From an optimization exercise on the open Yosys and OpenROAD flow, aimed at small area and a short achievable clock period; shortcuts taken in it are not production practice.
Only simulation tests tie the RTL to the original design; equivalence was not proved.
Not every run is shown, and edits may drop behaviour that the tests do not exercise.

`flow/config.mk`:
```
export PLATFORM = sky130hd
export DESIGN_NAME = sparq_dot8
export DESIGN_NICKNAME = sparq_dot8
export VERILOG_FILES = /design/flow/design.v
export SDC_FILE = /design/flow/constraint.sdc
export NUM_CORES = 4
export LEC_CHECK = 0
export CAP_MARGIN = 20
export CORE_MARGIN = 2
export CORE_UTILIZATION = 40
export PLACE_DENSITY = 0.6
export SLEW_MARGIN = 20
```
`flow/constraint.sdc`:
```
create_clock -name core_clock -period 11.0 [get_ports {clk}]
set_input_delay 2.2000 -clock core_clock [delete_from_list [all_inputs] [get_ports {clk}]]
set_output_delay 2.2000 -clock core_clock [all_outputs]
set_load 0.01 [all_outputs]
```
`flow/design.v`:
```
`timescale 1 ns / 1 ns 
package SPARQ_PKG;
localparam ARRAY_DIMENSION = 8;
localparam IN_BUFFER_SIZE    = 32'h10000;
localparam OUT_BUFFER_SIZE   = 32'h10000;
localparam QSIZE=8;
localparam FSIZE=32;
localparam COMMAND_WIDTH=8;
localparam PE_COMMAND_WIDTH=4;
localparam ACCUM_COMMAND_WIDTH=1;
localparam STATE_WIDTH=4;
localparam BUFFER_READ_LATENCY=2;
typedef struct  packed {
  logic valid;
  logic [COMMAND_WIDTH-1:0] command;
  logic [FSIZE-1:0] data0;
  logic [FSIZE-1:0] data1;
} CommandDataPort;
typedef struct  packed {
  logic [FSIZE-1:0] state0;	 
  logic [FSIZE-1:0] state1;	 
  logic [FSIZE-1:0] state2;	 
  logic [FSIZE-1:0] state3;	 
  logic [FSIZE-1:0] state4;	 
  logic [FSIZE-1:0] state5;	 
  logic [FSIZE-1:0] state6;	 
  logic [FSIZE-1:0] state7;	 
} StatePort;
localparam COMMAND_PE_RESET = 1;
localparam COMMAND_GEMM0 = 2;
localparam COMMAND_GEMM1 = 3;
localparam COMMAND_GEMM2 = 4;
localparam COMMAND_AXI_A_LOAD0 = 5;
localparam COMMAND_AXI_A_LOAD1 = 6;
localparam COMMAND_AXI_A_LOAD2 = 7;
localparam COMMAND_AXI_A_META_LOAD0 = 8;
localparam COMMAND_AXI_A_META_LOAD1 = 9;
localparam COMMAND_AXI_A_META_LOAD2 = 10;
localparam COMMAND_AXI_B_LOAD0 = 11;
localparam COMMAND_AXI_B_LOAD1 = 12;
localparam COMMAND_AXI_B_LOAD2 = 13;
localparam COMMAND_AXI_C_LOAD0 = 14;
localparam COMMAND_AXI_C_LOAD1 = 15;
localparam COMMAND_AXI_C_LOAD2 = 16;
localparam COMMAND_AXI_C_STORE0 = 17;
localparam COMMAND_AXI_C_STORE1 = 18;
localparam COMMAND_AXI_C_STORE2 = 19;
localparam STATE_IDLE = 0;
localparam STATE_WORKING = 1;
localparam PE_COMMAND_IDLE      =  0;
localparam PE_COMMAND_NORMAL    =  1;
localparam PE_COMMAND_RESET     =  3;
localparam PE_COMMAND_LOAD      =  4;
localparam ACCUMULATOR_COMMAND_ACCUM = 1;
localparam ACCUMULATOR_COMMAND_NEW_ACCUM = 0;
localparam MULTIPLIER_DELAY = 4;  
localparam ADDER_DELAY = 6;
localparam EXP_SIZE = 5;
localparam MANT_SIZE = 10;
localparam BIAS = 15;
localparam FLOAT_SIZE = 1 + EXP_SIZE + MANT_SIZE;
localparam INT_SIZE = 4;
localparam META_SIZE = 4;
typedef struct packed {
  logic [PE_COMMAND_WIDTH-1:0] command;
  logic [META_SIZE-1:0] meta;
  logic signed [INT_SIZE-1:0] data;
} PE_A_Input;
typedef struct packed {
  logic [PE_COMMAND_WIDTH-1:0] command;
  logic signed [FLOAT_SIZE-1:0] data;
} PE_B_Input;
typedef struct packed  {
  logic [PE_COMMAND_WIDTH-1:0] command;
  logic phase;
  logic [1:0] id;
  logic signed [FLOAT_SIZE-1:0] data;
} PE_C_Result;
typedef struct packed  {
  logic valid;
  logic phase;
  logic [1:0] id;
  logic [1:0] skip_id;
} PE_C_Inter_Req;
typedef struct packed  {
  logic [1:0] pos_0;
  logic [1:0] pos_1;
} PE_D_Output;
endpackage: SPARQ_PKG
`timescale 1 ns / 1 ns 
import SPARQ_PKG::*;
module FifoBuffer #(
		parameter DATA_SIZE     = FSIZE,
		parameter integer CYCLES        = 2
	) (	
	  input logic	                        clk,	
    input logic   [DATA_SIZE-1:0]       in,
    output logic  [DATA_SIZE-1:0]       out
  );
  typedef struct packed {   
    logic [CYCLES-1:0][DATA_SIZE-1:0] data;
  } Registers;
  Registers reg_current,reg_next;
  always_comb begin
    reg_next = reg_current;
    reg_next.data[0] = in;
    for(int i = 0; i < CYCLES-1; i ++) begin
      reg_next.data[i+1] = reg_current.data[i];
    end
  end
  assign out = reg_current.data[CYCLES-1];
  always @ (posedge clk) begin
    reg_current <= reg_next;
	end
endmodule
`timescale 1 ns / 1 ns 
import SPARQ_PKG::*;
module count_leading_zeros( 
    input [(MANT_SIZE+1+INT_SIZE)-1:0] vector,
    output reg [$clog2(MANT_SIZE+1+INT_SIZE)-1:0] num_zeros
);
  generate
    if (MANT_SIZE == 10 && INT_SIZE == 4) begin
      always @(*) begin
        casez(vector)
          15'b1??????????????: num_zeros = 0;
          15'b01?????????????: num_zeros = 1;
          15'b001????????????: num_zeros = 2;
          15'b0001???????????: num_zeros = 3;
          15'b00001??????????: num_zeros = 4;
          15'b000001?????????: num_zeros = 5;
          15'b0000001????????: num_zeros = 6;
          15'b00000001???????: num_zeros = 7;
          15'b000000001??????: num_zeros = 8;
          15'b0000000001?????: num_zeros = 9;
          15'b00000000001????: num_zeros = 10;
          15'b000000000001???: num_zeros = 11;
          15'b0000000000001??: num_zeros = 12;
          15'b00000000000001?: num_zeros = 13;
          15'b000000000000001: num_zeros = 14;
          15'b000000000000000: num_zeros = 15;
          default: num_zeros = 15;
        endcase
      end
    end      
    else if (MANT_SIZE == 7 && INT_SIZE == 4) begin
      always @(*) begin
        casez(vector)
          12'b1???????????: num_zeros = 0;
          12'b01??????????: num_zeros = 1;
          12'b001?????????: num_zeros = 2;
          12'b0001????????: num_zeros = 3;
          12'b00001???????: num_zeros = 4;
          12'b000001??????: num_zeros = 5;
          12'b0000001?????: num_zeros = 6;
          12'b00000001????: num_zeros = 7;
          12'b000000001???: num_zeros = 8;
          12'b0000000001??: num_zeros = 9;
          12'b00000000001?: num_zeros = 10;
          12'b000000000001: num_zeros = 11;
          12'b000000000000: num_zeros = 12;
          default: num_zeros = 12;
        endcase
      end
    end      
  endgenerate
endmodule
module float_multiplier (
  input [FLOAT_SIZE-1:0] in_A,
  input [INT_SIZE-1:0] in_B,
  output reg [FLOAT_SIZE-1:0] out
);
  logic sign_A, sign_B;
  logic [EXP_SIZE-1:0] exp_A;
  logic signed [EXP_SIZE+1:0] exponent_A;
  logic [MANT_SIZE-1:0] mant_A;
  logic [MANT_SIZE:0] frac_A;
  logic [(MANT_SIZE+1+INT_SIZE)-1:0] frac_mult;
  logic signed [$clog2(INT_SIZE-1)-1:0] exponent_B;
  logic [INT_SIZE-1:0] frac_B;
  /*verilator lint_off UNOPTFLAT*/
  logic [$clog2(MANT_SIZE+1+INT_SIZE)-1:0] frac_mult_lzc;
  /*verilator lint_on UNOPTFLAT*/
  count_leading_zeros count_leading_zeros(frac_mult,frac_mult_lzc);
  logic [(MANT_SIZE+1+INT_SIZE)-1:0] res_frac;
  logic signed [EXP_SIZE+1:0] res_exponent;
  logic [EXP_SIZE-1:0] res_exp;
  logic [MANT_SIZE-1:0] res_mant;
  logic res_sign;
  logic signed [EXP_SIZE-1:0] shift_amount;
  always_comb begin
    sign_A = in_A[EXP_SIZE+MANT_SIZE];
    exp_A = in_A[EXP_SIZE+MANT_SIZE-1:MANT_SIZE];
    mant_A = in_A[MANT_SIZE-1:0];
    if (exp_A == '0) begin   
      frac_A = {1'b0,mant_A};
      exponent_A = - (BIAS-1);
    end
    else begin   
      frac_A = {1'b1,mant_A};
      exponent_A = exp_A - BIAS;
    end
    sign_B = in_B[INT_SIZE-1];
    exponent_B = INT_SIZE-1;
    frac_B = {1'b0,in_B[INT_SIZE-2:0]};
    if (sign_B == 1'b1) begin
      frac_B = ~in_B + 1'b1;
    end
    frac_mult = frac_A * frac_B;   
    res_exponent = exponent_A + exponent_B - (frac_mult_lzc - 1);
    if (frac_mult_lzc == (MANT_SIZE+1+INT_SIZE)) begin  
      res_exp = 0;
      shift_amount = 0;
      res_frac = 0;
      res_mant = 0;
    end    
    else if(res_exponent >= -(BIAS-1) ) begin  
      res_exp = res_exponent + BIAS;
      shift_amount = frac_mult_lzc;
      res_frac = frac_mult << shift_amount;
      res_mant = res_frac[(MANT_SIZE+1+INT_SIZE)-2:INT_SIZE];
    end
    else begin   
      res_exp = 0;
      shift_amount = (res_exponent + (BIAS -1 ) + frac_mult_lzc);
      if (shift_amount >= 0)
        res_frac = frac_mult << shift_amount;
      else
        res_frac = frac_mult >> -shift_amount;
      res_mant = res_frac[(MANT_SIZE+1+INT_SIZE)-2:INT_SIZE];
    end
    res_sign = sign_A ^ sign_B;
    out = {res_sign,res_exp,res_mant};
  end
endmodule
module fsize_multiplier (		
    input logic	                  aclk,	
    input logic                   s_axis_a_tvalid,
    input logic [FLOAT_SIZE-1:0]  s_axis_a_tdata,
    input logic                   s_axis_b_tvalid,
    input logic [INT_SIZE-1:0]    s_axis_b_tdata,
    output logic                  m_axis_result_tvalid,
    output logic [FLOAT_SIZE-1:0] m_axis_result_tdata
  );
  logic [FLOAT_SIZE-1:0] multiplier_result;
  float_multiplier float_multiplier(s_axis_a_tdata,s_axis_b_tdata,multiplier_result);
  FifoBuffer #(.DATA_SIZE(1), .CYCLES(MULTIPLIER_DELAY)) valid_fifo (.clk(aclk), .in(s_axis_a_tvalid), .out(m_axis_result_tvalid) );
  FifoBuffer #(.DATA_SIZE(FLOAT_SIZE), .CYCLES(MULTIPLIER_DELAY)) out_fifo (.clk(aclk), .in(multiplier_result), .out(m_axis_result_tdata) );
endmodule
`timescale 1 ns / 1 ns 
import SPARQ_PKG::*;
module count_leading_zeros_add(
    input [MANT_SIZE+1:0] vector,
    output reg [$clog2(MANT_SIZE+1)-1:0] num_zeros
);
  generate
    if (MANT_SIZE == 23) begin
      always @(*) begin
          casez(vector)
              25'b1????????????????????????: num_zeros = 0;
              25'b01???????????????????????: num_zeros = 1;
              25'b001??????????????????????: num_zeros = 2;
              25'b0001?????????????????????: num_zeros = 3;
              25'b00001????????????????????: num_zeros = 4;
              25'b000001???????????????????: num_zeros = 5;
              25'b0000001??????????????????: num_zeros = 6;
              25'b00000001?????????????????: num_zeros = 7;
              25'b000000001????????????????: num_zeros = 8;
              25'b0000000001???????????????: num_zeros = 9;
              25'b00000000001??????????????: num_zeros = 10;
              25'b000000000001?????????????: num_zeros = 11;
              25'b0000000000001????????????: num_zeros = 12;
              25'b00000000000001???????????: num_zeros = 13;
              25'b000000000000001??????????: num_zeros = 14;
              25'b0000000000000001?????????: num_zeros = 15;
              25'b00000000000000001????????: num_zeros = 16;
              25'b000000000000000001???????: num_zeros = 17;
              25'b0000000000000000001??????: num_zeros = 18;
              25'b00000000000000000001?????: num_zeros = 19;
              25'b000000000000000000001????: num_zeros = 20;
              25'b0000000000000000000001???: num_zeros = 21;
              25'b00000000000000000000001??: num_zeros = 22;
              25'b000000000000000000000001?: num_zeros = 23;
              25'b0000000000000000000000001: num_zeros = 24;
              25'b0000000000000000000000000: num_zeros = 25;
              default: num_zeros = 25;
          endcase
      end
    end
    else if (MANT_SIZE == 10) begin
      always @(*) begin
          casez(vector)
              12'b1???????????: num_zeros = 0;
              12'b01??????????: num_zeros = 1;
              12'b001?????????: num_zeros = 2;
              12'b0001????????: num_zeros = 3;
              12'b00001???????: num_zeros = 4;
              12'b000001??????: num_zeros = 5;
              12'b0000001?????: num_zeros = 6;
              12'b00000001????: num_zeros = 7;
              12'b000000001???: num_zeros = 8;
              12'b0000000001??: num_zeros = 9;
              12'b00000000001?: num_zeros = 10;
              12'b000000000001: num_zeros = 11;
              12'b000000000000: num_zeros = 12;
              default: num_zeros = 12;
          endcase
      end
    end
    else if (MANT_SIZE == 7) begin
      always @(*) begin
          casez(vector)
              9'b1????????: num_zeros = 0;
              9'b01???????: num_zeros = 1;
              9'b001??????: num_zeros = 2;
              9'b0001?????: num_zeros = 3;
              9'b00001????: num_zeros = 4;
              9'b000001???: num_zeros = 5;
              9'b0000001??: num_zeros = 6;
              9'b00000001?: num_zeros = 7;
              9'b000000001: num_zeros = 8;
              9'b000000000: num_zeros = 9;
              default: num_zeros = 9;
          endcase
      end
    end
  endgenerate
endmodule
module float_adder (
  input [FLOAT_SIZE-1:0] in_A,
  input [FLOAT_SIZE-1:0] in_B,
  output reg [FLOAT_SIZE-1:0] out
);
  logic sign_A, sign_B;
  logic [EXP_SIZE-1:0] exp_A, exp_B;
  logic signed [EXP_SIZE:0] exponent_A, exponent_B;
  logic [MANT_SIZE-1:0] mant_A, mant_B;
  logic [MANT_SIZE:0] frac_A, frac_B;
  logic is_A_larger;
  logic [EXP_SIZE-1:0] exp_diff;  
  logic [MANT_SIZE+1:0] frac_add;
  /*verilator lint_off UNOPTFLAT*/
  logic [$clog2(MANT_SIZE+1)-1:0] frac_add_lzc;
  /*verilator lint_on UNOPTFLAT*/
  count_leading_zeros_add count_leading_zeros_add(frac_add,frac_add_lzc);
  logic signed [EXP_SIZE:0] res_exponent;
  logic [MANT_SIZE+1:0] res_frac;
  logic [EXP_SIZE-1:0] res_exp;
  logic [MANT_SIZE-1:0] res_mant;
  logic res_sign;
  logic signed [EXP_SIZE-1:0] shift_amount;
  always_comb begin
    res_exponent = '0;   
    sign_A = in_A[EXP_SIZE+MANT_SIZE];
    sign_B = in_B[EXP_SIZE+MANT_SIZE];
    exp_A = in_A[EXP_SIZE+MANT_SIZE-1:MANT_SIZE];
    exp_B = in_B[EXP_SIZE+MANT_SIZE-1:MANT_SIZE];
    mant_A = in_A[MANT_SIZE-1:0];
    mant_B = in_B[MANT_SIZE-1:0];
    if (exp_A == '0) begin   
      frac_A = {1'b0,mant_A};
      exponent_A = - (BIAS-1);
    end
    else begin   
      frac_A = {1'b1,mant_A};
      exponent_A = exp_A - BIAS;
    end
    if (exp_B == '0) begin   
      frac_B = {1'b0,mant_B};
      exponent_B = - (BIAS-1);
    end
    else begin   
      frac_B = {1'b1,mant_B};
      exponent_B = exp_B - BIAS;
    end
    if( exponent_A > exponent_B ) begin
      is_A_larger = 1;
    end
    else if( exponent_A < exponent_B ) begin
      is_A_larger = 0;
    end
    else begin
      if( frac_A >= frac_B ) begin
        is_A_larger = 1;
      end
      else begin
        is_A_larger = 0;
      end
    end
    if(is_A_larger) begin
      exp_diff = exponent_A - exponent_B;
      frac_B = frac_B >> exp_diff;
    end
    else begin
      exp_diff = exponent_B - exponent_A;
      frac_A = frac_A >> exp_diff;
    end
    if (sign_A == sign_B) begin
      res_sign = sign_A;
      frac_add = frac_A + frac_B;  
    end
    else begin
      if(is_A_larger) begin
        res_sign = sign_A;
        frac_add = frac_A - frac_B;  
      end
      else begin
        res_sign = sign_B;
        frac_add = frac_B - frac_A;  
      end
    end
    if (frac_add_lzc == MANT_SIZE+2) begin   
      res_exp = '0;
      shift_amount = 0;
    end
    else begin
      if (is_A_larger) begin
        res_exponent = exponent_A - (frac_add_lzc -1);
      end
      else begin
        res_exponent = exponent_B - (frac_add_lzc -1);
      end
      if ( res_exponent >= -(BIAS -1) ) begin  
        res_exp = res_exponent + BIAS;
        shift_amount = frac_add_lzc;            
      end
      else begin   
        res_exp = 0;
        shift_amount = res_exponent + (BIAS-1) +  frac_add_lzc;            
      end
    end
    if (shift_amount >= 0)
      res_frac = frac_add << shift_amount;
    else
      res_frac = frac_add >> -shift_amount;
    res_mant = res_frac[MANT_SIZE:1];
    out = {res_sign,res_exp,res_mant};
  end
endmodule
module fsize_adder (		
    input logic	                  aclk,	
    input logic                   s_axis_a_tvalid,
    input logic [FLOAT_SIZE-1:0]  s_axis_a_tdata,
    input logic                   s_axis_b_tvalid,
    input logic [FLOAT_SIZE-1:0]  s_axis_b_tdata,
    output logic                  m_axis_result_tvalid,
    output logic [FLOAT_SIZE-1:0] m_axis_result_tdata
  );
  logic [FLOAT_SIZE-1:0] adder_result;
  float_adder float_adder(s_axis_a_tdata,s_axis_b_tdata,adder_result);
  FifoBuffer #(.DATA_SIZE(1), .CYCLES(ADDER_DELAY)) valid_fifo (.clk(aclk), .in(s_axis_a_tvalid), .out(m_axis_result_tvalid) );
  FifoBuffer #(.DATA_SIZE(FLOAT_SIZE), .CYCLES(ADDER_DELAY)) out_fifo (.clk(aclk), .in(adder_result), .out(m_axis_result_tdata) );
endmodule
`timescale 1 ns / 1 ns
import SPARQ_PKG::*;
module sparq_dot8 (
  input  logic                                 clk,
  input  logic                                 rstn,
  input  logic                                 w_load,
  input  logic [ARRAY_DIMENSION*FLOAT_SIZE-1:0] w_data,
  input  logic                                 in_valid,
  input  logic [ARRAY_DIMENSION*INT_SIZE-1:0]   in_act,
  input  logic [FLOAT_SIZE-1:0]                in_acc,
  output logic                                 out_valid,
  output logic [FLOAT_SIZE-1:0]                out_data
);
  localparam STAGE_DELAY = 1 + ADDER_DELAY + 1;
  localparam TOTAL_DELAY = 1 + MULTIPLIER_DELAY + ARRAY_DIMENSION*STAGE_DELAY;
  logic [FLOAT_SIZE-1:0] weight [0:ARRAY_DIMENSION-1];
  always @ (posedge clk) begin
    if (w_load) begin
      for (int i = 0; i < ARRAY_DIMENSION; i++)
        weight[i] <= w_data[FLOAT_SIZE*i +: FLOAT_SIZE];
    end
  end
  logic [ARRAY_DIMENSION*INT_SIZE-1:0] in_act_buf;
  logic [FLOAT_SIZE-1:0]               in_acc_buf;
  always @ (posedge clk) begin
    in_act_buf <= in_act;
    in_acc_buf <= in_acc;
  end
  logic [FLOAT_SIZE-1:0] psum [0:ARRAY_DIMENSION];
  FifoBuffer #(.DATA_SIZE(FLOAT_SIZE), .CYCLES(MULTIPLIER_DELAY)) acc_skew (.clk(clk), .in(in_acc_buf), .out(psum[0]));
  genvar gi;
  generate
    for (gi = 0; gi < ARRAY_DIMENSION; gi++) begin : pe_col
      logic [INT_SIZE-1:0] act;
      if (gi == 0) begin : no_skew
        assign act = in_act_buf[INT_SIZE*gi +: INT_SIZE];
      end
      else begin : skew
        FifoBuffer #(.DATA_SIZE(INT_SIZE), .CYCLES(gi*STAGE_DELAY)) act_skew (.clk(clk), .in(in_act_buf[INT_SIZE*gi +: INT_SIZE]), .out(act));
      end
      logic                  mult_valid_next;
      logic [FLOAT_SIZE-1:0] mult_out_next;
      logic [FLOAT_SIZE-1:0] mult_out;
      fsize_multiplier multiplier (
        .aclk(clk),
        .s_axis_a_tvalid(1'b1),
        .s_axis_a_tdata(weight[gi]),
        .s_axis_b_tvalid(1'b1),
        .s_axis_b_tdata(act),
        .m_axis_result_tvalid(mult_valid_next),
        .m_axis_result_tdata(mult_out_next)
      );
      logic [FLOAT_SIZE-1:0] psum_in_buf;
      logic                  add_valid_next;
      logic [FLOAT_SIZE-1:0] add_out_next;
      logic [FLOAT_SIZE-1:0] add_out;
      fsize_adder adder (
        .aclk(clk),
        .s_axis_a_tvalid(1'b1),
        .s_axis_a_tdata(mult_out),
        .s_axis_b_tvalid(1'b1),
        .s_axis_b_tdata(psum_in_buf),
        .m_axis_result_tvalid(add_valid_next),
        .m_axis_result_tdata(add_out_next)
      );
      always @ (posedge clk) begin
        mult_out    <= mult_out_next;
        psum_in_buf <= psum[gi];
        add_out     <= add_out_next;
      end
      assign psum[gi+1] = add_out;
    end
  endgenerate
  logic [TOTAL_DELAY-1:0] valid_pipe;
  always @ (posedge clk) begin
    if (!rstn) valid_pipe <= '0;
    else       valid_pipe <= {valid_pipe[TOTAL_DELAY-2:0], in_valid};
  end
  assign out_valid = valid_pipe[TOTAL_DELAY-1];
  assign out_data  = psum[ARRAY_DIMENSION];
endmodule
```
`flow/run.sh`:
```
#!/bin/bash
# synth_recipe.tcl (not shown) runs the flow's synth.tcl, then flattens the netlist and writes it again
# the make line also repeats each setting of config.mk as NAME=value (left out here)
make -C /OpenROAD-flow-scripts/flow DESIGN_CONFIG=/design/flow/config.mk WORK_HOME=/design/flow/orfs CLKGATE_MAP_FILE= SYNTH_SCRIPT=/design/flow/synth_recipe.tcl finish
```
Figure 1. Sequential cells grouped by signal name (run 1).
(1 px per µm) Other sequential cells in the stronger grey, the rest of the logic in the fainter grey.
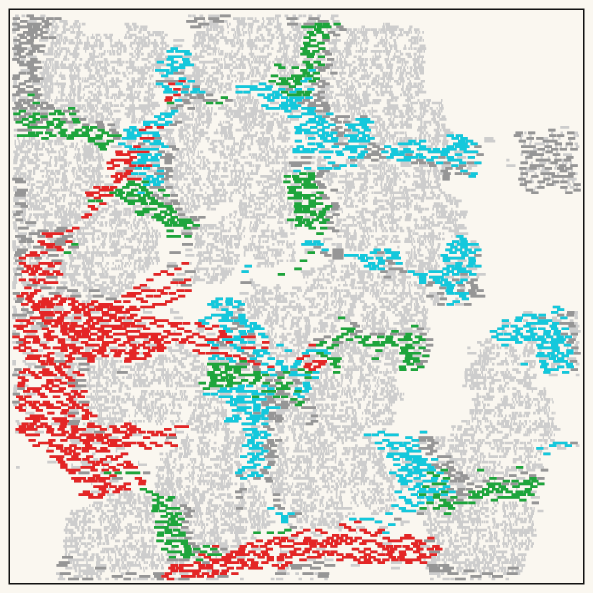
Key: green = pe_col.multiplier.out_fifo.reg_current [placed flops 512, where all over the die]; red = pe_col.skew.act_skew.reg_current [placed flops 896]; cyan = pe_col.adder.out_fifo.reg_current [placed flops 768, where all over the die]

Figure 2. Wires at chosen ports, followed through buffers (run 1).
(1 px per µm)
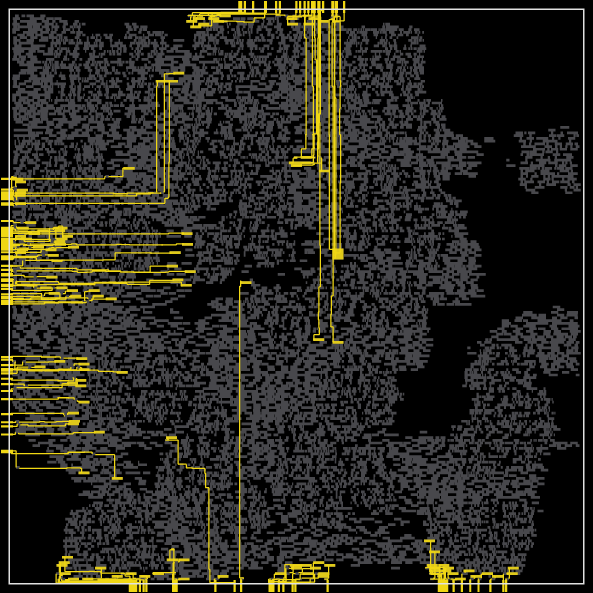
Key: yellow = w_data [bits 128, direction input, edge 62 left, 43 bottom, 23 top, end cells 128, buffers 128, wire 9,770 µm]

Figure 3. Cell placement (run 1).
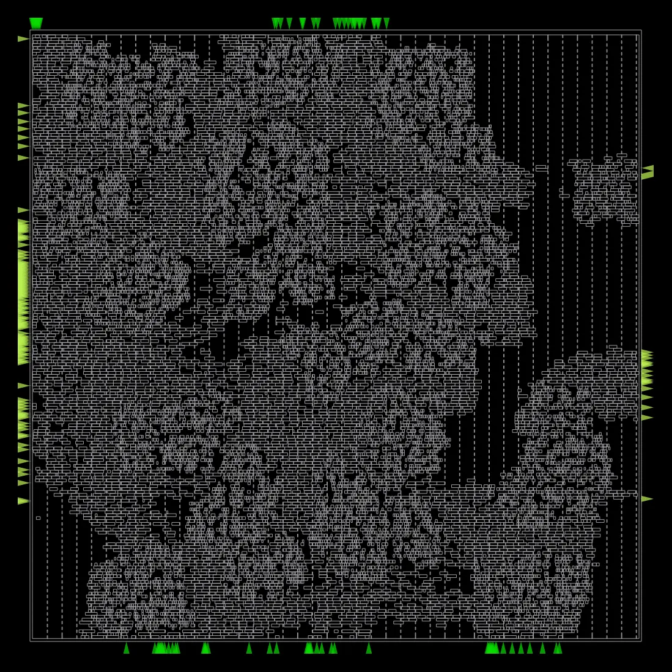
CORE AREA: 322,000 µm²
Final Core Density: 0.462
tap cell count: 4,305
fill count: 30,600
fraction of standard cell area that is sequential: 0.395

Figure 4. Power grid (run 1).
Pins as bars on the die edge. Tap cells in grey.
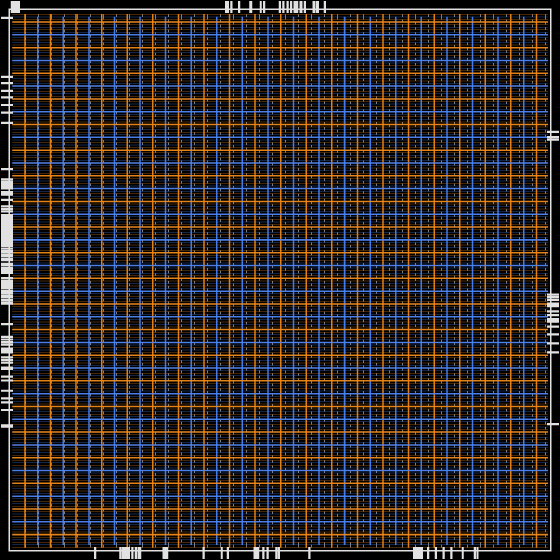
Key: orange = VSS; blue = VDD
197 signal pins sit on the boundary. 41 straps on met4. 4,305 tap cells. 209 met1 rails follow the rows. 41 straps on met5.

==> results.toml, run 1 <==
[grt]
top_usage_layer = "met2"
grt_start_max_net_pins = 85
grt_remaining_overflow = 0
grt_usage = 0.173
antenna_found_initial = 25
grtUsageMet3 = 0.0249
use_met2 = 0.276
use_met1 = 0.242

[cts]
clk_latency_ns = 0.90
clock_sinks = 2869
clock_path_buffers = 4
cts_tree = "done"
cts-buffers-inserted = 288
root_buffer = "clkbuf_16"

[die]
fp.dieH_um = 573
die_x_um = 573
num_io_pins = 197
dieArea_um2 = 328000

[routing]
drcViolationCount = 0
wl_met3_um = 15600
wl_met2_um = 130000
drtIter0Drc = 6730
wl_met1_um = 141000
routedWlPerCell_um = 16.2
viasPerCell = 5.15
wl_um = 295000
drtAntennaViolNets = 0

[yosys]
synth-async-reset-ratio = 0
yosysWarnings = 20
synth_mux_area_frac = 0.0536
synth_compound_area_frac = 0.151
synth-adder-area-share = 0.123
synth_area_um2 = 130000
synth.avg_cell_area_um2 = 9.80
synth-seq-cells = 2869
synth_top_family_by_area = "compound AO/OA/AOI/OAI gates"

[worst_hold_path]
hp-class = "flip-flop to flip-flop"
hp-start = "pe_col[3].adder.out_fifo.reg_current[72]"
hold_path_end = "pe_col[3].adder.out_fifo.reg_current[88]"
hold_depth = 0

[layout]
final_common_cell = "dfxtp_1"
drive_above_1_share = 0.0996
final_nets = 15000
areaGrowthSynthToFinish_pct = 14.7
final_cell_mix = "dfxtp_1 (2,741), nand2_1 (966), inv_1 (941)"

[timing]
drv_slew = 0
hold_viol = 0
relSlewSlack = 0.324
clock_skew_ns = 0.0675
holdWs_ns = 0.267
worst_pin_slew_ns = 1.01

[setup_path]
slowest_stage = "or4b_2"
r2r_start = "pe_col[5].psum_in_buf[10]"
cp-start-kind = "flip-flop"
path_max_fanout = 23
startpoint = "pe_col[5].psum_in_buf[10]"
crit_end = "pe_col[5].adder.out_fifo.reg_current[6]"
path_common_cell = "buf_4"
arrival_ns = 11.14
worst_r2r_endpoint = "pe_col[5].adder.out_fifo.reg_current[6]"
end_kind = "flip-flop"
path_depth = 42
slowest_delay_ns = 0.68
reg2reg_depth = 42
crit_type = "flip-flop to flip-flop"

[placed_design]
gp_congestion = 0.923
dp_hpwl_um = 222000
portBuffers = 196

[status]
status = "no timing/DRC/antenna violations"

[run]
cap_violations = 0
==> run 1: what timing repair did <==
item	CTS	global route
endpoints found under the hold margin	0	0
hold buffers	0	0
resized for setup	0	89
setup endpoints to repair	0	86
buffers inserted	0	14
==> run 1: synthesized netlist by cell type (all sizes together), types with 133 or more instances <==
library cell | number | area share
ha | 920 | 0.089
nor2b | 251 | 0.012
nand2 | 974 | 0.028
and2 | 295 | 0.014
nor3 | 291 | 0.011
inv | 958 | 0.028
a211oi | 148 | 0.0089
nand3 | 265 | 0.010
dfxtp | 2741 | 0.42
fa | 216 | 0.033
xnor2 | 288 | 0.020
a21oi | 787 | 0.031
nor2 | 911 | 0.027
o21ai | 636 | 0.025
xor2 | 227 | 0.015
clkbuf | 354 | 0.010
mux2i | 496 | 0.038
a21o | 171 | 0.0099
o211ai | 133 | 0.0079
==> run 1: area by class of cell <==
cell class                      count  area [µm²]  area share
Antenna cell                        7        17.5    0.000118
Inverter                          977        3680      0.0248
Clock inverter                    130        1670      0.0112
Clock buffer                      397        8160      0.0549
Timing Repair Buffer              636        5340      0.0360
Sequential cell                  2869       58700       0.395
Multi-Input combinational cell   8902       65600       0.442
Tap cell                         4305        5390      0.0362
==> run 1: per-stage QoR <==
stage                      util  setup slack [ns]  setup TNS (ns)  cell area (µm²)  cells
final                     0.462             0.639               0           149000  18200
after global routing      0.462           -0.0651          -0.203           149000  18200
after CTS                 0.460            0.0802               0           148000  18200
after detailed placement  0.430             0.183               0           138000  17700
after global placement    0.430             0.313               0           138000  17700
after floorplan               -             0.587               0           130000  13200
==> run 1: state kept, by name, indices dropped and copies added, names as in the netlist <==
register / cells
pe_col.mult_out: 128
pe_col.adder.out_fifo.reg_current: 768
acc_skew.reg_current: 64
pe_col.add_out: 128
pe_col.skew.act_skew.reg_current: 896
pe_col.psum_in_buf: 128
pe_col.multiplier.out_fifo.reg_current: 512
valid_pipe: 69
weight: 128
in_acc_buf: 16
in_act_buf: 32
==> run 1: cells by family after synthesis <==
kind of cell | after synthesis
AOI/OAI and AO/OA | 2952
xor gates and xnor gates | 515
adders and majority gates | 1151
buffers and inverters | 1442
DFF | 2869
muxes | 637
and+or+nand+nor | 3647
==> run 2: a larger rewrite; changed files in full <==
==> flow/design.v <==
`timescale 1 ns / 1 ns
package SPARQ_PKG;
localparam ARRAY_DIMENSION = 8;
localparam EXP_SIZE = 5;
localparam MANT_SIZE = 10;
localparam BIAS = 15;
localparam FLOAT_SIZE = 1 + EXP_SIZE + MANT_SIZE;
localparam INT_SIZE = 4;
endpackage: SPARQ_PKG
`timescale 1 ns / 1 ns
module FifoBuffer #(
  parameter integer DATA_SIZE = 16,
  parameter integer CYCLES    = 2
) (
  input  logic                 clk,
  input  logic [DATA_SIZE-1:0] in,
  output logic [DATA_SIZE-1:0] out
);
  logic [DATA_SIZE-1:0] data [0:CYCLES-1];
  always @ (posedge clk) begin
    data[0] <= in;
    for (int i = 1; i < CYCLES; i++) data[i] <= data[i-1];
  end
  assign out = data[CYCLES-1];
endmodule
module float_multiplier (
  input  logic [15:0] in_A,
  input  logic [3:0]  in_B,
  output logic [15:0] out
);
  logic [4:0]  e;
  logic [10:0] f;
  logic [3:0]  m;
  logic [13:0] prod;
  logic [4:0]  exp_o;
  logic [9:0]  mant;
  always_comb begin
    e    = (in_A[14:10] == 5'd0) ? 5'd1 : in_A[14:10];
    f    = {in_A[14:10] != 5'd0, in_A[9:0]};
    m    = in_B[3] ? (~in_B + 4'd1) : in_B;
    if (m[3]) prod = {f, 3'b000};
    else      prod = (m[0] ? {3'b000, f} : 14'd0) + (m[1] ? {2'b00, f, 1'b0} : 14'd0)
                   + (m[2] ? {1'b0, f, 2'b00} : 14'd0);
    if (prod[13]) begin
      mant = prod[12:3]; exp_o = e + 5'd3;
    end else if (prod[12]) begin
      mant = prod[11:2]; exp_o = e + 5'd2;
    end else if (prod[11]) begin
      mant = prod[10:1]; exp_o = e + 5'd1;
    end else begin
      mant = prod[9:0];  exp_o = prod[10] ? e : 5'd0;
    end
    out = {in_A[15] ^ in_B[3], exp_o, mant};
  end
endmodule
module fadd_front (
  input  logic [15:0] in_A,
  input  logic [15:0] in_B,
  output logic [11:0] sum,     
  output logic [4:0]  eL,      
  output logic        sL       
);
  logic [4:0]  eA, eB, d;
  logic [10:0] fA, fB, fL, fS, fSa;
  logic        a_ge, sub;
  always_comb begin
    eA = (in_A[14:10] == 5'd0) ? 5'd1 : in_A[14:10];
    eB = (in_B[14:10] == 5'd0) ? 5'd1 : in_B[14:10];
    fA = {in_A[14:10] != 5'd0, in_A[9:0]};
    fB = {in_B[14:10] != 5'd0, in_B[9:0]};
    a_ge = in_A[14:0] >= in_B[14:0];
    d   = (eA >= eB) ? eA - eB : eB - eA;
    fL  = a_ge ? fA : fB;
    fS  = a_ge ? fB : fA;
    eL  = a_ge ? eA : eB;
    sL  = a_ge ? in_A[15] : in_B[15];
    sub = in_A[15] ^ in_B[15];
    fSa = fS >> d;
    sum = sub ? {1'b0, fL} - {1'b0, fSa} : {1'b0, fL} + {1'b0, fSa};
  end
endmodule
module fadd_norm (
  input  logic [11:0] sum,
  input  logic [4:0]  eL,
  input  logic        sL,
  output logic [15:0] out
);
  logic [11:0] x8, x4, x2, x1;
  logic [4:0]  b8, b4, b2;
  logic [3:0]  t;
  logic        s8, s4, s2, s1;
  logic [4:0]  exp_o;
  always_comb begin
    s8 = (sum[11:4] == 8'd0) && (eL >= 5'd8);
    x8 = s8 ? {sum[3:0], 8'd0} : sum;
    b8 = s8 ? eL - 5'd8 : eL;
    s4 = (x8[11:8] == 4'd0) && (b8 >= 5'd4);
    x4 = s4 ? {x8[7:0], 4'd0} : x8;
    b4 = s4 ? b8 - 5'd4 : b8;
    s2 = (x4[11:10] == 2'd0) && (b4 >= 5'd2);
    x2 = s2 ? {x4[9:0], 2'd0} : x4;
    b2 = s2 ? b4 - 5'd2 : b4;
    s1 = !x2[11] && (b2 >= 5'd1);
    x1 = s1 ? {x2[10:0], 1'b0} : x2;
    t  = {s8, s4, s2, s1};
    exp_o = x1[11] ? eL + 5'd1 - {1'b0, t} : 5'd0;
    out = {sL, exp_o, x1[10:1]};
  end
endmodule
module float_adder (
  input  logic [15:0] in_A,
  input  logic [15:0] in_B,
  output logic [15:0] out
);
  logic [11:0] sum;
  logic [4:0]  eL;
  logic        sL;
  fadd_front front (.in_A(in_A), .in_B(in_B), .sum(sum), .eL(eL), .sL(sL));
  fadd_norm  norm  (.sum(sum), .eL(eL), .sL(sL), .out(out));
endmodule
`timescale 1 ns / 1 ns
module sparq_dot8 (
  input  logic         clk,
  input  logic         rstn,
  input  logic         w_load,
  input  logic [127:0] w_data,
  input  logic         in_valid,
  input  logic [31:0]  in_act,
  input  logic [15:0]  in_acc,
  output logic         out_valid,
  output logic [15:0]  out_data
);
  localparam int N = 8;
  logic [15:0] weight [0:N-1];
  always @ (posedge clk) begin
    if (w_load) begin
      for (int i = 0; i < N; i++) weight[i] <= w_data[16*i +: 16];
    end
  end
  logic [N+1:0] vld;
  always @ (posedge clk) begin
    if (!rstn) vld <= '0;
    else       vld <= {vld[N:0], in_valid};
  end
  assign out_valid = vld[N+1];
  logic [15:0] p_in;
  logic [15:0] acc_r;
  logic [15:0] p0_r;
  float_multiplier mul0 (.in_A(weight[0]), .in_B(in_act[3:0]), .out(p_in));
  always @ (posedge clk) begin
    acc_r <= in_acc;
    p0_r  <= p_in;
  end
  logic [3:0] act [1:N-1][0:N-1];
  always @ (posedge clk) begin
    for (int k = 1; k < N; k++) begin
      act[k][0] <= in_act[4*k +: 4];
      for (int j = 1; j <= k; j++) act[k][j] <= act[k][j-1];
    end
  end
  logic [11:0] sum_r [0:N-1];
  logic [4:0]  eL_r  [0:N-1];
  logic        sL_r  [0:N-1];
  genvar k;
  generate
    for (k = 0; k < N; k++) begin : pe
      logic [15:0] p, s;
      logic [11:0] sum;
      logic [4:0]  eL;
      logic        sL;
      if (k == 0) begin : first
        assign p = p0_r;
        assign s = acc_r;
      end
      else begin : chain
        float_multiplier mul (.in_A(weight[k]), .in_B(act[k][k]), .out(p));
        fadd_norm norm (.sum(sum_r[k-1]), .eL(eL_r[k-1]), .sL(sL_r[k-1]), .out(s));
      end
      fadd_front front (.in_A(p), .in_B(s), .sum(sum), .eL(eL), .sL(sL));
      always @ (posedge clk) begin
        sum_r[k] <= sum;
        eL_r[k]  <= eL;
        sL_r[k]  <= sL;
      end
    end
  endgenerate
  logic [15:0] res;
  fadd_norm norm_out (.sum(sum_r[N-1]), .eL(eL_r[N-1]), .sL(sL_r[N-1]), .out(res));
  always @ (posedge clk) out_data <= res;
endmodule
Figure 5. Sequential cells grouped by signal name (run 2).
(2 px per µm) Other sequential cells in the stronger grey, the rest of the logic in the fainter grey.
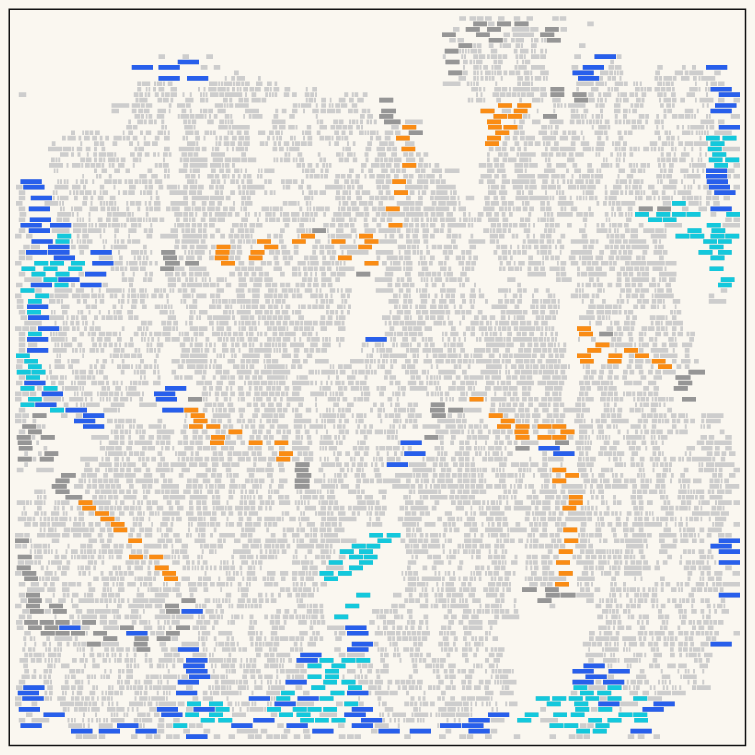
Key: orange = sum_r [placed flops 96]; cyan = act [placed flops 140, where all over the die]; blue = weight [placed flops 128, where all over the die]
Another 106 sequential cells are not coloured.

Figure 6. Cell placement (run 2).
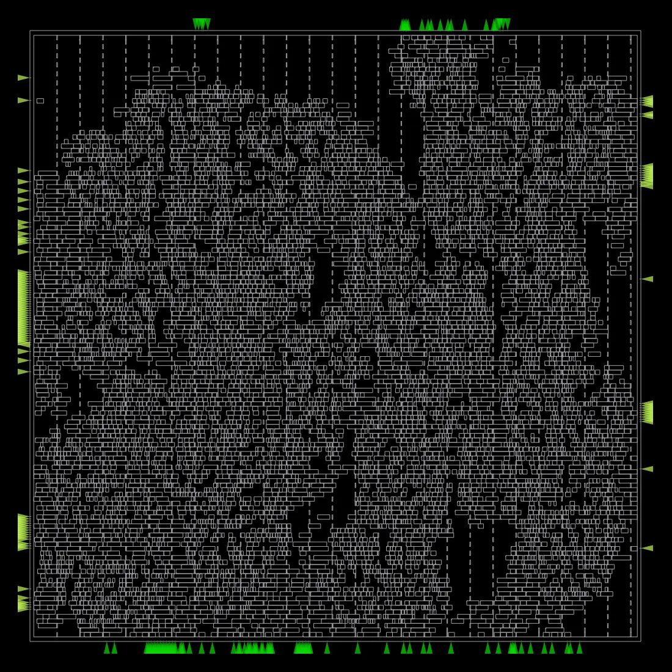
fraction of standard cell area that is sequential: 0.156
tap cell count: 1,755

==> results.toml, run 2 <==
[status]
failed_checks = "setup timing"
status = "complete, but fails checks"

[timing]
hold_viol = 0
setup_ws_ns = -0.768
relSlewSlack = 0.203
finalSetupViolations = 15
worst_pin_slew_ns = 1.19
holdWs_ns = 0.312

[routing]
drcViolationCount = 0
routedWlPerCell_um = 17.0
drtIter0Drc = 3611
viasPerCell = 5.60

[run]
cap_violations = 0

[yosys]
synth-async-reset-ratio = 0
synth_area_um2 = 52800
synth-seq-cells = 470
yosysMostFrequentCell = "nand2_1"
synth_top_area_cell = "dfxtp_1"
synth_top_cell_area_share = 0.130

[layout]
largest_register_ffs = 140
largestRegisters = "act x140, weight x128, sum_r x96"
areaGrowthSynthToFinish_pct = 29.8
final_common_cell = "buf_4"

[worst_hold_path]
hold_depth = 0
hp-start = "act[26][3]"
hp-class = "flip-flop to flip-flop"

[placed_design]
dp_hpwl_um = 125000
post-place-ws_ns = -1.08
gp_congestion = 0.912

[die]
die_x_um = 367
num_io_pins = 197

[setup_path]
cp-start-kind = "flip-flop"
worst_r2r_endpoint = "sum_r[3][11]"
end_kind = "flip-flop"
path_common_cell = "ha_4"
path_max_fanout = 3
crit_type = "flip-flop to flip-flop"
slowest_delay_ns = 0.54
reg2reg_depth = 62
r2r_start = "eL_r[2][0]"

[cts]
clock_sinks = 470
clk_latency_ns = 0.71
root_buffer = "clkbuf_16"
ctsHoldBuffers = 0
cts-buffers-inserted = 59

[grt]
grt_remaining_overflow = 0
==> run 2: cell type report <==
class | count | area, µm²
clock inverter | 44 | 487
timing repair buffer | 1144 | 9280
multi-input combinational | 5370 | 42200
inverter | 534 | 2070
clock buffer | 68 | 1570
sequential | 470 | 10700
fill | 12300 | 62800
tap | 1755 | 2200
==> run 2: logic make-up after synthesis <==
family                   Yosys count  share of synthesized area
AND/OR/NAND/NOR                 2111                      0.193
AO/OA/AOI/OAI                   2001                      0.263
buffers and inverters            806                     0.0578
adder cells (fa/ha/maj)          649                      0.170
flip-flops                       470                      0.202
multiplexers                     316                     0.0662
XOR/XNOR                         293                     0.0486
==> run 2: worst reg2reg max path, delay by kind of cell, from the launching register on <==
family / cells / cell delay [ns]
buf+inv: 8 / 0.65
simple gates: 17 / 3.25
flops: 1 / 0.31
xor+xnor: 2 / 0.25
fa+ha+maj: 11 / 2.37
compound gates: 20 / 3.86
mux: 4 / 1.01
==> run 2: layer usage <==
metal / track usage / part of all wire / vias up
li1: - / - / 26200
met1: 0.301 / 0.46 / 25000
met2: 0.397 / 0.48 / 1129
met3: 0.0210 / 0.040 / 200
met4: 0.0481 / 0.019 / 2
met5: 0 / 0.000075 / -
==> run 2: repair_timing <==
item	CTS	global route
buffers inserted	157	89
endpoints found under the hold margin	0	0
pin swaps	160	177
setup endpoints to repair	33	51
gates cloned	0	1
resized for setup	132	196
==> run 2: through the flow <==
step / cell area (µm²) / cells
floorplan: 54800 / 6646
finish: 68500 / 9385
global route: 68500 / 9385
detailed placement: 63300 / 9060
global placement: 63300 / 9060
CTS: 67200 / 9327
==> run 2: worst max path at each step <==
stage / end / cells after the start / slack, ns
after floorplan: sum_r[3][11] / 64 / -1.39
after global placement: sum_r[3][11] / 63 / -0.87
after detailed placement: sum_r[3][11] / 62 / -1.08
after CTS: sum_r[3][11] / 63 / -0.86
after global routing: sum_r[3][11] / 62 / -1.31
final: sum_r[3][11] / 62 / -0.77
--- run 3 (changed files replaced; the others as in run 2) ---
==> flow/design.v <==
`timescale 1 ns / 1 ns
package SPARQ_PKG;
localparam ARRAY_DIMENSION = 8;
localparam EXP_SIZE = 5;
localparam MANT_SIZE = 10;
localparam BIAS = 15;
localparam FLOAT_SIZE = 1 + EXP_SIZE + MANT_SIZE;
localparam INT_SIZE = 4;
endpackage: SPARQ_PKG
`timescale 1 ns / 1 ns
module FifoBuffer #(
  parameter integer DATA_SIZE = 16,
  parameter integer CYCLES    = 2
) (
  input  logic                 clk,
  input  logic [DATA_SIZE-1:0] in,
  output logic [DATA_SIZE-1:0] out
);
  logic [DATA_SIZE-1:0] data [0:CYCLES-1];
  always @ (posedge clk) begin
    data[0] <= in;
    for (int i = 1; i < CYCLES; i++) data[i] <= data[i-1];
  end
  assign out = data[CYCLES-1];
endmodule
module float_multiplier (
  input  logic [15:0] in_A,
  input  logic [3:0]  in_B,
  output logic [15:0] out
);
  logic [4:0]  e, exp_o;
  logic [10:0] f;
  logic [3:0]  m;
  logic [13:0] prod, op1, op2;
  logic [9:0]  mant;
  always_comb begin
    e    = {in_A[14:11], in_A[10] | (in_A[14:10] == 5'd0)};
    f    = {in_A[14:10] != 5'd0, in_A[9:0]};
    m    = in_B[3] ? (~in_B + 4'd1) : in_B;
    case (m)
      4'd1: begin op1 = {3'd0, f};       op2 = 14'd0; end
      4'd2: begin op1 = {2'd0, f, 1'b0}; op2 = 14'd0; end
      4'd3: begin op1 = {2'd0, f, 1'b0}; op2 = {3'd0, f}; end
      4'd4: begin op1 = {1'd0, f, 2'b0}; op2 = 14'd0; end
      4'd5: begin op1 = {1'd0, f, 2'b0}; op2 = {3'd0, f}; end
      4'd6: begin op1 = {1'd0, f, 2'b0}; op2 = {2'd0, f, 1'b0}; end
      4'd7: begin op1 = {f, 3'b0};       op2 = ~{3'd0, f} + 14'd1; end
      4'd8: begin op1 = {f, 3'b0};       op2 = 14'd0; end
      default: begin op1 = 14'd0; op2 = 14'd0; end
    endcase
    prod = op1 + op2;
    if (prod[13]) begin
      mant = prod[12:3]; exp_o = e + 5'd3;
    end else if (prod[12]) begin
      mant = prod[11:2]; exp_o = e + 5'd2;
    end else if (prod[11]) begin
      mant = prod[10:1]; exp_o = e + 5'd1;
    end else begin
      mant = prod[9:0];  exp_o = prod[10] ? e : 5'd0;
    end
    out = {in_A[15] ^ in_B[3], exp_o, mant};
  end
endmodule
module fadd_front (
  input  logic [15:0] in_A,
  input  logic [15:0] in_B,
  output logic [11:0] sum,     
  output logic [4:0]  eL,      
  output logic        sL       
);
  logic [4:0]  eA, eB, d;
  logic [5:0]  dAB, dBA;
  logic [10:0] fA, fB, X, Y;
  logic [11:0] Xs, op1, op2;
  logic        a_ge, ge_e, w, sub;
  always_comb begin
    eA = {in_A[14:11], in_A[10] | (in_A[14:10] == 5'd0)};
    eB = {in_B[14:11], in_B[10] | (in_B[14:10] == 5'd0)};
    fA = {in_A[14:10] != 5'd0, in_A[9:0]};
    fB = {in_B[14:10] != 5'd0, in_B[9:0]};
    a_ge = in_A[14:0] >= in_B[14:0];
    dAB = {1'b0, eA} - {1'b0, eB};
    dBA = {1'b0, eB} - {1'b0, eA};
    ge_e = !dAB[5];
    d  = ge_e ? dAB[4:0] : dBA[4:0];
    X  = ge_e ? fB : fA;
    Y  = ge_e ? fA : fB;
    Xs = {1'b0, X} >> d;
    w  = ge_e & ~a_ge;
    sub = in_A[15] ^ in_B[15];
    op1 = (sub & w)  ? ~{1'b0, Y} : {1'b0, Y};
    op2 = (sub & ~w) ? ~Xs : Xs;
    sum = op1 + op2 + {11'd0, sub};
    eL = ge_e ? eA : eB;
    sL = a_ge ? in_A[15] : in_B[15];
  end
endmodule
module fadd_norm (
  input  logic [11:0] sum,
  input  logic [4:0]  eL,      
  input  logic        sL,
  output logic [15:0] out
);
  logic [11:0] sent, v, x8, x4, x2, x1, w8, w4, w2;
  logic        s8, s4, s2, s1;
  logic [3:0]  t;
  logic [4:0]  exp_o;
  always_comb begin
    sent = 12'd0;
    for (int i = 0; i < 12; i++) if (eL == 5'(11 - i)) sent[i] = 1'b1;
    v  = sum | sent;
    s8 = v[11:4] == 8'd0;
    x8 = s8 ? {sum[3:0], 8'd0} : sum;
    w8 = s8 ? {v[3:0], 8'd0} : v;
    s4 = w8[11:8] == 4'd0;
    x4 = s4 ? {x8[7:0], 4'd0} : x8;
    w4 = s4 ? {w8[7:0], 4'd0} : w8;
    s2 = w4[11:10] == 2'd0;
    x2 = s2 ? {x4[9:0], 2'd0} : x4;
    w2 = s2 ? {w4[9:0], 2'd0} : w4;
    s1 = !w2[11];
    x1 = s1 ? {x2[10:0], 1'b0} : x2;
    t  = {s8, s4, s2, s1};
    exp_o = x1[11] ? eL + 5'd1 - {1'b0, t} : 5'd0;
    out = {sL, exp_o, x1[10:1]};
  end
endmodule
module float_adder (
  input  logic [15:0] in_A,
  input  logic [15:0] in_B,
  output logic [15:0] out
);
  logic [11:0] sum;
  logic [4:0]  eL;
  logic        sL;
  fadd_front front (.in_A(in_A), .in_B(in_B), .sum(sum), .eL(eL), .sL(sL));
  fadd_norm  norm  (.sum(sum), .eL(eL), .sL(sL), .out(out));
endmodule
`timescale 1 ns / 1 ns
module sparq_dot8 (
  input  logic         clk,
  input  logic         rstn,
  input  logic         w_load,
  input  logic [127:0] w_data,
  input  logic         in_valid,
  input  logic [31:0]  in_act,
  input  logic [15:0]  in_acc,
  output logic         out_valid,
  output logic [15:0]  out_data
);
  localparam int N   = 8;
  localparam int LAT = 2*N + 2;    
  logic [15:0] weight [0:N-1];
  always @ (posedge clk) begin
    if (w_load) begin
      for (int i = 0; i < N; i++) weight[i] <= w_data[16*i +: 16];
    end
  end
  logic [LAT-1:0] vld;
  always @ (posedge clk) begin
    if (!rstn) vld <= '0;
    else       vld <= {vld[LAT-2:0], in_valid};
  end
  assign out_valid = vld[LAT-1];
  logic [15:0] acc_r;
  logic [3:0]  act0_r;
  always @ (posedge clk) begin
    acc_r  <= in_acc;
    act0_r <= in_act[3:0];
  end
  logic [3:0] act [1:N-1];
  genvar k;
  generate
    for (k = 1; k < N; k++) begin : skew
      FifoBuffer #(.DATA_SIZE(4), .CYCLES(2*k+1)) dl (.clk(clk), .in(in_act[4*k +: 4]), .out(act[k]));
    end
  endgenerate
  logic [15:0] s_r   [0:N-1];    
  logic [15:0] p_r   [0:N-1];    
  logic [11:0] sum_r [0:N-1];    
  logic [4:0]  eL_r  [0:N-1];
  logic        sL_r  [0:N-1];
  logic [15:0] p0;
  float_multiplier mul0 (.in_A(weight[0]), .in_B(act0_r), .out(p0));
  always @ (posedge clk) begin
    s_r[0] <= acc_r;
    p_r[0] <= p0;
  end
  generate
    for (k = 0; k < N; k++) begin : pe
      logic [11:0] sum;
      logic [4:0]  eL;
      logic        sL;
      fadd_front front (.in_A(p_r[k]), .in_B(s_r[k]), .sum(sum), .eL(eL), .sL(sL));
      always @ (posedge clk) begin
        sum_r[k] <= sum;
        eL_r[k]  <= eL;
        sL_r[k]  <= sL;
      end
      logic [15:0] s_next;
      fadd_norm norm (.sum(sum_r[k]), .eL(eL_r[k]), .sL(sL_r[k]), .out(s_next));
      if (k < N-1) begin : next
        logic [15:0] p_next;
        float_multiplier mul (.in_A(weight[k+1]), .in_B(act[k+1]), .out(p_next));
        always @ (posedge clk) begin
          s_r[k+1] <= s_next;
          p_r[k+1] <= p_next;
        end
      end
      else begin : last
        always @ (posedge clk) out_data <= s_next;
      end
    end
  endgenerate
endmodule
==> flow/config.mk <==
export PLATFORM = sky130hd
export DESIGN_NAME = sparq_dot8
export DESIGN_NICKNAME = sparq_dot8
export VERILOG_FILES = /design/flow/design.v
export SDC_FILE = /design/flow/constraint.sdc
export NUM_CORES = 4
export LEC_CHECK = 0
export ABC_AREA = 1
export CAP_MARGIN = 20
export CORE_MARGIN = 2
export CORE_UTILIZATION = 55
export PLACE_DENSITY = 0.65
export SLEW_MARGIN = 20
==> results.toml, run 3 <==
[status]
status = "no timing/DRC/antenna violations"

[layout]
largest_register = "skew.dl.data"
drive_above_1_share = 0.0549
final_common_cell = "nand2_1"
fin_util = 0.613
final_cell_mix = "nand2_1 (2,028), inv_1 (1,008), dfxtp_1 (706)"
n_fill_cell = 9809
final_nets = 8955
fin_cells = 9739
areaGrowthSynthToFinish_pct = 10.1

[cts]
root_buffer = "clkbuf_16"
ctsHoldBuffers = 0
cts_tree = "done"
clk_latency_ns = 0.68
cts-buffers-inserted = 92
clock_path_buffers = 3

[run]
cap_violations = 0

[yosys]
yosysWarnings = 31
synth.avg_cell_area_um2 = 7.05
synth-async-reset-ratio = 0
synth_area_um2 = 57800
synth_top_cell_area_share = 0.245
synth_commonest_cells = "nand2_1 (2,028), inv_1 (1,008), dfxtp_1 (706), o21ai_0 (684), nand3_1 (592)"
yosysMostFrequentCell = "nand2_1"
synth-seq-cells = 834
synth_area_leaders = "dfxtp_1 (24%), nand2_1 (13%), ha_1 (9.7%), edfxtp_1 (6.7%), inv_1 (6.6%)"

[timing]
relSlewSlack = 0.391
drv_slew = 0
finalSetupViolations = 0
worst_pin_slew_ns = 0.912
hold_viol = 0
holdWs_ns = 0.308

[grt]
grt_usage = 0.247
grt_remaining_overflow = 0
antenna_found_initial = 2
grt_start_max_net_pins = 76

[placed_design]
dpl_cell_area_um2 = 60400
portBuffers = 196

[setup_path]
cp-start-kind = "flip-flop"
arrival_ns = 6.13
worst_r2r_endpoint = "sum_r[0][10]"
crit_type = "flip-flop to flip-flop"
slowest_stage = "nand3_2"
path_max_fanout = 58
slowest_delay_ns = 0.68
startpoint = "p_r[0][11]"

[routing]
drtIter0Drc = 3717
wl_met2_um = 61600
drcViolationCount = 0
wl_met3_um = 6140
routedWlPerCell_um = 13.9
viasPerCell = 5.30

[die]
core_um2 = 104000
dieArea_um2 = 108000
die_x_um = 328

[worst_hold_path]
hp-start = "skew[6].dl.data[6][3]"
run 3: cell count changes in the layout (fill, tap and decap cells not counted), moves of 379 or more:
cell / previous run / this run
nand3_1: 136 / 592
buf_4: 904 / 8
inv_1: 478 / 1008
dfxtp_1: 327 / 706
o21ai_0: 297 / 682
nand2_1: 709 / 2028
run 3: metal layers:
| layer | track usage | vias up |
|---|---|---|
| met4 | 0.0715 | 2 |
| li1 | - | 27100 |
| met5 | 0 | - |
| met1 | 0.335 | 23100 |
| met3 | 0.0276 | 211 |
| met2 | 0.413 | 1165 |
run 3: how the worst max path moves through the flow:
stage / endpoint / slack [ns] / depth (start not counted)
2_1_floorplan: sum_r[2][10] / 6.59 / 30
3_3_place_gp: sum_r[1][10] / 5.46 / 23
3_5_place_dp: sum_r[1][10] / 5.30 / 23
4_1_cts: sum_r[1][10] / 5.19 / 24
5_1_grt: sum_r[5][10] / 4.63 / 27
6_report: sum_r[0][10] / 5.43 / 23
run 3: stage by stage:
stage,worst slack [ns]
after floorplan,6.59
after global placement,5.46
after detailed placement,5.30
after CTS,5.19
after global routing,4.63
final,5.43
run 3: area by class of cell:
class | instances | area (µm²) | area share
flip-flops and latches | 834 | 18000 | 0.283
clock inverters | 48 | 567 | 0.00891
clock buffers | 125 | 2670 | 0.0420
well taps | 1380 | 1730 | 0.0271
diodes | 1 | 2.50 | 0.0000393
multi-input cells | 6049 | 34500 | 0.542
repair buffers | 204 | 2020 | 0.0318
inverters | 1098 | 4130 | 0.0650
run 3: kinds of logic (layout without fill, tap and decap cells):
family	after synthesis	count (layout)	synth area share
other	0	1	0
buffers and inverters	1308	1475	0.0914
flip-flops	834	834	0.311
multiplexers	16	16	0.00295
AND/OR/NAND/NOR	3436	3436	0.254
XOR/XNOR	431	431	0.0654
AO/OA/AOI/OAI	1670	1670	0.161
adder cells (fa/ha/maj)	496	496	0.114
Figure 7. Power grid (run 3).
(1.5 px per µm) Pins as bars on the die edge. Tap cells in grey.
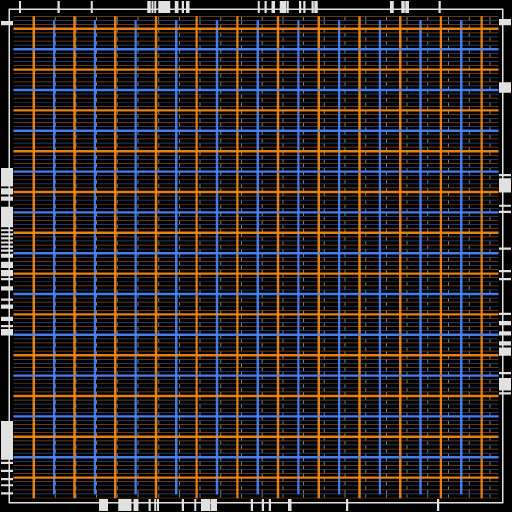
Key: orange = VSS; blue = VDD
119 met1 rails follow the rows. 197 signal pins sit on the boundary.

Figure 8. M1 wires (run 3).
(1 px per µm) Supply wires on this layer in grey.
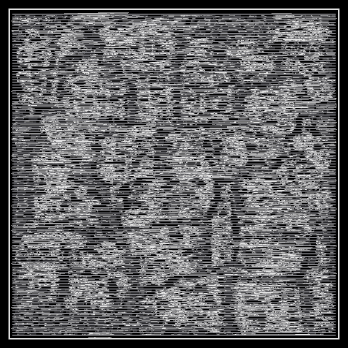
The wires run mostly horizontal. The layer carries 64.3 mm of wire. The layer holds 47% of the routed length. The longest straight run is 78.2 µm.

Figure 9. Cell placement (run 3).
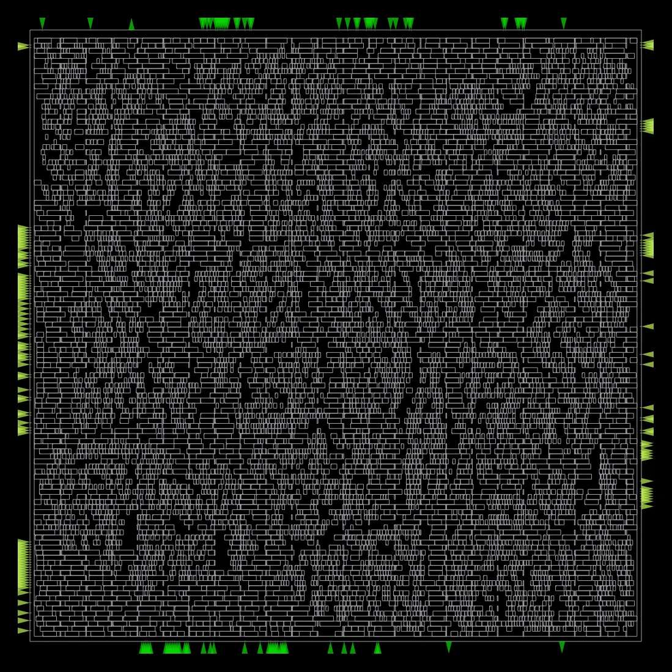

==> run 4, diff against run 3 <==
--- a/flow/design.v
+++ b/flow/design.v
@@ -32,11 +32,13 @@
   logic [10:0] f;
   logic [3:0]  m;
   logic [13:0] prod, op1, op2;
+  logic        cin, cout;
   logic [9:0]  mant;
   always_comb begin
     e    = {in_A[14:11], in_A[10] | (in_A[14:10] == 5'd0)};
     f    = {in_A[14:10] != 5'd0, in_A[9:0]};
     m    = in_B[3] ? (~in_B + 4'd1) : in_B;
+    cin  = 1'b0;
     case (m)
       4'd1: begin op1 = {3'd0, f};       op2 = 14'd0; end
       4'd2: begin op1 = {2'd0, f, 1'b0}; op2 = 14'd0; end
@@ -44,11 +46,13 @@
       4'd4: begin op1 = {1'd0, f, 2'b0}; op2 = 14'd0; end
       4'd5: begin op1 = {1'd0, f, 2'b0}; op2 = {3'd0, f}; end
       4'd6: begin op1 = {1'd0, f, 2'b0}; op2 = {2'd0, f, 1'b0}; end
-      4'd7: begin op1 = {f, 3'b0};       op2 = ~{3'd0, f} + 14'd1; end
+      4'd7: begin op1 = {f, 3'b0};       op2 = ~{3'd0, f}; cin = 1'b1; end
       4'd8: begin op1 = {f, 3'b0};       op2 = 14'd0; end
       default: begin op1 = 14'd0; op2 = 14'd0; end
     endcase
-    prod = op1 + op2;
+  end
+  pfx_add #(14) add (.a(op1), .b(op2), .cin(cin), .s(prod), .cout(cout));
+  always_comb begin
     if (prod[13]) begin
       mant = prod[12:3]; exp_o = e + 5'd3;
     end else if (prod[12]) begin
@@ -61,6 +65,67 @@
     out = {in_A[15] ^ in_B[3], exp_o, mant};
   end
 endmodule
+module pfx_add #(
+  parameter int W = 12
+) (
+  input  logic [W-1:0] a,
+  input  logic [W-1:0] b,
+  input  logic         cin,
+  output logic [W-1:0] s,
+  output logic         cout
+);
+  localparam int L = $clog2(W + 1);
+  logic [W:0] g [0:L];
+  logic [W:0] p [0:L];
+  always_comb begin
+    g[0][0] = cin;
+    p[0][0] = 1'b0;
+    for (int i = 0; i < W; i++) begin
+      g[0][i+1] = a[i] & b[i];
+      p[0][i+1] = a[i] ^ b[i];
+    end
+    for (int l = 0; l < L; l++) begin
+      for (int i = 0; i <= W; i++) begin
+        if ((i >> l) & 1) begin
+          g[l+1][i] = g[l][i] | (p[l][i] & g[l][((i >> l) << l) - 1]);
+          p[l+1][i] = p[l][i] & p[l][((i >> l) << l) - 1];
+        end
+        else begin
+          g[l+1][i] = g[l][i];
+          p[l+1][i] = p[l][i];
+        end
+      end
+    end
+    for (int i = 0; i < W; i++) s[i] = p[0][i+1] ^ g[L][i];
+    cout = g[L][W];
+  end
+endmodule
+module fadd_pre (
+  input  logic [15:0] in_A,
+  input  logic [15:0] in_B,
+  output logic [3:0]  amtA,    
+  output logic        zA,      
+  output logic [3:0]  amtB,
+  output logic        zB,
+  output logic        geE      
+);
+  logic [4:0] eA, eB;
+  logic [4:0] dAB, dBA;
+  logic       cAB, cBA;
+  always_comb begin
+    eA = {in_A[14:11], in_A[10] | (in_A[14:10] == 5'd0)};
+    eB = {in_B[14:11], in_B[10] | (in_B[14:10] == 5'd0)};
+  end
+  pfx_add #(5) subAB (.a(eA), .b(~eB), .cin(1'b1), .s(dAB), .cout(cAB));
+  pfx_add #(5) subBA (.a(eB), .b(~eA), .cin(1'b1), .s(dBA), .cout(cBA));
+  always_comb begin
+    geE  = cAB;
+    amtA = cAB ? 4'd0 : dBA[3:0];
+    zA   = !cAB && dBA[4];
+    amtB = cBA ? 4'd0 : dAB[3:0];
+    zB   = !cBA && dAB[4];
+  end
+endmodule
 module fadd_front (
   input  logic [15:0] in_A,
   input  logic [15:0] in_B,
@@ -68,32 +133,28 @@
   output logic [4:0]  eL,      
   output logic        sL       
 );
-  logic [4:0]  eA, eB, d;
-  logic [5:0]  dAB, dBA;
-  logic [10:0] fA, fB, X, Y;
-  logic [11:0] Xs, op1, op2;
-  logic        a_ge, ge_e, w, sub;
-  always_comb begin
-    eA = {in_A[14:11], in_A[10] | (in_A[14:10] == 5'd0)};
-    eB = {in_B[14:11], in_B[10] | (in_B[14:10] == 5'd0)};
+  logic [10:0] fA, fB, xA, xB;
+  logic [11:0] op1, op2;
+  logic        a_ge, sub, cmp_c, add_c;
+  logic [14:0] cmp_s;
+  logic [3:0]  amtA, amtB;
+  logic        zA, zB, geE;
+  fadd_pre pre (.in_A(in_A), .in_B(in_B), .amtA(amtA), .zA(zA), .amtB(amtB), .zB(zB), .geE(geE));
+  pfx_add #(15) cmp (.a(in_A[14:0]), .b(~in_B[14:0]), .cin(1'b1), .s(cmp_s), .cout(cmp_c));
+  always_comb begin
     fA = {in_A[14:10] != 5'd0, in_A[9:0]};
     fB = {in_B[14:10] != 5'd0, in_B[9:0]};
-    a_ge = in_A[14:0] >= in_B[14:0];
-    dAB = {1'b0, eA} - {1'b0, eB};
-    dBA = {1'b0, eB} - {1'b0, eA};
-    ge_e = !dAB[5];
-    d  = ge_e ? dAB[4:0] : dBA[4:0];
-    X  = ge_e ? fB : fA;
-    Y  = ge_e ? fA : fB;
-    Xs = {1'b0, X} >> d;
-    w  = ge_e & ~a_ge;
-    sub = in_A[15] ^ in_B[15];
-    op1 = (sub & w)  ? ~{1'b0, Y} : {1'b0, Y};
-    op2 = (sub & ~w) ? ~Xs : Xs;
-    sum = op1 + op2 + {11'd0, sub};
-    eL = ge_e ? eA : eB;
-    sL = a_ge ? in_A[15] : in_B[15];
-  end
+    xA = zA ? 11'd0 : fA >> amtA;
+    xB = zB ? 11'd0 : fB >> amtB;
+    a_ge = cmp_c;
+    sub  = in_A[15] ^ in_B[15];
+    op1 = (sub & ~a_ge) ? ~{1'b0, xA} : {1'b0, xA};
+    op2 = (sub &  a_ge) ? ~{1'b0, xB} : {1'b0, xB};
+    eL  = geE ? {in_A[14:11], in_A[10] | (in_A[14:10] == 5'd0)}
+              : {in_B[14:11], in_B[10] | (in_B[14:10] == 5'd0)};
+    sL  = a_ge ? in_A[15] : in_B[15];
+  end
+  pfx_add #(12) add (.a(op1), .b(op2), .cin(sub), .s(sum), .cout(add_c));
 endmodule
 module fadd_norm (
   input  logic [11:0] sum,
==> flow/flow/run.sh (new file) <==
#!/bin/bash
set -euo pipefail
export SETUP_SLACK_MARGIN=7.0
bash standard.sh finish > orfs_make.log 2>&1
==> flow/standard.sh (new file) <==
#!/bin/bash
# synth_recipe.tcl (not shown) runs the flow's synth.tcl, then flattens the netlist and writes it again
# the make line also repeats each setting of config.mk as NAME=value (left out here)
make -C /OpenROAD-flow-scripts/flow DESIGN_CONFIG=/design/flow/config.mk WORK_HOME=/design/flow/orfs CLKGATE_MAP_FILE= SYNTH_SCRIPT=/design/flow/synth_recipe.tcl "${@:-finish}"
removed: flow/run.sh
Figure 10. Cell placement (run 4).
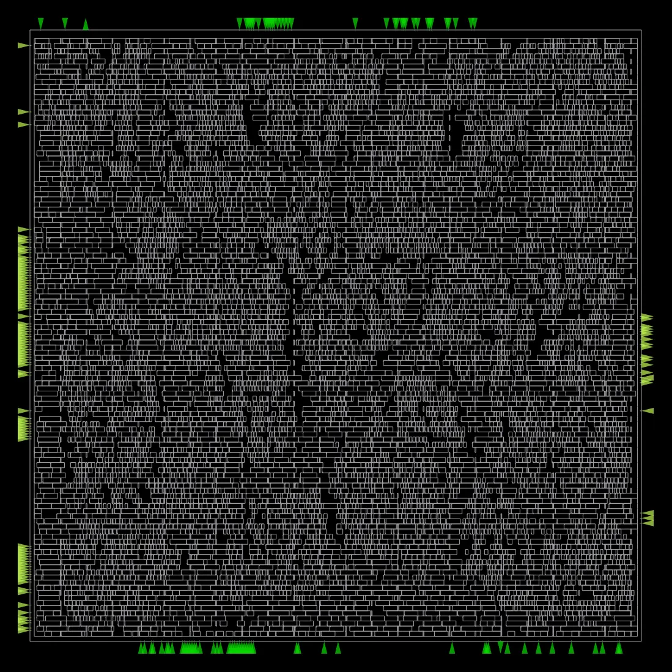
# rows: 117
tap cell count: 1,368
CORE AREA: 102,000 µm²

==> results.toml, run 4 <==
[yosys]
yosysWarnings = 44
synth_area_um2 = 56800
seq_area_frac_synth = 0.316
synth-async-reset-ratio = 0
synth_edf_count = 128
synth_commonest_cells = "nand2_1 (2,099), inv_1 (1,137), dfxtp_1 (706), o21ai_0 (591), nand3_1 (548)"
synth_flop_cell = "dfxtp_1"
yosysUniqueCellTypes = 57
synth_top_area_cell = "dfxtp_1"
syn_inst = 7964
synth_top_cell_area_share = 0.249
synth.avg_cell_area_um2 = 7.14
synth-seq-cells = 834
yosysMostFrequentCell = "nand2_1"
synth_area_leaders = "dfxtp_1 (25%), nand2_1 (14%), ha_1 (9.7%), inv_1 (7.5%), edfxtp_1 (6.8%)"

[timing]
period_needed_ns = 4.17
tns_ns = 0
drv_slew = 0
fmaxAchievable_ghz = 0.240
clock_skew_ns = 0.0241
hold_viol = 0
min_period_over_period = 0.379
relSlewSlack = 0.455
rsz0062_at_grt = "yes"
finalSetupViolations = 0
worst_pin_slew_ns = 0.817

[layout]
drive_above_1_share = 0.232
fin_util = 0.712
areaGrowthSynthToFinish_pct = 28.0
largest_register_ffs = 252
final_common_cell = "nand2_1"
final_cell_mix = "nand2_1 (1,857), inv_1 (938), dfxtp_1 (632)"
n_fill_cell = 8329
largest_register = "skew.dl.data"
final_nets = 9416

[routing]
drtAntennaViolNets = 0
dr.pass1.iters = 9
drcViolationCount = 0
viasPerCell = 5.38
detailroute.via_count = 54600
wl_um = 154000
routedWlPerCell_um = 15.2
drtIter0Drc = 4137

[die]
initial_core_util = 0.556
die_x_um = 325
fp.dieH_um = 325
num_io_pins = 197
dieArea_um2 = 106000

[worst_hold_path]
hp-start = "skew[5].dl.data[1][2]"
hold_depth = 0
hold_path_end = "skew[5].dl.data[2][2]"
hp-class = "flip-flop to flip-flop"

[placed_design]
gp_congestion = 0.935
dp_hpwl_um = 107000
portBuffers = 196

[setup_path]
path_depth = 21
slowest_delay_ns = 0.45
path_delay_family = "adder cells"
path_common_cell = "nand2_1"
r2r_start = "p_r[7][11]"
cp-start-kind = "flip-flop"
end_kind = "flip-flop"
critPathBufInv = 3
required_ns = 11.63
arrival_ns = 4.79
worst_r2r_endpoint = "sum_r[7][7]"
crit_type = "flip-flop to flip-flop"
reg2reg_depth = 21
r2r_slack_ns = 6.83
path_max_fanout = 9
cp_cell_sequence = "nor2_1 -> nand4_1 -> nand2_1 -> nand3_1 -> fa_2 -> or2_2 -> a21oi_4 -> clkinv_4 -> o211ai_1 -> nand2_1 -> xor2_2 -> fa_2 -> inv_2 -> nor2_2 -> a211oi_2 -> o21ai_2 -> nand2_1 -> nand2_2 -> a21oi_4 -> fa_1 -> inv_1"
slowest_stage = "fa_1"

[grt]
grt_pass1_wl_um = 240000
grt_usage = 0.267
grt_pass1_vias = 50000
grt_remaining_overflow = 0
antenna_found_initial = 2
grt_start_max_net_pins = 72

[cts]
cts.clk_slew.worst_paths_ns = 0.06
clock_path_buffers = 3
cts-buffers-inserted = 88
cts_tree = "done"
ctsHoldBuffers = 0
clock_sinks = 834
h-tree-depth = 3
root_buffer = "clkbuf_16"
clk_latency_ns = 0.69

[status]
status = "no timing/DRC/antenna violations"

[run]
cap_violations = 0
Figure 11. Sequential cells grouped by signal name (run 4).
(2 px per µm) Other sequential cells in the stronger grey, the rest of the logic in the fainter grey.
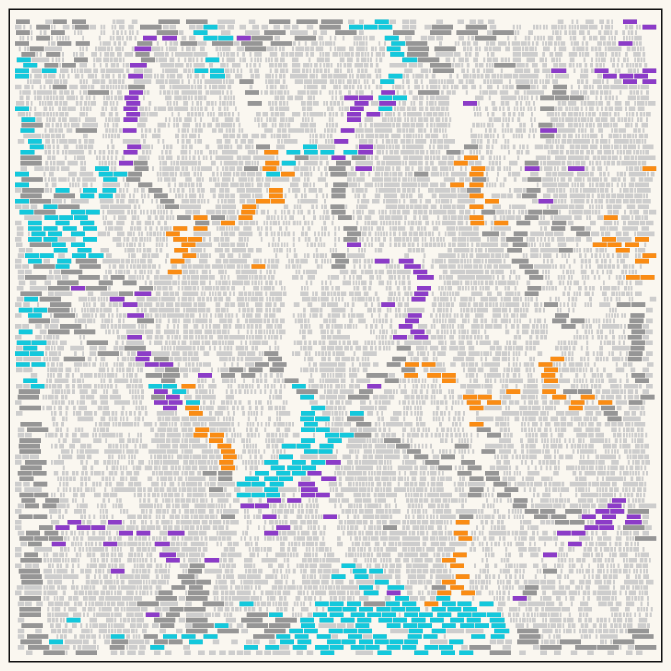
Key: orange = sum_r [placed flops 96]; purple = p_r [placed flops 128, where all over the die]; cyan = skew.dl.data [placed flops 252, where all over the die]

[run 4: layout make-up]
type / instances / area (µm²) / area share
Multi-Input combinational cell: 5783 / 38300 / 0.526
Sequential cell: 834 / 18200 / 0.249
Timing Repair Buffer: 785 / 6830 / 0.0939
Inverter: 1192 / 4730 / 0.0651
Clock buffer: 120 / 2570 / 0.0353
Tap cell: 1368 / 1710 / 0.0235
Clock inverter: 43 / 448 / 0.00616
Timing Repair inverter: 8 / 53.8 / 0.000739
Antenna cell: 2 / 5.00 / 0.0000688
[run 4: logic make-up (layout without fill, tap and decap cells)]
family	after synthesis	after routing	share of synthesized area
compound gates	1506	1506	0.153
other cells	0	2	0
fa+ha+maj	544	544	0.133
simple gates	3346	3367	0.245
flops	834	834	0.316
mux	16	16	0.00286
buf+inv	1368	2148	0.0953
xor+xnor	350	350	0.0539
[run 4: worst max path at each step]
stage,start,endpoint
2_1_floorplan,p_r[7][13],sum_r[7][7]
3_3_place_gp,skew[6].dl.data[12][0],p_r[6][13]
3_5_place_dp,act0_r[0],p_r[0][13]
4_1_cts,s_r[7][10],sum_r[7][7]
5_1_grt,s_r[4][11],sum_r[4][7]
6_report,p_r[7][11],sum_r[7][7]
[run 4: repair_timing]
action / 4_1_cts / 5_1_grt
resized for setup: 817 / 835
gates cloned: 18 / 15
setup buffers: 315 / 261
pin swaps: 229 / 380
endpoints found under the setup margin: 205 / 190
[run 4: per-layer routing]
layer | vias up | track usage | routed length, µm
met3 | 341 | 0.0277 | 7780
met5 | - | 0 | 0
met2 | 1594 | 0.455 | 73800
met1 | 25100 | 0.357 | 68500
li1 | 27500 | - | -
met4 | 0 | 0.0760 | 4450
[run 4: stage by stage]
step	setup WS [ns]	hold slack [ns]	instances	area [µm²]
finish	6.83	0.318	10100	72800
global route	6.57	0.328	10100	72800
CTS	6.89	0.320	9857	67900
detailed placement	5.85	0.312	9361	59800
global placement	5.96	0.310	9361	59700
floorplan	6.99	0.310	7964	56900
==> run 5, diff against run 4 <==
==> flow/run.sh (new file) <==
#!/bin/bash
# synth_recipe.tcl (not shown) runs the flow's synth.tcl, then flattens the netlist and writes it again
# the make line also repeats each setting of config.mk as NAME=value (left out here)
make -C /OpenROAD-flow-scripts/flow DESIGN_CONFIG=/design/flow/config.mk WORK_HOME=/design/flow/orfs CLKGATE_MAP_FILE= SYNTH_SCRIPT=/design/flow/synth_recipe.tcl finish
removed: flow/flow/run.sh
removed: flow/standard.sh
Figure 12. Sequential cells grouped by signal name (run 5).
(2 px per µm) Other sequential cells in the stronger grey, the rest of the logic in the fainter grey.
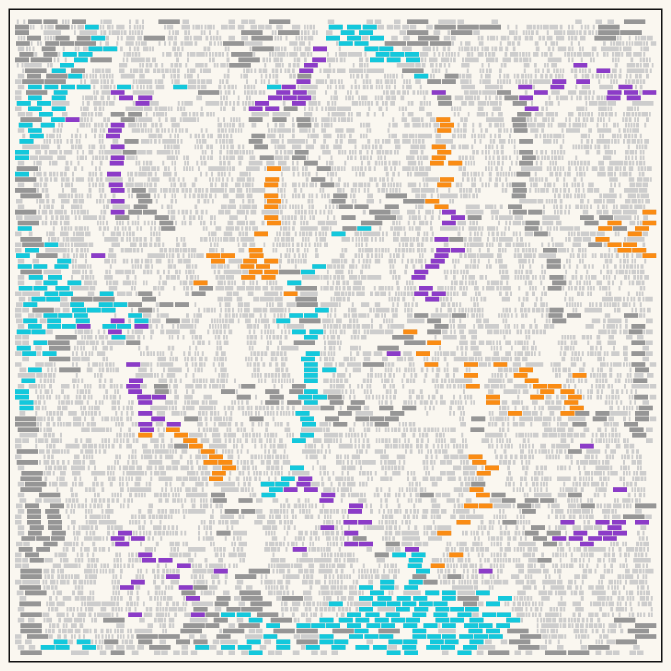
Key: cyan = skew.dl.data [placed flops 252, where all over the die]; purple = p_r [placed flops 128, where all over the die]; orange = sum_r [placed flops 96]

Figure 13. M1 wires (run 5).
(1 px per µm) Supply wires on this layer in grey.
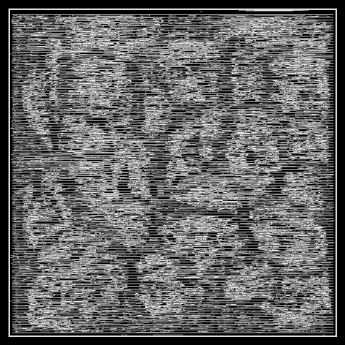
The layer carries 65.2 mm of wire. The layer holds 48% of the routed length. The wires run mostly horizontal.

==> results.toml, run 5 <==
[cts]
cts.clk_slew.worst_paths_ns = 0.06
cts_tree = "done"
postCtsSetupRepairBufs = 0
ctsResizeCount = 0
clk_latency_ns = 0.69
clock_sinks = 834
cts-buffers-inserted = 93
clock_path_buffers = 3
h-tree-depth = 3
root_buffer = "clkbuf_16"

[timing]
setup_ws_ns = 5.59
hold_viol = 0
fmaxAchievable_ghz = 0.185
finalSetupViolations = 0
drv_slew = 0
clock_skew_ns = 0.0377
rsz0062_at_grt = "no"
worst_pin_slew_ns = 1.06

[layout]
n_fill_cell = 9506
drive_above_1_share = 0.0458
design_area_um2 = 62900
final_common_cell = "nand2_1"
final_nets = 8811
areaGrowthSynthToFinish_pct = 10.7
largest_register = "skew.dl.data"
multiInputGateArea_um2 = 33500
largest_register_ffs = 252
final_cell_mix = "nand2_1 (2,099), inv_1 (1,137), dfxtp_1 (706)"
regArea_um2 = 18000
fin_cells = 9542

[routing]
routedWlPerCell_um = 14.3
wl_um = 137000
drtAntennaViolNets = 0
detailroute.via_count = 50400
dr.pass1.iters = 9
viasPerCell = 5.28

[setup_path]
cp-start-kind = "flip-flop"
path_max_fanout = 12
r2r_start = "p_r[1][13]"
reg2reg_depth = 27
worst_r2r_endpoint = "sum_r[1][10]"

[yosys]
syn_inst = 7964
synth_flop_cell = "dfxtp_1"
seq_area_frac_synth = 0.316
synth_top_area_cell = "dfxtp_1"
yosysWarnings = 44
yosysMostFrequentCell = "nand2_1"
synth.avg_cell_area_um2 = 7.14
synth_area_um2 = 56800
synth_edf_count = 128
synth-seq-cells = 834
synth_top_cell_area_share = 0.249
synth_commonest_cells = "nand2_1 (2,099), inv_1 (1,137), dfxtp_1 (706), o21ai_0 (591), nand3_1 (548)"

[die]
rows = 117
die_x_um = 325
dieArea_um2 = 106000
num_io_pins = 197

[run]
cap_violations = 0

[grt]
grt_usage = 0.252
grt_pass1_wl_um = 226000
antenna_found_initial = 10
grt_pass1_vias = 46800
grt_remaining_overflow = 0

[worst_hold_path]
hp-start = "skew[6].dl.data[4][2]"
hold_path_end = "skew[6].dl.data[5][2]"

[placed_design]
place_inst = 9360
gp_congestion = 0.942
post-place-ws_ns = 5.70

[status]
status = "no timing/DRC/antenna violations"
-- run 5: cell counts after synthesis --
No cell type changed its count.
-- run 5: final cells by class --
type | count | share of cell area
Clock buffer | 109 | 0.0396
Sequential cell | 834 | 0.286
Tap cell | 1368 | 0.0272
Clock inverter | 65 | 0.0121
Multi-Input combinational cell | 5762 | 0.532
Timing Repair Buffer | 204 | 0.0322
Antenna cell | 8 | 0.000318
Inverter | 1192 | 0.0712
-- run 5: critical path, stage by stage (launching register included) --
cell	delay (ns)
dfxtp_1	0.41
inv_1	0.12
nand4_1	0.17
nand2_1	0.11
inv_1	0.07
ha_1	0.15
inv_1	0.06
fa_1	0.51
inv_1	0.04
nor2_1	0.57
clkinv_1	0.45
nand3_1	0.26
nand2_1	0.07
o21ai_0	0.19
nand2_1	0.08
nand2_1	0.06
nand2_1	0.06
fa_1	0.35
inv_1	0.09
nor2_1	0.05
a211oi_1	0.29
o21ai_0	0.20
nand2_1	0.09
nand2_1	0.08
a21oi_1	0.22
o21ai_0	0.20
a21oi_1	0.23
xnor2_1	0.14
-- run 5: through the flow --
| step | hold slack [ns] | utilization |
|---|---|---|
| 2_1_floorplan | 0.310 | - |
| 3_3_place_gp | 0.310 | 0.584 |
| 3_5_place_dp | 0.312 | 0.584 |
| 4_1_cts | 0.308 | 0.615 |
| 5_1_grt | 0.320 | 0.616 |
| 6_report | 0.311 | 0.616 |
-- run 5: metal layers --
| metal | routed length, µm | GRT usage | share of wire |
|---|---|---|---|
| met1 | 65200 | 0.349 | 0.48 |
| met2 | 61500 | 0.413 | 0.45 |
| met3 | 6510 | 0.0302 | 0.048 |
| met4 | 3490 | 0.0703 | 0.026 |
| met5 | 13 | 0 | 0.000095 |
-- run 5: logic make-up after synthesis --
| group | after synthesis | synth area share |
|---|---|---|
| and+or+nand+nor | 3346 | 0.245 |
| DFF | 834 | 0.316 |
| AOI/OAI and AO/OA | 1506 | 0.153 |
| muxes | 16 | 0.00286 |
| buffers and inverters | 1368 | 0.0953 |
| adders and majority gates | 544 | 0.133 |
| xor gates and xnor gates | 350 | 0.0539 |
==> run 6, diff against run 5 <==
--- a/flow/config.mk
+++ b/flow/config.mk
@@ -8,6 +8,6 @@
 export ABC_AREA = 1
 export CAP_MARGIN = 20
 export CORE_MARGIN = 2
-export CORE_UTILIZATION = 55
-export PLACE_DENSITY = 0.65
+export CORE_UTILIZATION = 70
+export PLACE_DENSITY = 0.8
 export SLEW_MARGIN = 20
Figure 14. Cell placement (run 6).
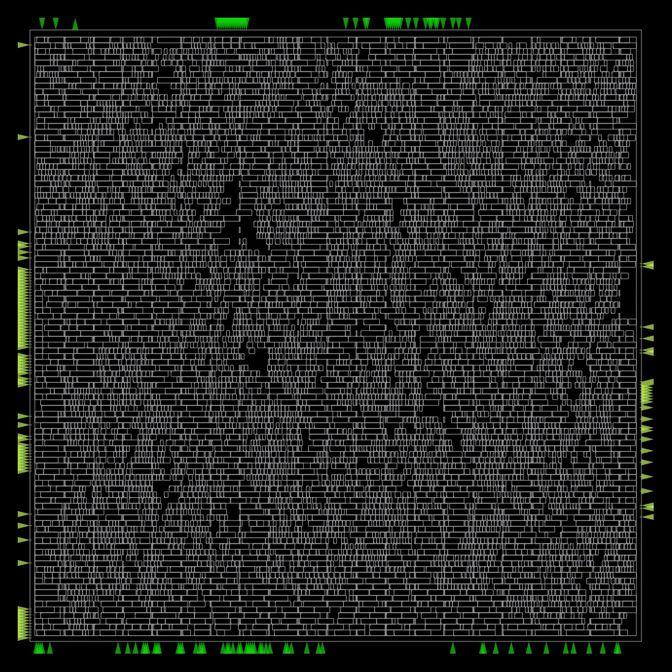
tap cell count: 1,060
Finished Layout Cells: 9,215
fill count: 5,967

Figure 15. Sequential cells grouped by signal name (run 6).
(2 px per µm) Other sequential cells in the stronger grey, the rest of the logic in the fainter grey.
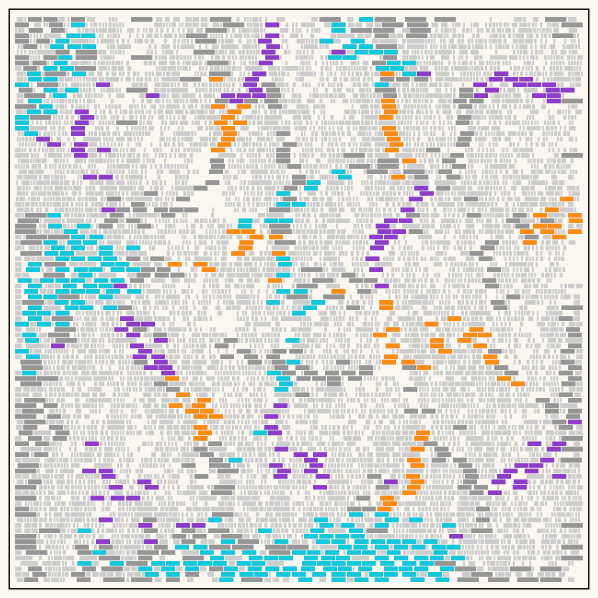
Key: purple = p_r [placed flops 128, where all over the die]; orange = sum_r [placed flops 96]; cyan = skew.dl.data [placed flops 252, where all over the die]

==> results.toml, run 6 <==
[yosys]
synth-async-reset-ratio = 0
synth-seq-cells = 834
synth_flop_cell = "dfxtp_1"
synth.avg_cell_area_um2 = 7.14
synth_top_cell_area_share = 0.249
synth-adder-area-share = 0.133
yosysUniqueCellTypes = 57
synth_area_leaders = "dfxtp_1 (25%), nand2_1 (14%), ha_1 (9.7%), inv_1 (7.5%), edfxtp_1 (6.8%)"
synth_edf_count = 128
synth_mux_area_frac = 0.00286
synth_commonest_cells = "nand2_1 (2,099), inv_1 (1,137), dfxtp_1 (706), o21ai_0 (591), nand3_1 (548)"
synth_area_um2 = 56800
synth_top_area_cell = "dfxtp_1"
yosysWarnings = 44
synth_compound_area_frac = 0.153
syn_inst = 7964
yosys.area_share.simple = 0.245
seq_area_frac_synth = 0.316
yosysMostFrequentCell = "nand2_1"
synth_xor_area_frac = 0.0539
synth_top_family_by_area = "simple AND/OR/NAND/NOR gates"

[placed_design]
post-place-ws_ns = 5.66
dp_hpwl_um = 106000
gp_congestion = 0.970
portBuffers = 196

[routing]
drtIter0Drc = 4644
routedWlPerCell_um = 15.1
drtAntennaViolNets = 0
dr.pass1.iters = 7
drcViolationCount = 0
wl_um = 140000
viasPerCell = 5.68
detailroute.via_count = 52400

[run]
cap_violations = 0

[die]
num_io_pins = 197
die_x_um = 289
dieArea_um2 = 83500
core_um2 = 80400
rows = 104
fp.dieH_um = 289
initial_core_util = 0.707

[timing]
clock_skew_ns = 0.0283
min_period_over_period = 0.494
hold_viol = 0
period_needed_ns = 5.44
tns_ns = 0
setup_ws_ns = 5.56
worst_pin_slew_ns = 1.08
fmaxAchievable_ghz = 0.184
relSlewSlack = 0.273
finalSetupViolations = 0
rsz0062_at_grt = "no"
drv_slew = 0

[status]
status = "no timing/DRC/antenna violations"

[layout]
drive_above_1_share = 0.0437
largest_register_ffs = 252
largest_register = "skew.dl.data"
final_common_cell = "nand2_1"
final_nets = 8803
final_cell_mix = "nand2_1 (2,099), inv_1 (1,137), dfxtp_1 (706)"
areaGrowthSynthToFinish_pct = 9.80

[grt]
grt_start_max_net_pins = 67
grt_remaining_overflow = 0
antenna_found_initial = 3
grt_pass1_vias = 49200
grt_usage = 0.330
grt_pass1_wl_um = 231000

[cts]
clock_path_buffers = 3
cts.clk_slew.worst_paths_ns = 0.06
postCtsSetupRepairBufs = 0
clk_latency_ns = 0.66
h-tree-depth = 3
cts_tree = "done"
ctsHoldBuffers = 0
ctsResizeCount = 0
cts-buffers-inserted = 87
root_buffer = "clkbuf_16"
clock_sinks = 834

[setup_path]
cp-start-kind = "flip-flop"
crit_type = "flip-flop to flip-flop"
path_common_cell = "nand2_1"
slowest_delay_ns = 0.57
path_delay_family = "simple AND/OR/NAND/NOR gates"
critPathBufInv = 3
end_kind = "flip-flop"
required_ns = 11.59
arrival_ns = 6.02
slowest_stage = "nor2_1"
path_max_fanout = 14

[worst_hold_path]
hp-class = "flip-flop to flip-flop"
==> run 6: area by class of cell <==
| type | count | area [µm²] |
|---|---|---|
| antenna | 2 | 5.00 |
| clock buffer | 111 | 2440 |
| clock inverter | 52 | 708 |
| fill | 5967 | 18000 |
| inverter | 1192 | 4480 |
| multi-input combinational | 5762 | 33500 |
| sequential | 834 | 18000 |
| tap | 1060 | 1330 |
| timing repair buffer | 202 | 2010 |
==> run 6: worst paths after layout <==
| check | start | to | slack, ns | cells past startpoint |
|---|---|---|---|---|
| worst max register to register | p_r[6][12] | sum_r[6][11] | 5.56 | 29 |
| worst min register to register | skew[5].dl.data[9][3] | skew[5].dl.data[10][3] | 0.32 | 0 |
| worst max-delay path | p_r[6][12] | sum_r[6][11] | 5.56 | 29 |
| worst min-delay path | skew[5].dl.data[9][3] | skew[5].dl.data[10][3] | 0.32 | 0 |
==> run 6: routing by layer <==
metal	up-vias	share of wire	global-route usage
li1	26200	-	-
met3	360	0.064	0.0475
met4	0	0.031	0.108
met1	23900	0.43	0.423
met2	1926	0.48	0.571
met5	-	0	0
==> run 6: stage by stage <==
stage / util / hold slack (ns) / cell area (µm²) / cells
2_1_floorplan: - / 0.310 / 56800 / 7964
3_3_place_gp: 0.737 / 0.310 / 59200 / 9050
3_5_place_dp: 0.737 / 0.312 / 59200 / 9050
4_1_cts: 0.776 / 0.320 / 62400 / 9213
5_1_grt: 0.776 / 0.323 / 62400 / 9215
6_report: 0.776 / 0.318 / 62400 / 9215
==> run 6: logic make-up after synthesis <==
logic type | count (synthesis)
compound gates | 1506
xor+xnor | 350
fa+ha+maj | 544
buf+inv | 1368
flops | 834
mux | 16
simple gates | 3346
==> run 6: worst register-to-register path: cells and delay by family, from the launching register on <==
| kind | cells | cell delay [ns] |
|---|---|---|
| AO/OA/AOI/OAI | 9 | 1.60 |
| XOR/XNOR | 2 | 0.42 |
| adder cells (fa/ha/maj) | 2 | 0.65 |
| buffers and inverters | 3 | 0.44 |
| flip-flops | 1 | 0.39 |
| AND/OR/NAND/NOR | 13 | 1.87 |
## Run 7: files that changed since run 6, shown whole
==> flow/design.v <==
`timescale 1 ns / 1 ns
package SPARQ_PKG;
localparam ARRAY_DIMENSION = 8;
localparam EXP_SIZE = 5;
localparam MANT_SIZE = 10;
localparam BIAS = 15;
localparam FLOAT_SIZE = 1 + EXP_SIZE + MANT_SIZE;
localparam INT_SIZE = 4;
endpackage: SPARQ_PKG
`timescale 1 ns / 1 ns
module FifoBuffer #(
  parameter integer DATA_SIZE = 16,
  parameter integer CYCLES    = 2
) (
  input  logic                 clk,
  input  logic [DATA_SIZE-1:0] in,
  output logic [DATA_SIZE-1:0] out
);
  logic [DATA_SIZE-1:0] data [0:CYCLES-1];
  always @ (posedge clk) begin
    data[0] <= in;
    for (int i = 1; i < CYCLES; i++) data[i] <= data[i-1];
  end
  assign out = data[CYCLES-1];
endmodule
module float_multiplier (
  input  logic [15:0] in_A,
  input  logic [3:0]  in_B,
  output logic [15:0] out
);
  logic [4:0]  e, exp_o;
  logic [10:0] f;
  logic [3:0]  m;
  logic [13:0] prod, op1, op2;
  logic        cin, cout;
  logic [9:0]  mant;
  always_comb begin
    e    = {in_A[14:11], in_A[10] | (in_A[14:10] == 5'd0)};
    f    = {in_A[14:10] != 5'd0, in_A[9:0]};
    m    = in_B[3] ? (~in_B + 4'd1) : in_B;
    cin  = 1'b0;
    case (m)
      4'd1: begin op1 = {3'd0, f};       op2 = 14'd0; end
      4'd2: begin op1 = {2'd0, f, 1'b0}; op2 = 14'd0; end
      4'd3: begin op1 = {2'd0, f, 1'b0}; op2 = {3'd0, f}; end
      4'd4: begin op1 = {1'd0, f, 2'b0}; op2 = 14'd0; end
      4'd5: begin op1 = {1'd0, f, 2'b0}; op2 = {3'd0, f}; end
      4'd6: begin op1 = {1'd0, f, 2'b0}; op2 = {2'd0, f, 1'b0}; end
      4'd7: begin op1 = {f, 3'b0};       op2 = ~{3'd0, f}; cin = 1'b1; end
      4'd8: begin op1 = {f, 3'b0};       op2 = 14'd0; end
      default: begin op1 = 14'd0; op2 = 14'd0; end
    endcase
  end
  pfx_add #(14) add (.a(op1), .b(op2), .cin(cin), .s(prod), .cout(cout));
  always_comb begin
    if (prod[13]) begin
      mant = prod[12:3]; exp_o = e + 5'd3;
    end else if (prod[12]) begin
      mant = prod[11:2]; exp_o = e + 5'd2;
    end else if (prod[11]) begin
      mant = prod[10:1]; exp_o = e + 5'd1;
    end else begin
      mant = prod[9:0];  exp_o = prod[10] ? e : 5'd0;
    end
    out = {in_A[15] ^ in_B[3], exp_o, mant};
  end
endmodule
module pfx_add #(
  parameter int W = 12
) (
  input  logic [W-1:0] a,
  input  logic [W-1:0] b,
  input  logic         cin,
  output logic [W-1:0] s,
  output logic         cout
);
  localparam int L = $clog2(W + 1);
  logic [W:0] g [0:L];
  logic [W:0] p [0:L];
  always_comb begin
    g[0][0] = cin;
    p[0][0] = 1'b0;
    for (int i = 0; i < W; i++) begin
      g[0][i+1] = a[i] & b[i];
      p[0][i+1] = a[i] ^ b[i];
    end
    for (int l = 0; l < L; l++) begin
      for (int i = 0; i <= W; i++) begin
        if ((i >> l) & 1) begin
          g[l+1][i] = g[l][i] | (p[l][i] & g[l][((i >> l) << l) - 1]);
          p[l+1][i] = p[l][i] & p[l][((i >> l) << l) - 1];
        end
        else begin
          g[l+1][i] = g[l][i];
          p[l+1][i] = p[l][i];
        end
      end
    end
    for (int i = 0; i < W; i++) s[i] = p[0][i+1] ^ g[L][i];
    cout = g[L][W];
  end
endmodule
module fadd_n (
  input  logic [11:0] sum,     
  input  logic [4:0]  eL,      
  input  logic        sL,
  input  logic [15:0] p,       
  output logic [10:0] fP,      
  output logic [10:0] fS,
  output logic [3:0]  amtP,    
  output logic        zP,      
  output logic [3:0]  amtS,
  output logic        zS,
  output logic        invP,    
  output logic        invS,
  output logic        cin,
  output logic [4:0]  neL,     
  output logic        nsL      
);
  logic [11:0] sent, v, x8, x4, x2, x1, w8, w4, w2;
  logic        s8, s4, s2, s1;
  logic [3:0]  t;
  logic        wrap, zero, special;
  logic [4:0]  ep, es;
  logic [6:0]  X, D, ND;
  logic        p_gt_e, eq_e, a_ge, sub;
  always_comb begin
    sent = 12'd0;
    for (int i = 0; i < 12; i++) if (eL == 5'(11 - i)) sent[i] = 1'b1;
    v  = sum | sent;
    s8 = v[11:4] == 8'd0;
    x8 = s8 ? {sum[3:0], 8'd0} : sum;
    w8 = s8 ? {v[3:0], 8'd0} : v;
    s4 = w8[11:8] == 4'd0;
    x4 = s4 ? {x8[7:0], 4'd0} : x8;
    w4 = s4 ? {w8[7:0], 4'd0} : w8;
    s2 = w4[11:10] == 2'd0;
    x2 = s2 ? {x4[9:0], 2'd0} : x4;
    w2 = s2 ? {w4[9:0], 2'd0} : w4;
    s1 = !w2[11];
    x1 = s1 ? {x2[10:0], 1'b0} : x2;
    t  = {s8, s4, s2, s1};
    wrap    = (eL == 5'd31) && sum[11];
    zero    = sum == 12'd0;
    special = wrap || zero;
    fS = {x1[11] && !wrap, x1[10:1]};
    es = special ? 5'd1 : eL + 5'd1 - {1'b0, t};
    ep = {p[14:11], p[10] | (p[14:10] == 5'd0)};
    fP = {p[14:10] != 5'd0, p[9:0]};
    X  = {2'b00, eL} + 7'd1 - {2'b00, ep};
    D  = special ? 7'd1 - {2'b00, ep} : X - {3'b000, t};
    ND = special ? {2'b00, ep} - 7'd1 : {3'b000, t} - X;
    p_gt_e = D[6];
    eq_e   = D == 7'd0;
    amtP = p_gt_e ? 4'd0 : D[3:0];
    zP   = !p_gt_e && (D[5:4] != 2'b00);
    amtS = p_gt_e ? ND[3:0] : 4'd0;
    zS   = p_gt_e && (ND[5:4] != 2'b00);
    a_ge = p_gt_e || (eq_e && fP >= fS);
    sub  = p[15] ^ sL;
    invP = sub && !a_ge;
    invS = sub && a_ge;
    cin  = sub;
    neL  = p_gt_e ? ep : es;
    nsL  = a_ge ? p[15] : sL;
  end
endmodule
module fadd_f (
  input  logic [10:0] fP,
  input  logic [10:0] fS,
  input  logic [3:0]  amtP,
  input  logic        zP,
  input  logic [3:0]  amtS,
  input  logic        zS,
  input  logic        invP,
  input  logic        invS,
  input  logic        cin,
  output logic [11:0] sum
);
  logic [10:0] xP, xS;
  logic [11:0] op1, op2;
  logic        cout;
  always_comb begin
    xP  = zP ? 11'd0 : fP >> amtP;
    xS  = zS ? 11'd0 : fS >> amtS;
    op1 = invP ? ~{1'b0, xP} : {1'b0, xP};
    op2 = invS ? ~{1'b0, xS} : {1'b0, xS};
  end
  pfx_add #(12) add (.a(op1), .b(op2), .cin(cin), .s(sum), .cout(cout));
endmodule
module fadd_norm (
  input  logic [11:0] sum,
  input  logic [4:0]  eL,      
  input  logic        sL,
  output logic [15:0] out
);
  logic [11:0] sent, v, x8, x4, x2, x1, w8, w4, w2;
  logic        s8, s4, s2, s1;
  logic [3:0]  t;
  logic [4:0]  exp_o;
  always_comb begin
    sent = 12'd0;
    for (int i = 0; i < 12; i++) if (eL == 5'(11 - i)) sent[i] = 1'b1;
    v  = sum | sent;
    s8 = v[11:4] == 8'd0;
    x8 = s8 ? {sum[3:0], 8'd0} : sum;
    w8 = s8 ? {v[3:0], 8'd0} : v;
    s4 = w8[11:8] == 4'd0;
    x4 = s4 ? {x8[7:0], 4'd0} : x8;
    w4 = s4 ? {w8[7:0], 4'd0} : w8;
    s2 = w4[11:10] == 2'd0;
    x2 = s2 ? {x4[9:0], 2'd0} : x4;
    w2 = s2 ? {w4[9:0], 2'd0} : w4;
    s1 = !w2[11];
    x1 = s1 ? {x2[10:0], 1'b0} : x2;
    t  = {s8, s4, s2, s1};
    exp_o = x1[11] ? eL + 5'd1 - {1'b0, t} : 5'd0;
    out = {sL, exp_o, x1[10:1]};
  end
endmodule
`timescale 1 ns / 1 ns
module sparq_dot8 (
  input  logic         clk,
  input  logic         rstn,
  input  logic         w_load,
  input  logic [127:0] w_data,
  input  logic         in_valid,
  input  logic [31:0]  in_act,
  input  logic [15:0]  in_acc,
  output logic         out_valid,
  output logic [15:0]  out_data
);
  localparam int N   = 8;
  localparam int LAT = 2*N + 3;    
  logic [15:0] weight [0:N-1];
  always @ (posedge clk) begin
    if (w_load) begin
      for (int i = 0; i < N; i++) weight[i] <= w_data[16*i +: 16];
    end
  end
  logic [LAT-1:0] vld;
  always @ (posedge clk) begin
    if (!rstn) vld <= '0;
    else       vld <= {vld[LAT-2:0], in_valid};
  end
  assign out_valid = vld[LAT-1];
  logic [15:0] acc_r;
  logic [3:0]  act0_r;
  always @ (posedge clk) begin
    acc_r  <= in_acc;
    act0_r <= in_act[3:0];
  end
  logic [3:0] act [1:N-1];
  genvar k;
  generate
    for (k = 1; k < N; k++) begin : skew
      FifoBuffer #(.DATA_SIZE(4), .CYCLES(2*k+1)) dl (.clk(clk), .in(in_act[4*k +: 4]), .out(act[k]));
    end
  endgenerate
  logic [11:0] sum_r [0:N];
  logic [4:0]  eL_r  [0:N];
  logic        sL_r  [0:N];
  logic [15:0] p_r   [0:N-1];
  logic [15:0] p0;
  float_multiplier mul0 (.in_A(weight[0]), .in_B(act0_r), .out(p0));
  always @ (posedge clk) begin
    sum_r[0] <= {1'b0, acc_r[14:10] != 5'd0, acc_r[9:0]};
    eL_r[0]  <= {acc_r[14:11], acc_r[10] | (acc_r[14:10] == 5'd0)};
    sL_r[0]  <= acc_r[15];
    p_r[0]   <= p0;
  end
  generate
    for (k = 0; k < N; k++) begin : pe
      logic [10:0] fP, fS;
      logic [3:0]  amtP, amtS;
      logic        zP, zS, invP, invS, cin;
      logic [4:0]  neL;
      logic        nsL;
      fadd_n n (.sum(sum_r[k]), .eL(eL_r[k]), .sL(sL_r[k]), .p(p_r[k]),
                .fP(fP), .fS(fS), .amtP(amtP), .zP(zP), .amtS(amtS), .zS(zS),
                .invP(invP), .invS(invS), .cin(cin), .neL(neL), .nsL(nsL));
      logic [10:0] fP_r, fS_r;
      logic [3:0]  amtP_r, amtS_r;
      logic        zP_r, zS_r, invP_r, invS_r, cin_r;
      logic [4:0]  neL_r;
      logic        nsL_r;
      always @ (posedge clk) begin
        fP_r   <= fP;
        fS_r   <= fS;
        amtP_r <= amtP;
        zP_r   <= zP;
        amtS_r <= amtS;
        zS_r   <= zS;
        invP_r <= invP;
        invS_r <= invS;
        cin_r  <= cin;
        neL_r  <= neL;
        nsL_r  <= nsL;
      end
      logic [11:0] nsum;
      fadd_f f (.fP(fP_r), .fS(fS_r), .amtP(amtP_r), .zP(zP_r), .amtS(amtS_r), .zS(zS_r),
                .invP(invP_r), .invS(invS_r), .cin(cin_r), .sum(nsum));
      always @ (posedge clk) begin
        sum_r[k+1] <= nsum;
        eL_r[k+1]  <= neL_r;
        sL_r[k+1]  <= nsL_r;
      end
      if (k < N-1) begin : next
        logic [15:0] p_next;
        float_multiplier mul (.in_A(weight[k+1]), .in_B(act[k+1]), .out(p_next));
        always @ (posedge clk) p_r[k+1] <= p_next;
      end
    end
  endgenerate
  logic [15:0] res;
  fadd_norm norm_out (.sum(sum_r[N]), .eL(eL_r[N]), .sL(sL_r[N]), .out(res));
  always @ (posedge clk) out_data <= res;
endmodule
==> flow/config.mk <==
export PLATFORM = sky130hd
export DESIGN_NAME = sparq_dot8
export DESIGN_NICKNAME = sparq_dot8
export VERILOG_FILES = /design/flow/design.v
export SDC_FILE = /design/flow/constraint.sdc
export NUM_CORES = 4
export LEC_CHECK = 0
export ABC_AREA = 1
export CAP_MARGIN = 20
export CORE_MARGIN = 2
export CORE_UTILIZATION = 55
export PLACE_DENSITY = 0.65
export SLEW_MARGIN = 20
Figure 16. Sequential cells grouped by signal name (run 7).
(2 px per µm) Other sequential cells in the stronger grey, the rest of the logic in the fainter grey.
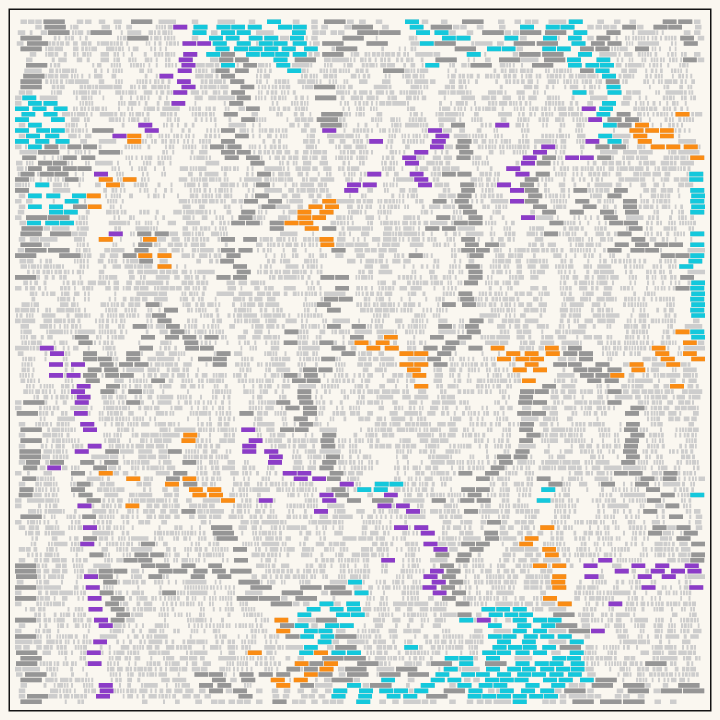
Key: orange = sum_r [placed flops 107, where all over the die]; cyan = skew.dl.data [placed flops 252, where all over the die]; purple = p_r [placed flops 128, where all over the die]
Another 565 sequential cells are not coloured.

==> results.toml, run 7 <==
[yosys]
synth_area_leaders = "dfxtp_1 (28%), nand2_1 (12%), ha_1 (10%), inv_1 (6.3%), edfxtp_1 (5.8%)"
synth_commonest_cells = "nand2_1 (2,154), inv_1 (1,102), dfxtp_1 (924), nor2_1 (620), o21ai_0 (608)"
synth_flop_cell = "dfxtp_1"
synth_area_um2 = 65800
synth-async-reset-ratio = 0
syn_inst = 8877
synth_top_area_cell = "dfxtp_1"
synth.avg_cell_area_um2 = 7.42
yosysMostFrequentCell = "nand2_1"
seq_area_frac_synth = 0.339
synth-seq-cells = 1052
synth_edf_count = 128
yosysWarnings = 36
yosysUniqueCellTypes = 68
synth_top_cell_area_share = 0.281

[cts]
ctsResizeCount = 0
postCtsSetupRepairBufs = 0
ctsHoldBuffers = 0
root_buffer = "clkbuf_16"
clock_sinks = 1052
cts_tree = "done"
clk_latency_ns = 0.74
cts.clk_slew.worst_paths_ns = 0.06
h-tree-depth = 3
clock_path_buffers = 3
cts-buffers-inserted = 112

[setup_path]
crit_type = "flip-flop to flip-flop"
cp-start-kind = "flip-flop"
required_ns = 11.62
slowest_stage = "inv_1"
r2r_start = "eL_r[2][3]"
path_max_fanout = 22
slowest_delay_ns = 0.50
end_kind = "flip-flop"
path_common_cell = "nand2_1"
arrival_ns = 6.22
startpoint = "eL_r[2][3]"

[grt]
grt_pass1_wl_um = 255000
antenna_found_initial = 1
grt_usage = 0.247
grt_remaining_overflow = 0
grt_pass1_vias = 53400
grt_start_max_net_pins = 82

[layout]
largest_register = "skew.dl.data"
antenna_cells = 0
drive_above_1_share = 0.0485
final_cell_mix = "nand2_1 (2,154), inv_1 (1,102), dfxtp_1 (924)"
areaGrowthSynthToFinish_pct = 10.5
largestRegisters = "skew.dl.data x252, p_r x128, weight x128"
final_common_cell = "nand2_1"
largest_register_ffs = 252
final_nets = 9781

[die]
core_um2 = 118000
dieArea_um2 = 122000
initial_core_util = 0.556
die_x_um = 350
fp.dieH_um = 350
num_io_pins = 197
rows = 126

[placed_design]
portBuffers = 196
dp_hpwl_um = 119000
gp_congestion = 0.921

[run]
cap_violations = 0

[worst_hold_path]
hp-class = "flip-flop to flip-flop"
hp-start = "pe[6].neL_r[2]"

[timing]
period_needed_ns = 5.59
relSlewSlack = 0.353
fmaxAchievable_ghz = 0.179
min_period_over_period = 0.508
finalSetupViolations = 0
hold_viol = 0
worst_pin_slew_ns = 0.969
tns_ns = 0
drv_slew = 0
clock_skew_ns = 0.0359
rsz0062_at_grt = "no"

[routing]
drcViolationCount = 0
viasPerCell = 5.28
drtIter0Drc = 3852
routedWlPerCell_um = 14.3
wl_um = 153000
dr.pass1.iters = 6
drtAntennaViolNets = 0
detailroute.via_count = 56300

[status]
status = "no timing/DRC/antenna violations"
Figure 17. Wires at chosen ports, followed through buffers (run 7).
(2 px per µm)
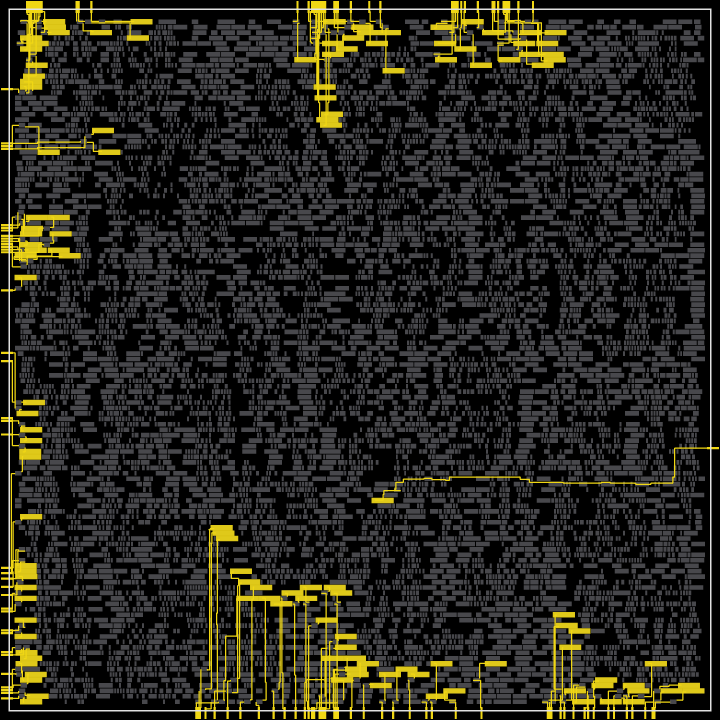
Key: yellow = w_data [bits 128, direction input, edge 47 bottom, 44 top, 36 left, 1 right, end cells 128, buffers 128, wire 4,000 µm]

-- run 7: worst max-delay path: cells and delay by family (launching register included) --
family	cells	cell delay (ns)
AO/OA/AOI/OAI	3	0.56
AND/OR/NAND/NOR	18	2.69
adder cells (fa/ha/maj)	2	0.69
XOR/XNOR	1	0.18
flip-flops	1	0.46
buffers and inverters	3	0.90
-- run 7: per-stage QoR --
stage / std cells / hold WS [ns] / worst slack, ns / area [µm²] / util
2_1_floorplan: 8877 / 0.310 / 7.07 / 65800 / -
3_3_place_gp: 10400 / 0.310 / 5.51 / 68700 / 0.581
3_5_place_dp: 10400 / 0.312 / 5.50 / 68700 / 0.581
4_1_cts: 10700 / 0.300 / 5.47 / 72700 / 0.614
5_1_grt: 10700 / 0.318 / 4.65 / 72800 / 0.615
6_report: 10700 / 0.303 / 5.41 / 72800 / 0.615
-- run 7: metal layers --
| metal | global-route usage | up-vias | share of wire |
|---|---|---|---|
| met1 | 0.304 | 25600 | 0.44 |
| met2 | 0.448 | 1113 | 0.49 |
| met4 | 0.0767 | 0 | 0.028 |
| met3 | 0.0296 | 271 | 0.034 |
| li1 | - | 29400 | - |
| met5 | 0 | - | 0 |
-- run 7: cell type report --
cell class	count	area (µm²)
repair buffers	209	2060
well taps	1600	2000
fillers	10700	45600
clock inverters	69	790
clock buffers	144	3200
flip-flops and latches	1052	22300
multi-input cells	6397	37900
inverters	1189	4470
-- run 7: final timing paths --
kind / endpoint / slack, ns / depth (start not counted)
worst max-delay path: pe[2].nsL_r / 5.41 / 27
worst min-delay path: eL_r[7][2] / 0.30 / 0
worst max register to register: pe[2].nsL_r / 5.41 / 27
worst min register to register: eL_r[7][2] / 0.30 / 0
-- run 7: cell families (layout without fill, tap and decap cells) --
logic type                 count (synthesis)  in the layout  share of synthesized area
muxes                                     35             35                    0.00532
xor gates and xnor gates                 435            435                     0.0579
adders and majority gates                640            640                      0.134
AOI/OAI and AO/OA                       1682           1682                      0.150
and+or+nand+nor                         3605           3605                      0.229
DFF                                     1052           1052                      0.339
buffers and inverters                   1428           1611                     0.0853
==> run 8: too many edits to list; what changed since run 7 <==
flow/design.v: 318 -> 396 lines; modules unchanged: 2
  fmul_dec: new, 24 lines
  fmul_prod: new, 23 lines
  fmul_norm: new, 22 lines
  float_multiplier: edited, 42 -> 12 lines
  fadd_pre: new, 26 lines
  fadd_align: new, 33 lines
  fadd_add: new, 16 lines
  fadd_lzc: new, 26 lines
  fadd_shift: new, 18 lines
  float_adder: new, 15 lines
  sparq_dot8: edited, 97 -> 120 lines
  removed: fadd_n, fadd_f, fadd_norm
==> module float_multiplier as of run 8 <==
module float_multiplier (
  input  logic [15:0] in_A,
  input  logic [3:0]  in_B,
  output logic [15:0] out
);
  logic [5:0]  ctl;
  logic [13:0] prod;
  logic        sign;
  fmul_dec  md (.in_B(in_B), .ctl(ctl));
  fmul_prod mp (.in_A(in_A), .ctl(ctl), .prod(prod), .sign(sign));
  fmul_norm mn (.in_A(in_A), .prod(prod), .sign(sign), .out(out));
endmodule
==> module float_adder as of run 8 <==
module float_adder (
  input  logic [15:0] in_A,
  input  logic [15:0] in_B,
  output logic [15:0] out
);
  logic [10:0] xA, xB;
  logic        invA, invB, cin, sL;
  logic [4:0]  eL;
  logic [11:0] sum;
  logic [3:0]  t;
  fadd_align al (.in_A(in_A), .in_B(in_B), .xA(xA), .xB(xB), .invA(invA), .invB(invB), .cin(cin), .eL(eL), .sL(sL));
  fadd_add   ad (.xA(xA), .xB(xB), .invA(invA), .invB(invB), .cin(cin), .sum(sum));
  fadd_lzc   lz (.sum(sum), .eL(eL), .t(t));
  fadd_shift sh (.sum(sum), .eL(eL), .sL(sL), .t(t), .out(out));
endmodule
==> module fmul_norm as of run 8 <==
module fmul_norm (
  input  logic [15:0] in_A,    
  input  logic [13:0] prod,
  input  logic        sign,
  output logic [15:0] out
);
  logic [4:0] e, exp_o;
  logic [9:0] mant;
  always_comb begin
    e = {in_A[14:11], in_A[10] | (in_A[14:10] == 5'd0)};
    if (prod[13]) begin
      mant = prod[12:3]; exp_o = e + 5'd3;
    end else if (prod[12]) begin
      mant = prod[11:2]; exp_o = e + 5'd2;
    end else if (prod[11]) begin
      mant = prod[10:1]; exp_o = e + 5'd1;
    end else begin
      mant = prod[9:0];  exp_o = prod[10] ? e : 5'd0;
    end
    out = {sign, exp_o, mant};
  end
endmodule
==> module fadd_shift as of run 8 <==
module fadd_shift (
  input  logic [11:0] sum,
  input  logic [4:0]  eL,
  input  logic        sL,
  input  logic [3:0]  t,
  output logic [15:0] out
);
  logic [11:0] x8, x4, x2, x1;
  logic [4:0]  exp_o;
  always_comb begin
    x8 = t[3] ? {sum[3:0], 8'd0} : sum;
    x4 = t[2] ? {x8[7:0], 4'd0} : x8;
    x2 = t[1] ? {x4[9:0], 2'd0} : x4;
    x1 = t[0] ? {x2[10:0], 1'b0} : x2;
    exp_o = x1[11] ? eL + 5'd1 - {1'b0, t} : 5'd0;
    out = {sL, exp_o, x1[10:1]};
  end
endmodule
==> module fadd_add as of run 8 <==
module fadd_add (
  input  logic [10:0] xA,
  input  logic [10:0] xB,
  input  logic        invA,
  input  logic        invB,
  input  logic        cin,
  output logic [11:0] sum      
);
  logic [11:0] op1, op2;
  logic        cout;
  always_comb begin
    op1 = invA ? ~{1'b0, xA} : {1'b0, xA};
    op2 = invB ? ~{1'b0, xB} : {1'b0, xB};
  end
  pfx_add #(12) add (.a(op1), .b(op2), .cin(cin), .s(sum), .cout(cout));
endmodule
--- a/flow/config.mk
+++ b/flow/config.mk
@@ -10,4 +10,6 @@
 export CORE_MARGIN = 2
 export CORE_UTILIZATION = 55
+export CTS_BUF_LIST = sky130_fd_sc_hd__clkbuf_8
+export CTS_CLUSTER_SIZE = 30
 export PLACE_DENSITY = 0.65
 export SLEW_MARGIN = 20
Figure 18. Wires at chosen ports, followed through buffers (run 8).
(2 px per µm)
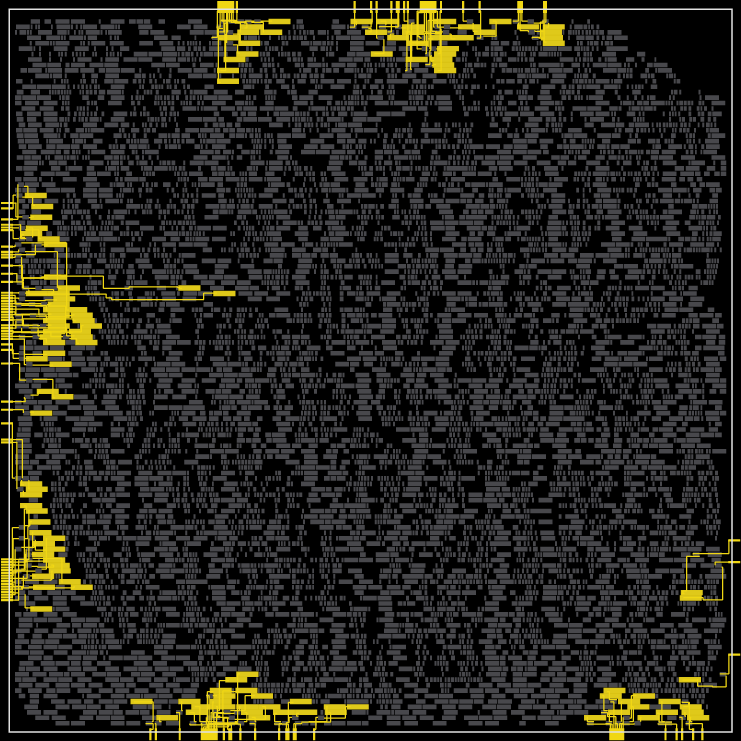
Key: yellow = w_data [bits 128, direction input, edge 54 left, 36 bottom, 35 top, 3 right, end cells 128, buffers 128, wire 3,350 µm]

Figure 19. Sequential cells grouped by signal name (run 8).
(2 px per µm) Other sequential cells in the stronger grey, the rest of the logic in the fainter grey.
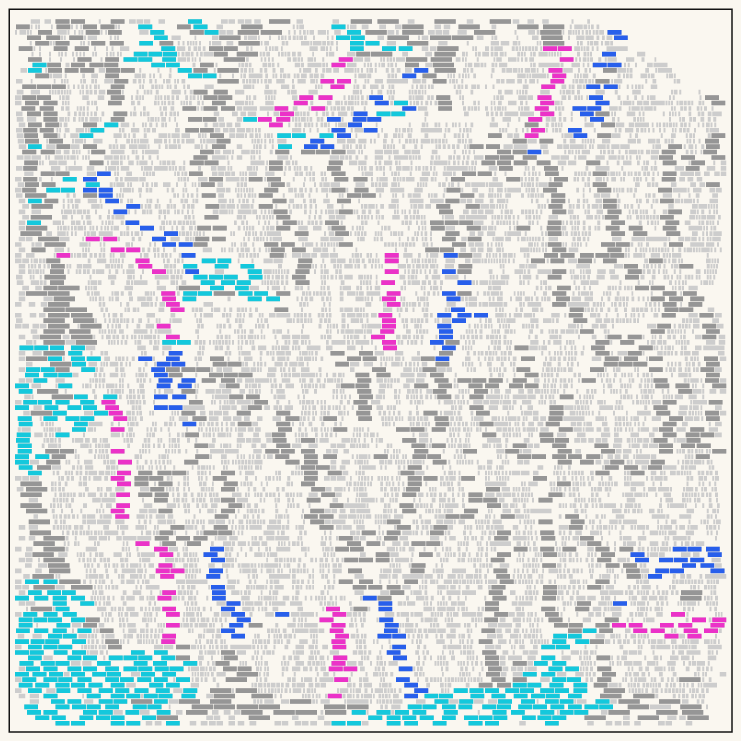
Key: cyan = skew.delayed.dl.data [placed flops 336, where all over the die]; magenta = prod_r [placed flops 112, where all over the die]; blue = pe.p_r [placed flops 128, where all over the die]
Another 816 sequential cells are not coloured.

==> results.toml, run 8 <==
[timing]
clock_skew_ns = 0.0367
min_period_over_period = 0.362
rsz0062_at_grt = "no"
relSlewSlack = 0.270
holdWs_ns = 0.308
hold_viol = 0
fmaxAchievable_ghz = 0.251
drv_slew = 0
finalSetupViolations = 0
tns_ns = 0

[yosys]
synth_flop_cell = "dfxtp_1"
yosysWarnings = 51
synth_area_leaders = "dfxtp_1 (36%), nand2_1 (9.8%), ha_1 (8.0%), inv_1 (7.2%), edfxtp_1 (5.5%)"
synth_area_um2 = 70000
seq_area_frac_synth = 0.417
synth-seq-cells = 1392
synth-async-reset-ratio = 0
synth.avg_cell_area_um2 = 7.88
syn_inst = 8875
synth_commonest_cells = "nand2_1 (1,823), inv_1 (1,345), dfxtp_1 (1,264), nand3_1 (690), o21ai_0 (681)"
synth_top_cell_area_share = 0.362

[run]
cap_violations = 0

[die]
initial_core_util = 0.556
die_x_um = 361
core_um2 = 126000

[setup_path]
end_kind = "output port"
path_delay_family = "buffers and inverters"
cp_cell_sequence = "clkdlybuf4s50_1"
critPathBufInv = 1
r2r_start = "pe[3].s_r[11]"
r2r_slack_ns = 7.77
slowest_delay_ns = 0.53
slowest_stage = "clkdlybuf4s50_1"
path_max_fanout = 1
path_depth = 1
cp-start-kind = "flip-flop"
crit_type = "flip-flop to output port"

[grt]
antenna_found_initial = 5
grt_pass1_vias = 52400
grt_remaining_overflow = 0
grt_usage = 0.225
grt_start_max_net_pins = 77

[cts]
ctsResizeCount = 0
clk_latency_ns = 0.95
root_buffer = "clkbuf_8"
clock_path_buffers = 3
cts_tree = "done"
clock_sinks = 1392
cts.clk_slew.worst_paths_ns = 0.06

[worst_hold_path]
hp-class = "flip-flop to flip-flop"
hold_depth = 0
hold_path_end = "sL_r[2]"

[placed_design]
place_inst = 10500
dpl_cell_area_um2 = 73000
gp_congestion = 0.924
dp_hpwl_um = 115000
portBuffers = 196

[layout]
final_cell_mix = "nand2_1 (1,823), inv_1 (1,388), dfxtp_1 (1,264)"
design_area_um2 = 78000
n_fill_cell = 11300
areaGrowthSynthToFinish_pct = 11.5
fin_util = 0.620
largest_register_ffs = 336
largest_register = "skew.delayed.dl.data"
drive_above_1_share = 0.0588
fin_cells = 10900

[routing]
routedWlPerCell_um = 13.6
detailroute.via_count = 56100
wl_um = 148000
drtIter0Drc = 3549
dr.pass1.iters = 6
drcViolationCount = 0

[status]
status = "no timing/DRC/antenna violations"
[run 8: changes by cell type after synthesis, sizes merged, moves of 48 or more]
cell / previous run / this run
nor2: 654 / 567
inv: 1147 / 1374
xor2: 365 / 222
nand2: 2182 / 1853
o221ai: 95 / 7
nand4: 42 / 95
ha: 535 / 447
nand3: 532 / 707
a22oi: 6 / 57
dfxtp: 924 / 1264
xnor2: 70 / 120
a31oi: 40 / 88
[run 8: final cells by class]
| type | instances | area (µm²) | share of cell area |
|---|---|---|---|
| sequential | 1392 | 29100 | 0.374 |
| clock buffer | 259 | 3560 | 0.0457 |
| tap | 1650 | 2060 | 0.0265 |
| timing repair buffer | 197 | 1970 | 0.0253 |
| inverter | 1393 | 5230 | 0.0670 |
| clock inverter | 149 | 1450 | 0.0186 |
| antenna | 3 | 7.51 | 0.0000962 |
| multi-input combinational | 5875 | 34600 | 0.443 |
[run 8: metal layers]
layer | wire, µm | track usage | up-vias
met3 | 6380 | 0.0348 | 242
met5 | 0 | 0 | -
met1 | 71400 | 0.308 | 25300
met2 | 67000 | 0.367 | 1173
li1 | - | - | 29300
met4 | 3170 | 0.0659 | 0
[run 8: cell families (layout without fill, tap and decap cells)]
kind of cell               after synthesis  count (layout)  synth area share
xor gates and xnor gates               342             342            0.0428
buffers and inverters                 1610            1998            0.0893
DFF                                   1392            1392             0.417
muxes                                   56              56           0.00803
AOI/OAI and AO/OA                     1544            1544             0.125
adders and majority gates              552             552             0.110
and+or+nand+nor                       3377            3377             0.208
other                                    2               7          0.000107
[run 8: worst register-to-register path, stage by stage (launching register included)]
cell and delay, ns:
dfxtp_1 0.42, inv_1 0.14, nand3_1 0.17, nand2_1 0.10, inv_1 0.08, ha_1 0.19
inv_1 0.07, fa_1 0.53, inv_1 0.04, nor2_1 0.57, inv_1 0.36, nand3_1 0.21
nand3_1 0.09, nand3_1 0.09, nand2_1 0.06
[run 8: worst max path at each step]
stage | slack, ns | from | to
floorplan | 7.82 | in_act[0] | ctl[0][4]
global placement | 7.03 | w_load | weight[7][13]
detailed placement | 7.01 | w_load | weight[7][14]
CTS | 6.88 | out_data[9] | out_data[9]
global route | 6.91 | out_data[9] | out_data[9]
finish | 7.02 | out_data[9] | out_data[9]

==> notes/layouts.md <==
Pictures saved along the way, in no particular order.

Cell placement.
(a)
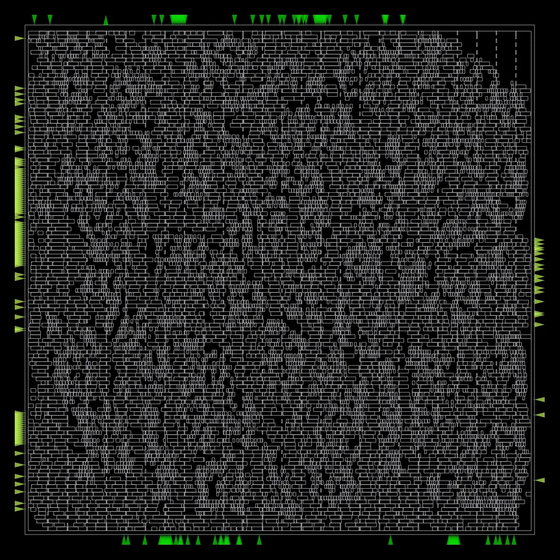
(b)
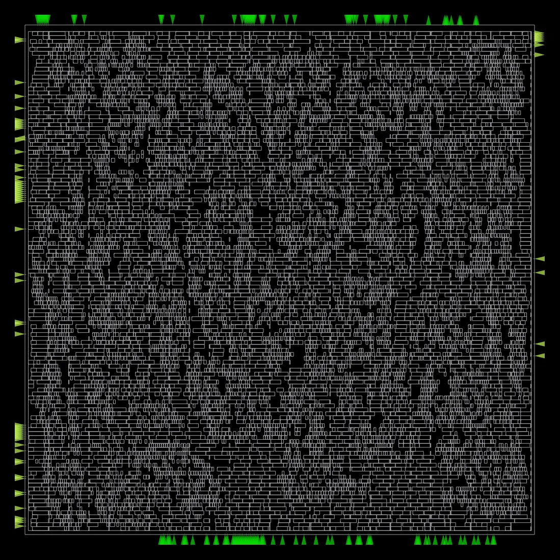
(c)
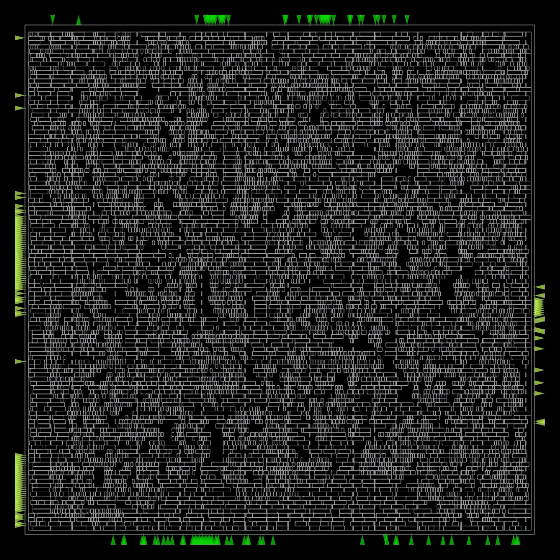
(c) -> run 5
(a) -> run 8
(b) -> run 7
- most sequential cells: (a)


==> notes/layouts.md <==
Pictures saved along the way, in no particular order.

M1 wires.
(1 px per µm) Supply wires on this layer in grey.
shot_01.png
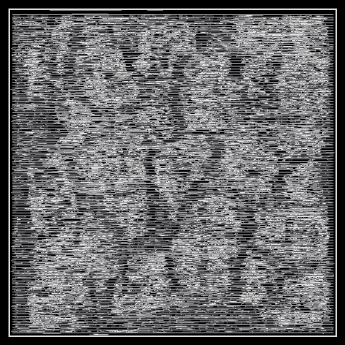
shot_02.png
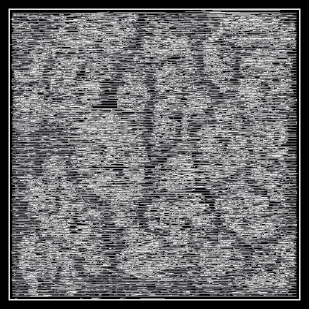
shot_03.png
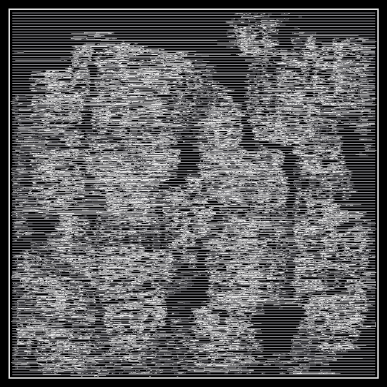
shot_04.png
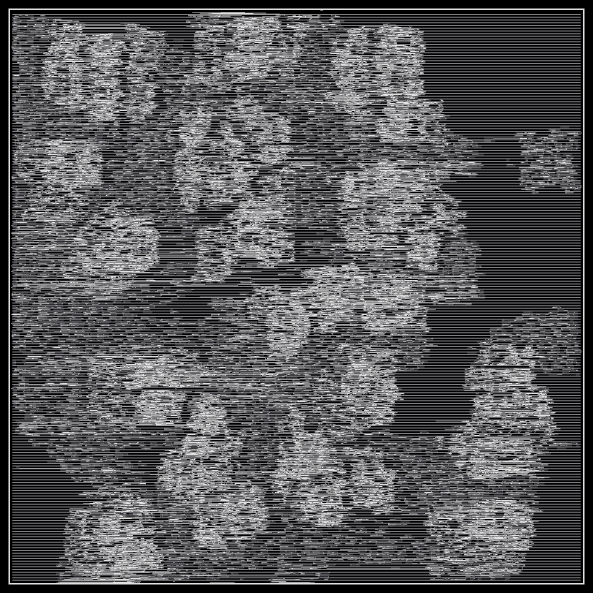
shot_05.png
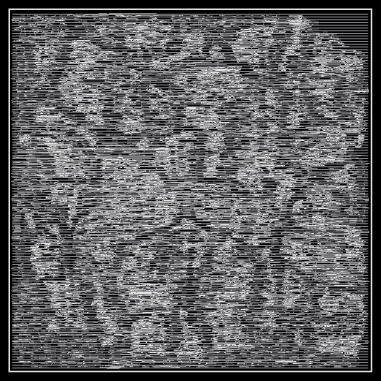
shot_06.png
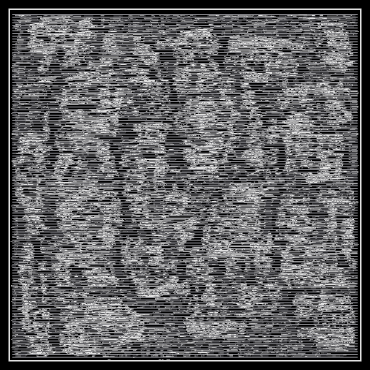
run 2: shot_03.png
run 7: shot_06.png
run 4: shot_01.png
run 1: shot_04.png
run 8: shot_05.png
run 6: shot_02.png

Key to shot_05.png:
The wires run mostly horizontal. The longest straight run is 119 µm. The layer holds 48% of the routed length. The layer carries 71.4 mm of wire.

[port drivers added, routing unchanged]
How much do the figures lean on ideal ports? The routed layouts below were timed once more, with nothing changed but the port constraints.
Step 1: set_driving_cell puts a clkbuf_16 on clk and a buf_2 on each other input, an assumption about the parent block.
Step 2 adds t to the input delays and takes it off the output delays; t is the mean of the earliest and latest rising clock arrival at the registers after step 1. Input paths then give back, and output paths get back, about the clock's delay inside the block.
Slacks: ideal ports / drivers / drivers and shift; pairs: ideal ports / drivers.
| run | t (ns) | setup slack, ns | latest minus earliest clock arrival (ns) | pins driven straight from the clock port |
|---|---|---|---|---|
| run 1 | 0.974 | 0.639 / 0.639 / 0.639 | 0.081 / 0.081 | 1 |
| run 2 | 0.758 | -0.768 / -0.768 / -0.768 | 0.055 / 0.055 | 1 |
| run 3 | 0.742 | 5.434 / 5.434 / 5.434 | 0.037 / 0.037 | 1 |
| run 4 | 0.756 | 6.832 / 6.832 / 6.832 | 0.026 / 0.026 | 1 |
| run 5 | 0.748 | 5.588 / 5.588 / 5.588 | 0.040 / 0.041 | 1 |
| run 6 | 0.729 | 5.564 / 5.564 / 5.564 | 0.042 / 0.042 | 1 |
| run 7 | 0.795 | 5.409 / 5.409 / 5.409 | 0.041 / 0.041 | 1 |
| run 8 | 1.003 | 7.019 / 6.945 / 7.020 | 0.038 / 0.039 | 1 |
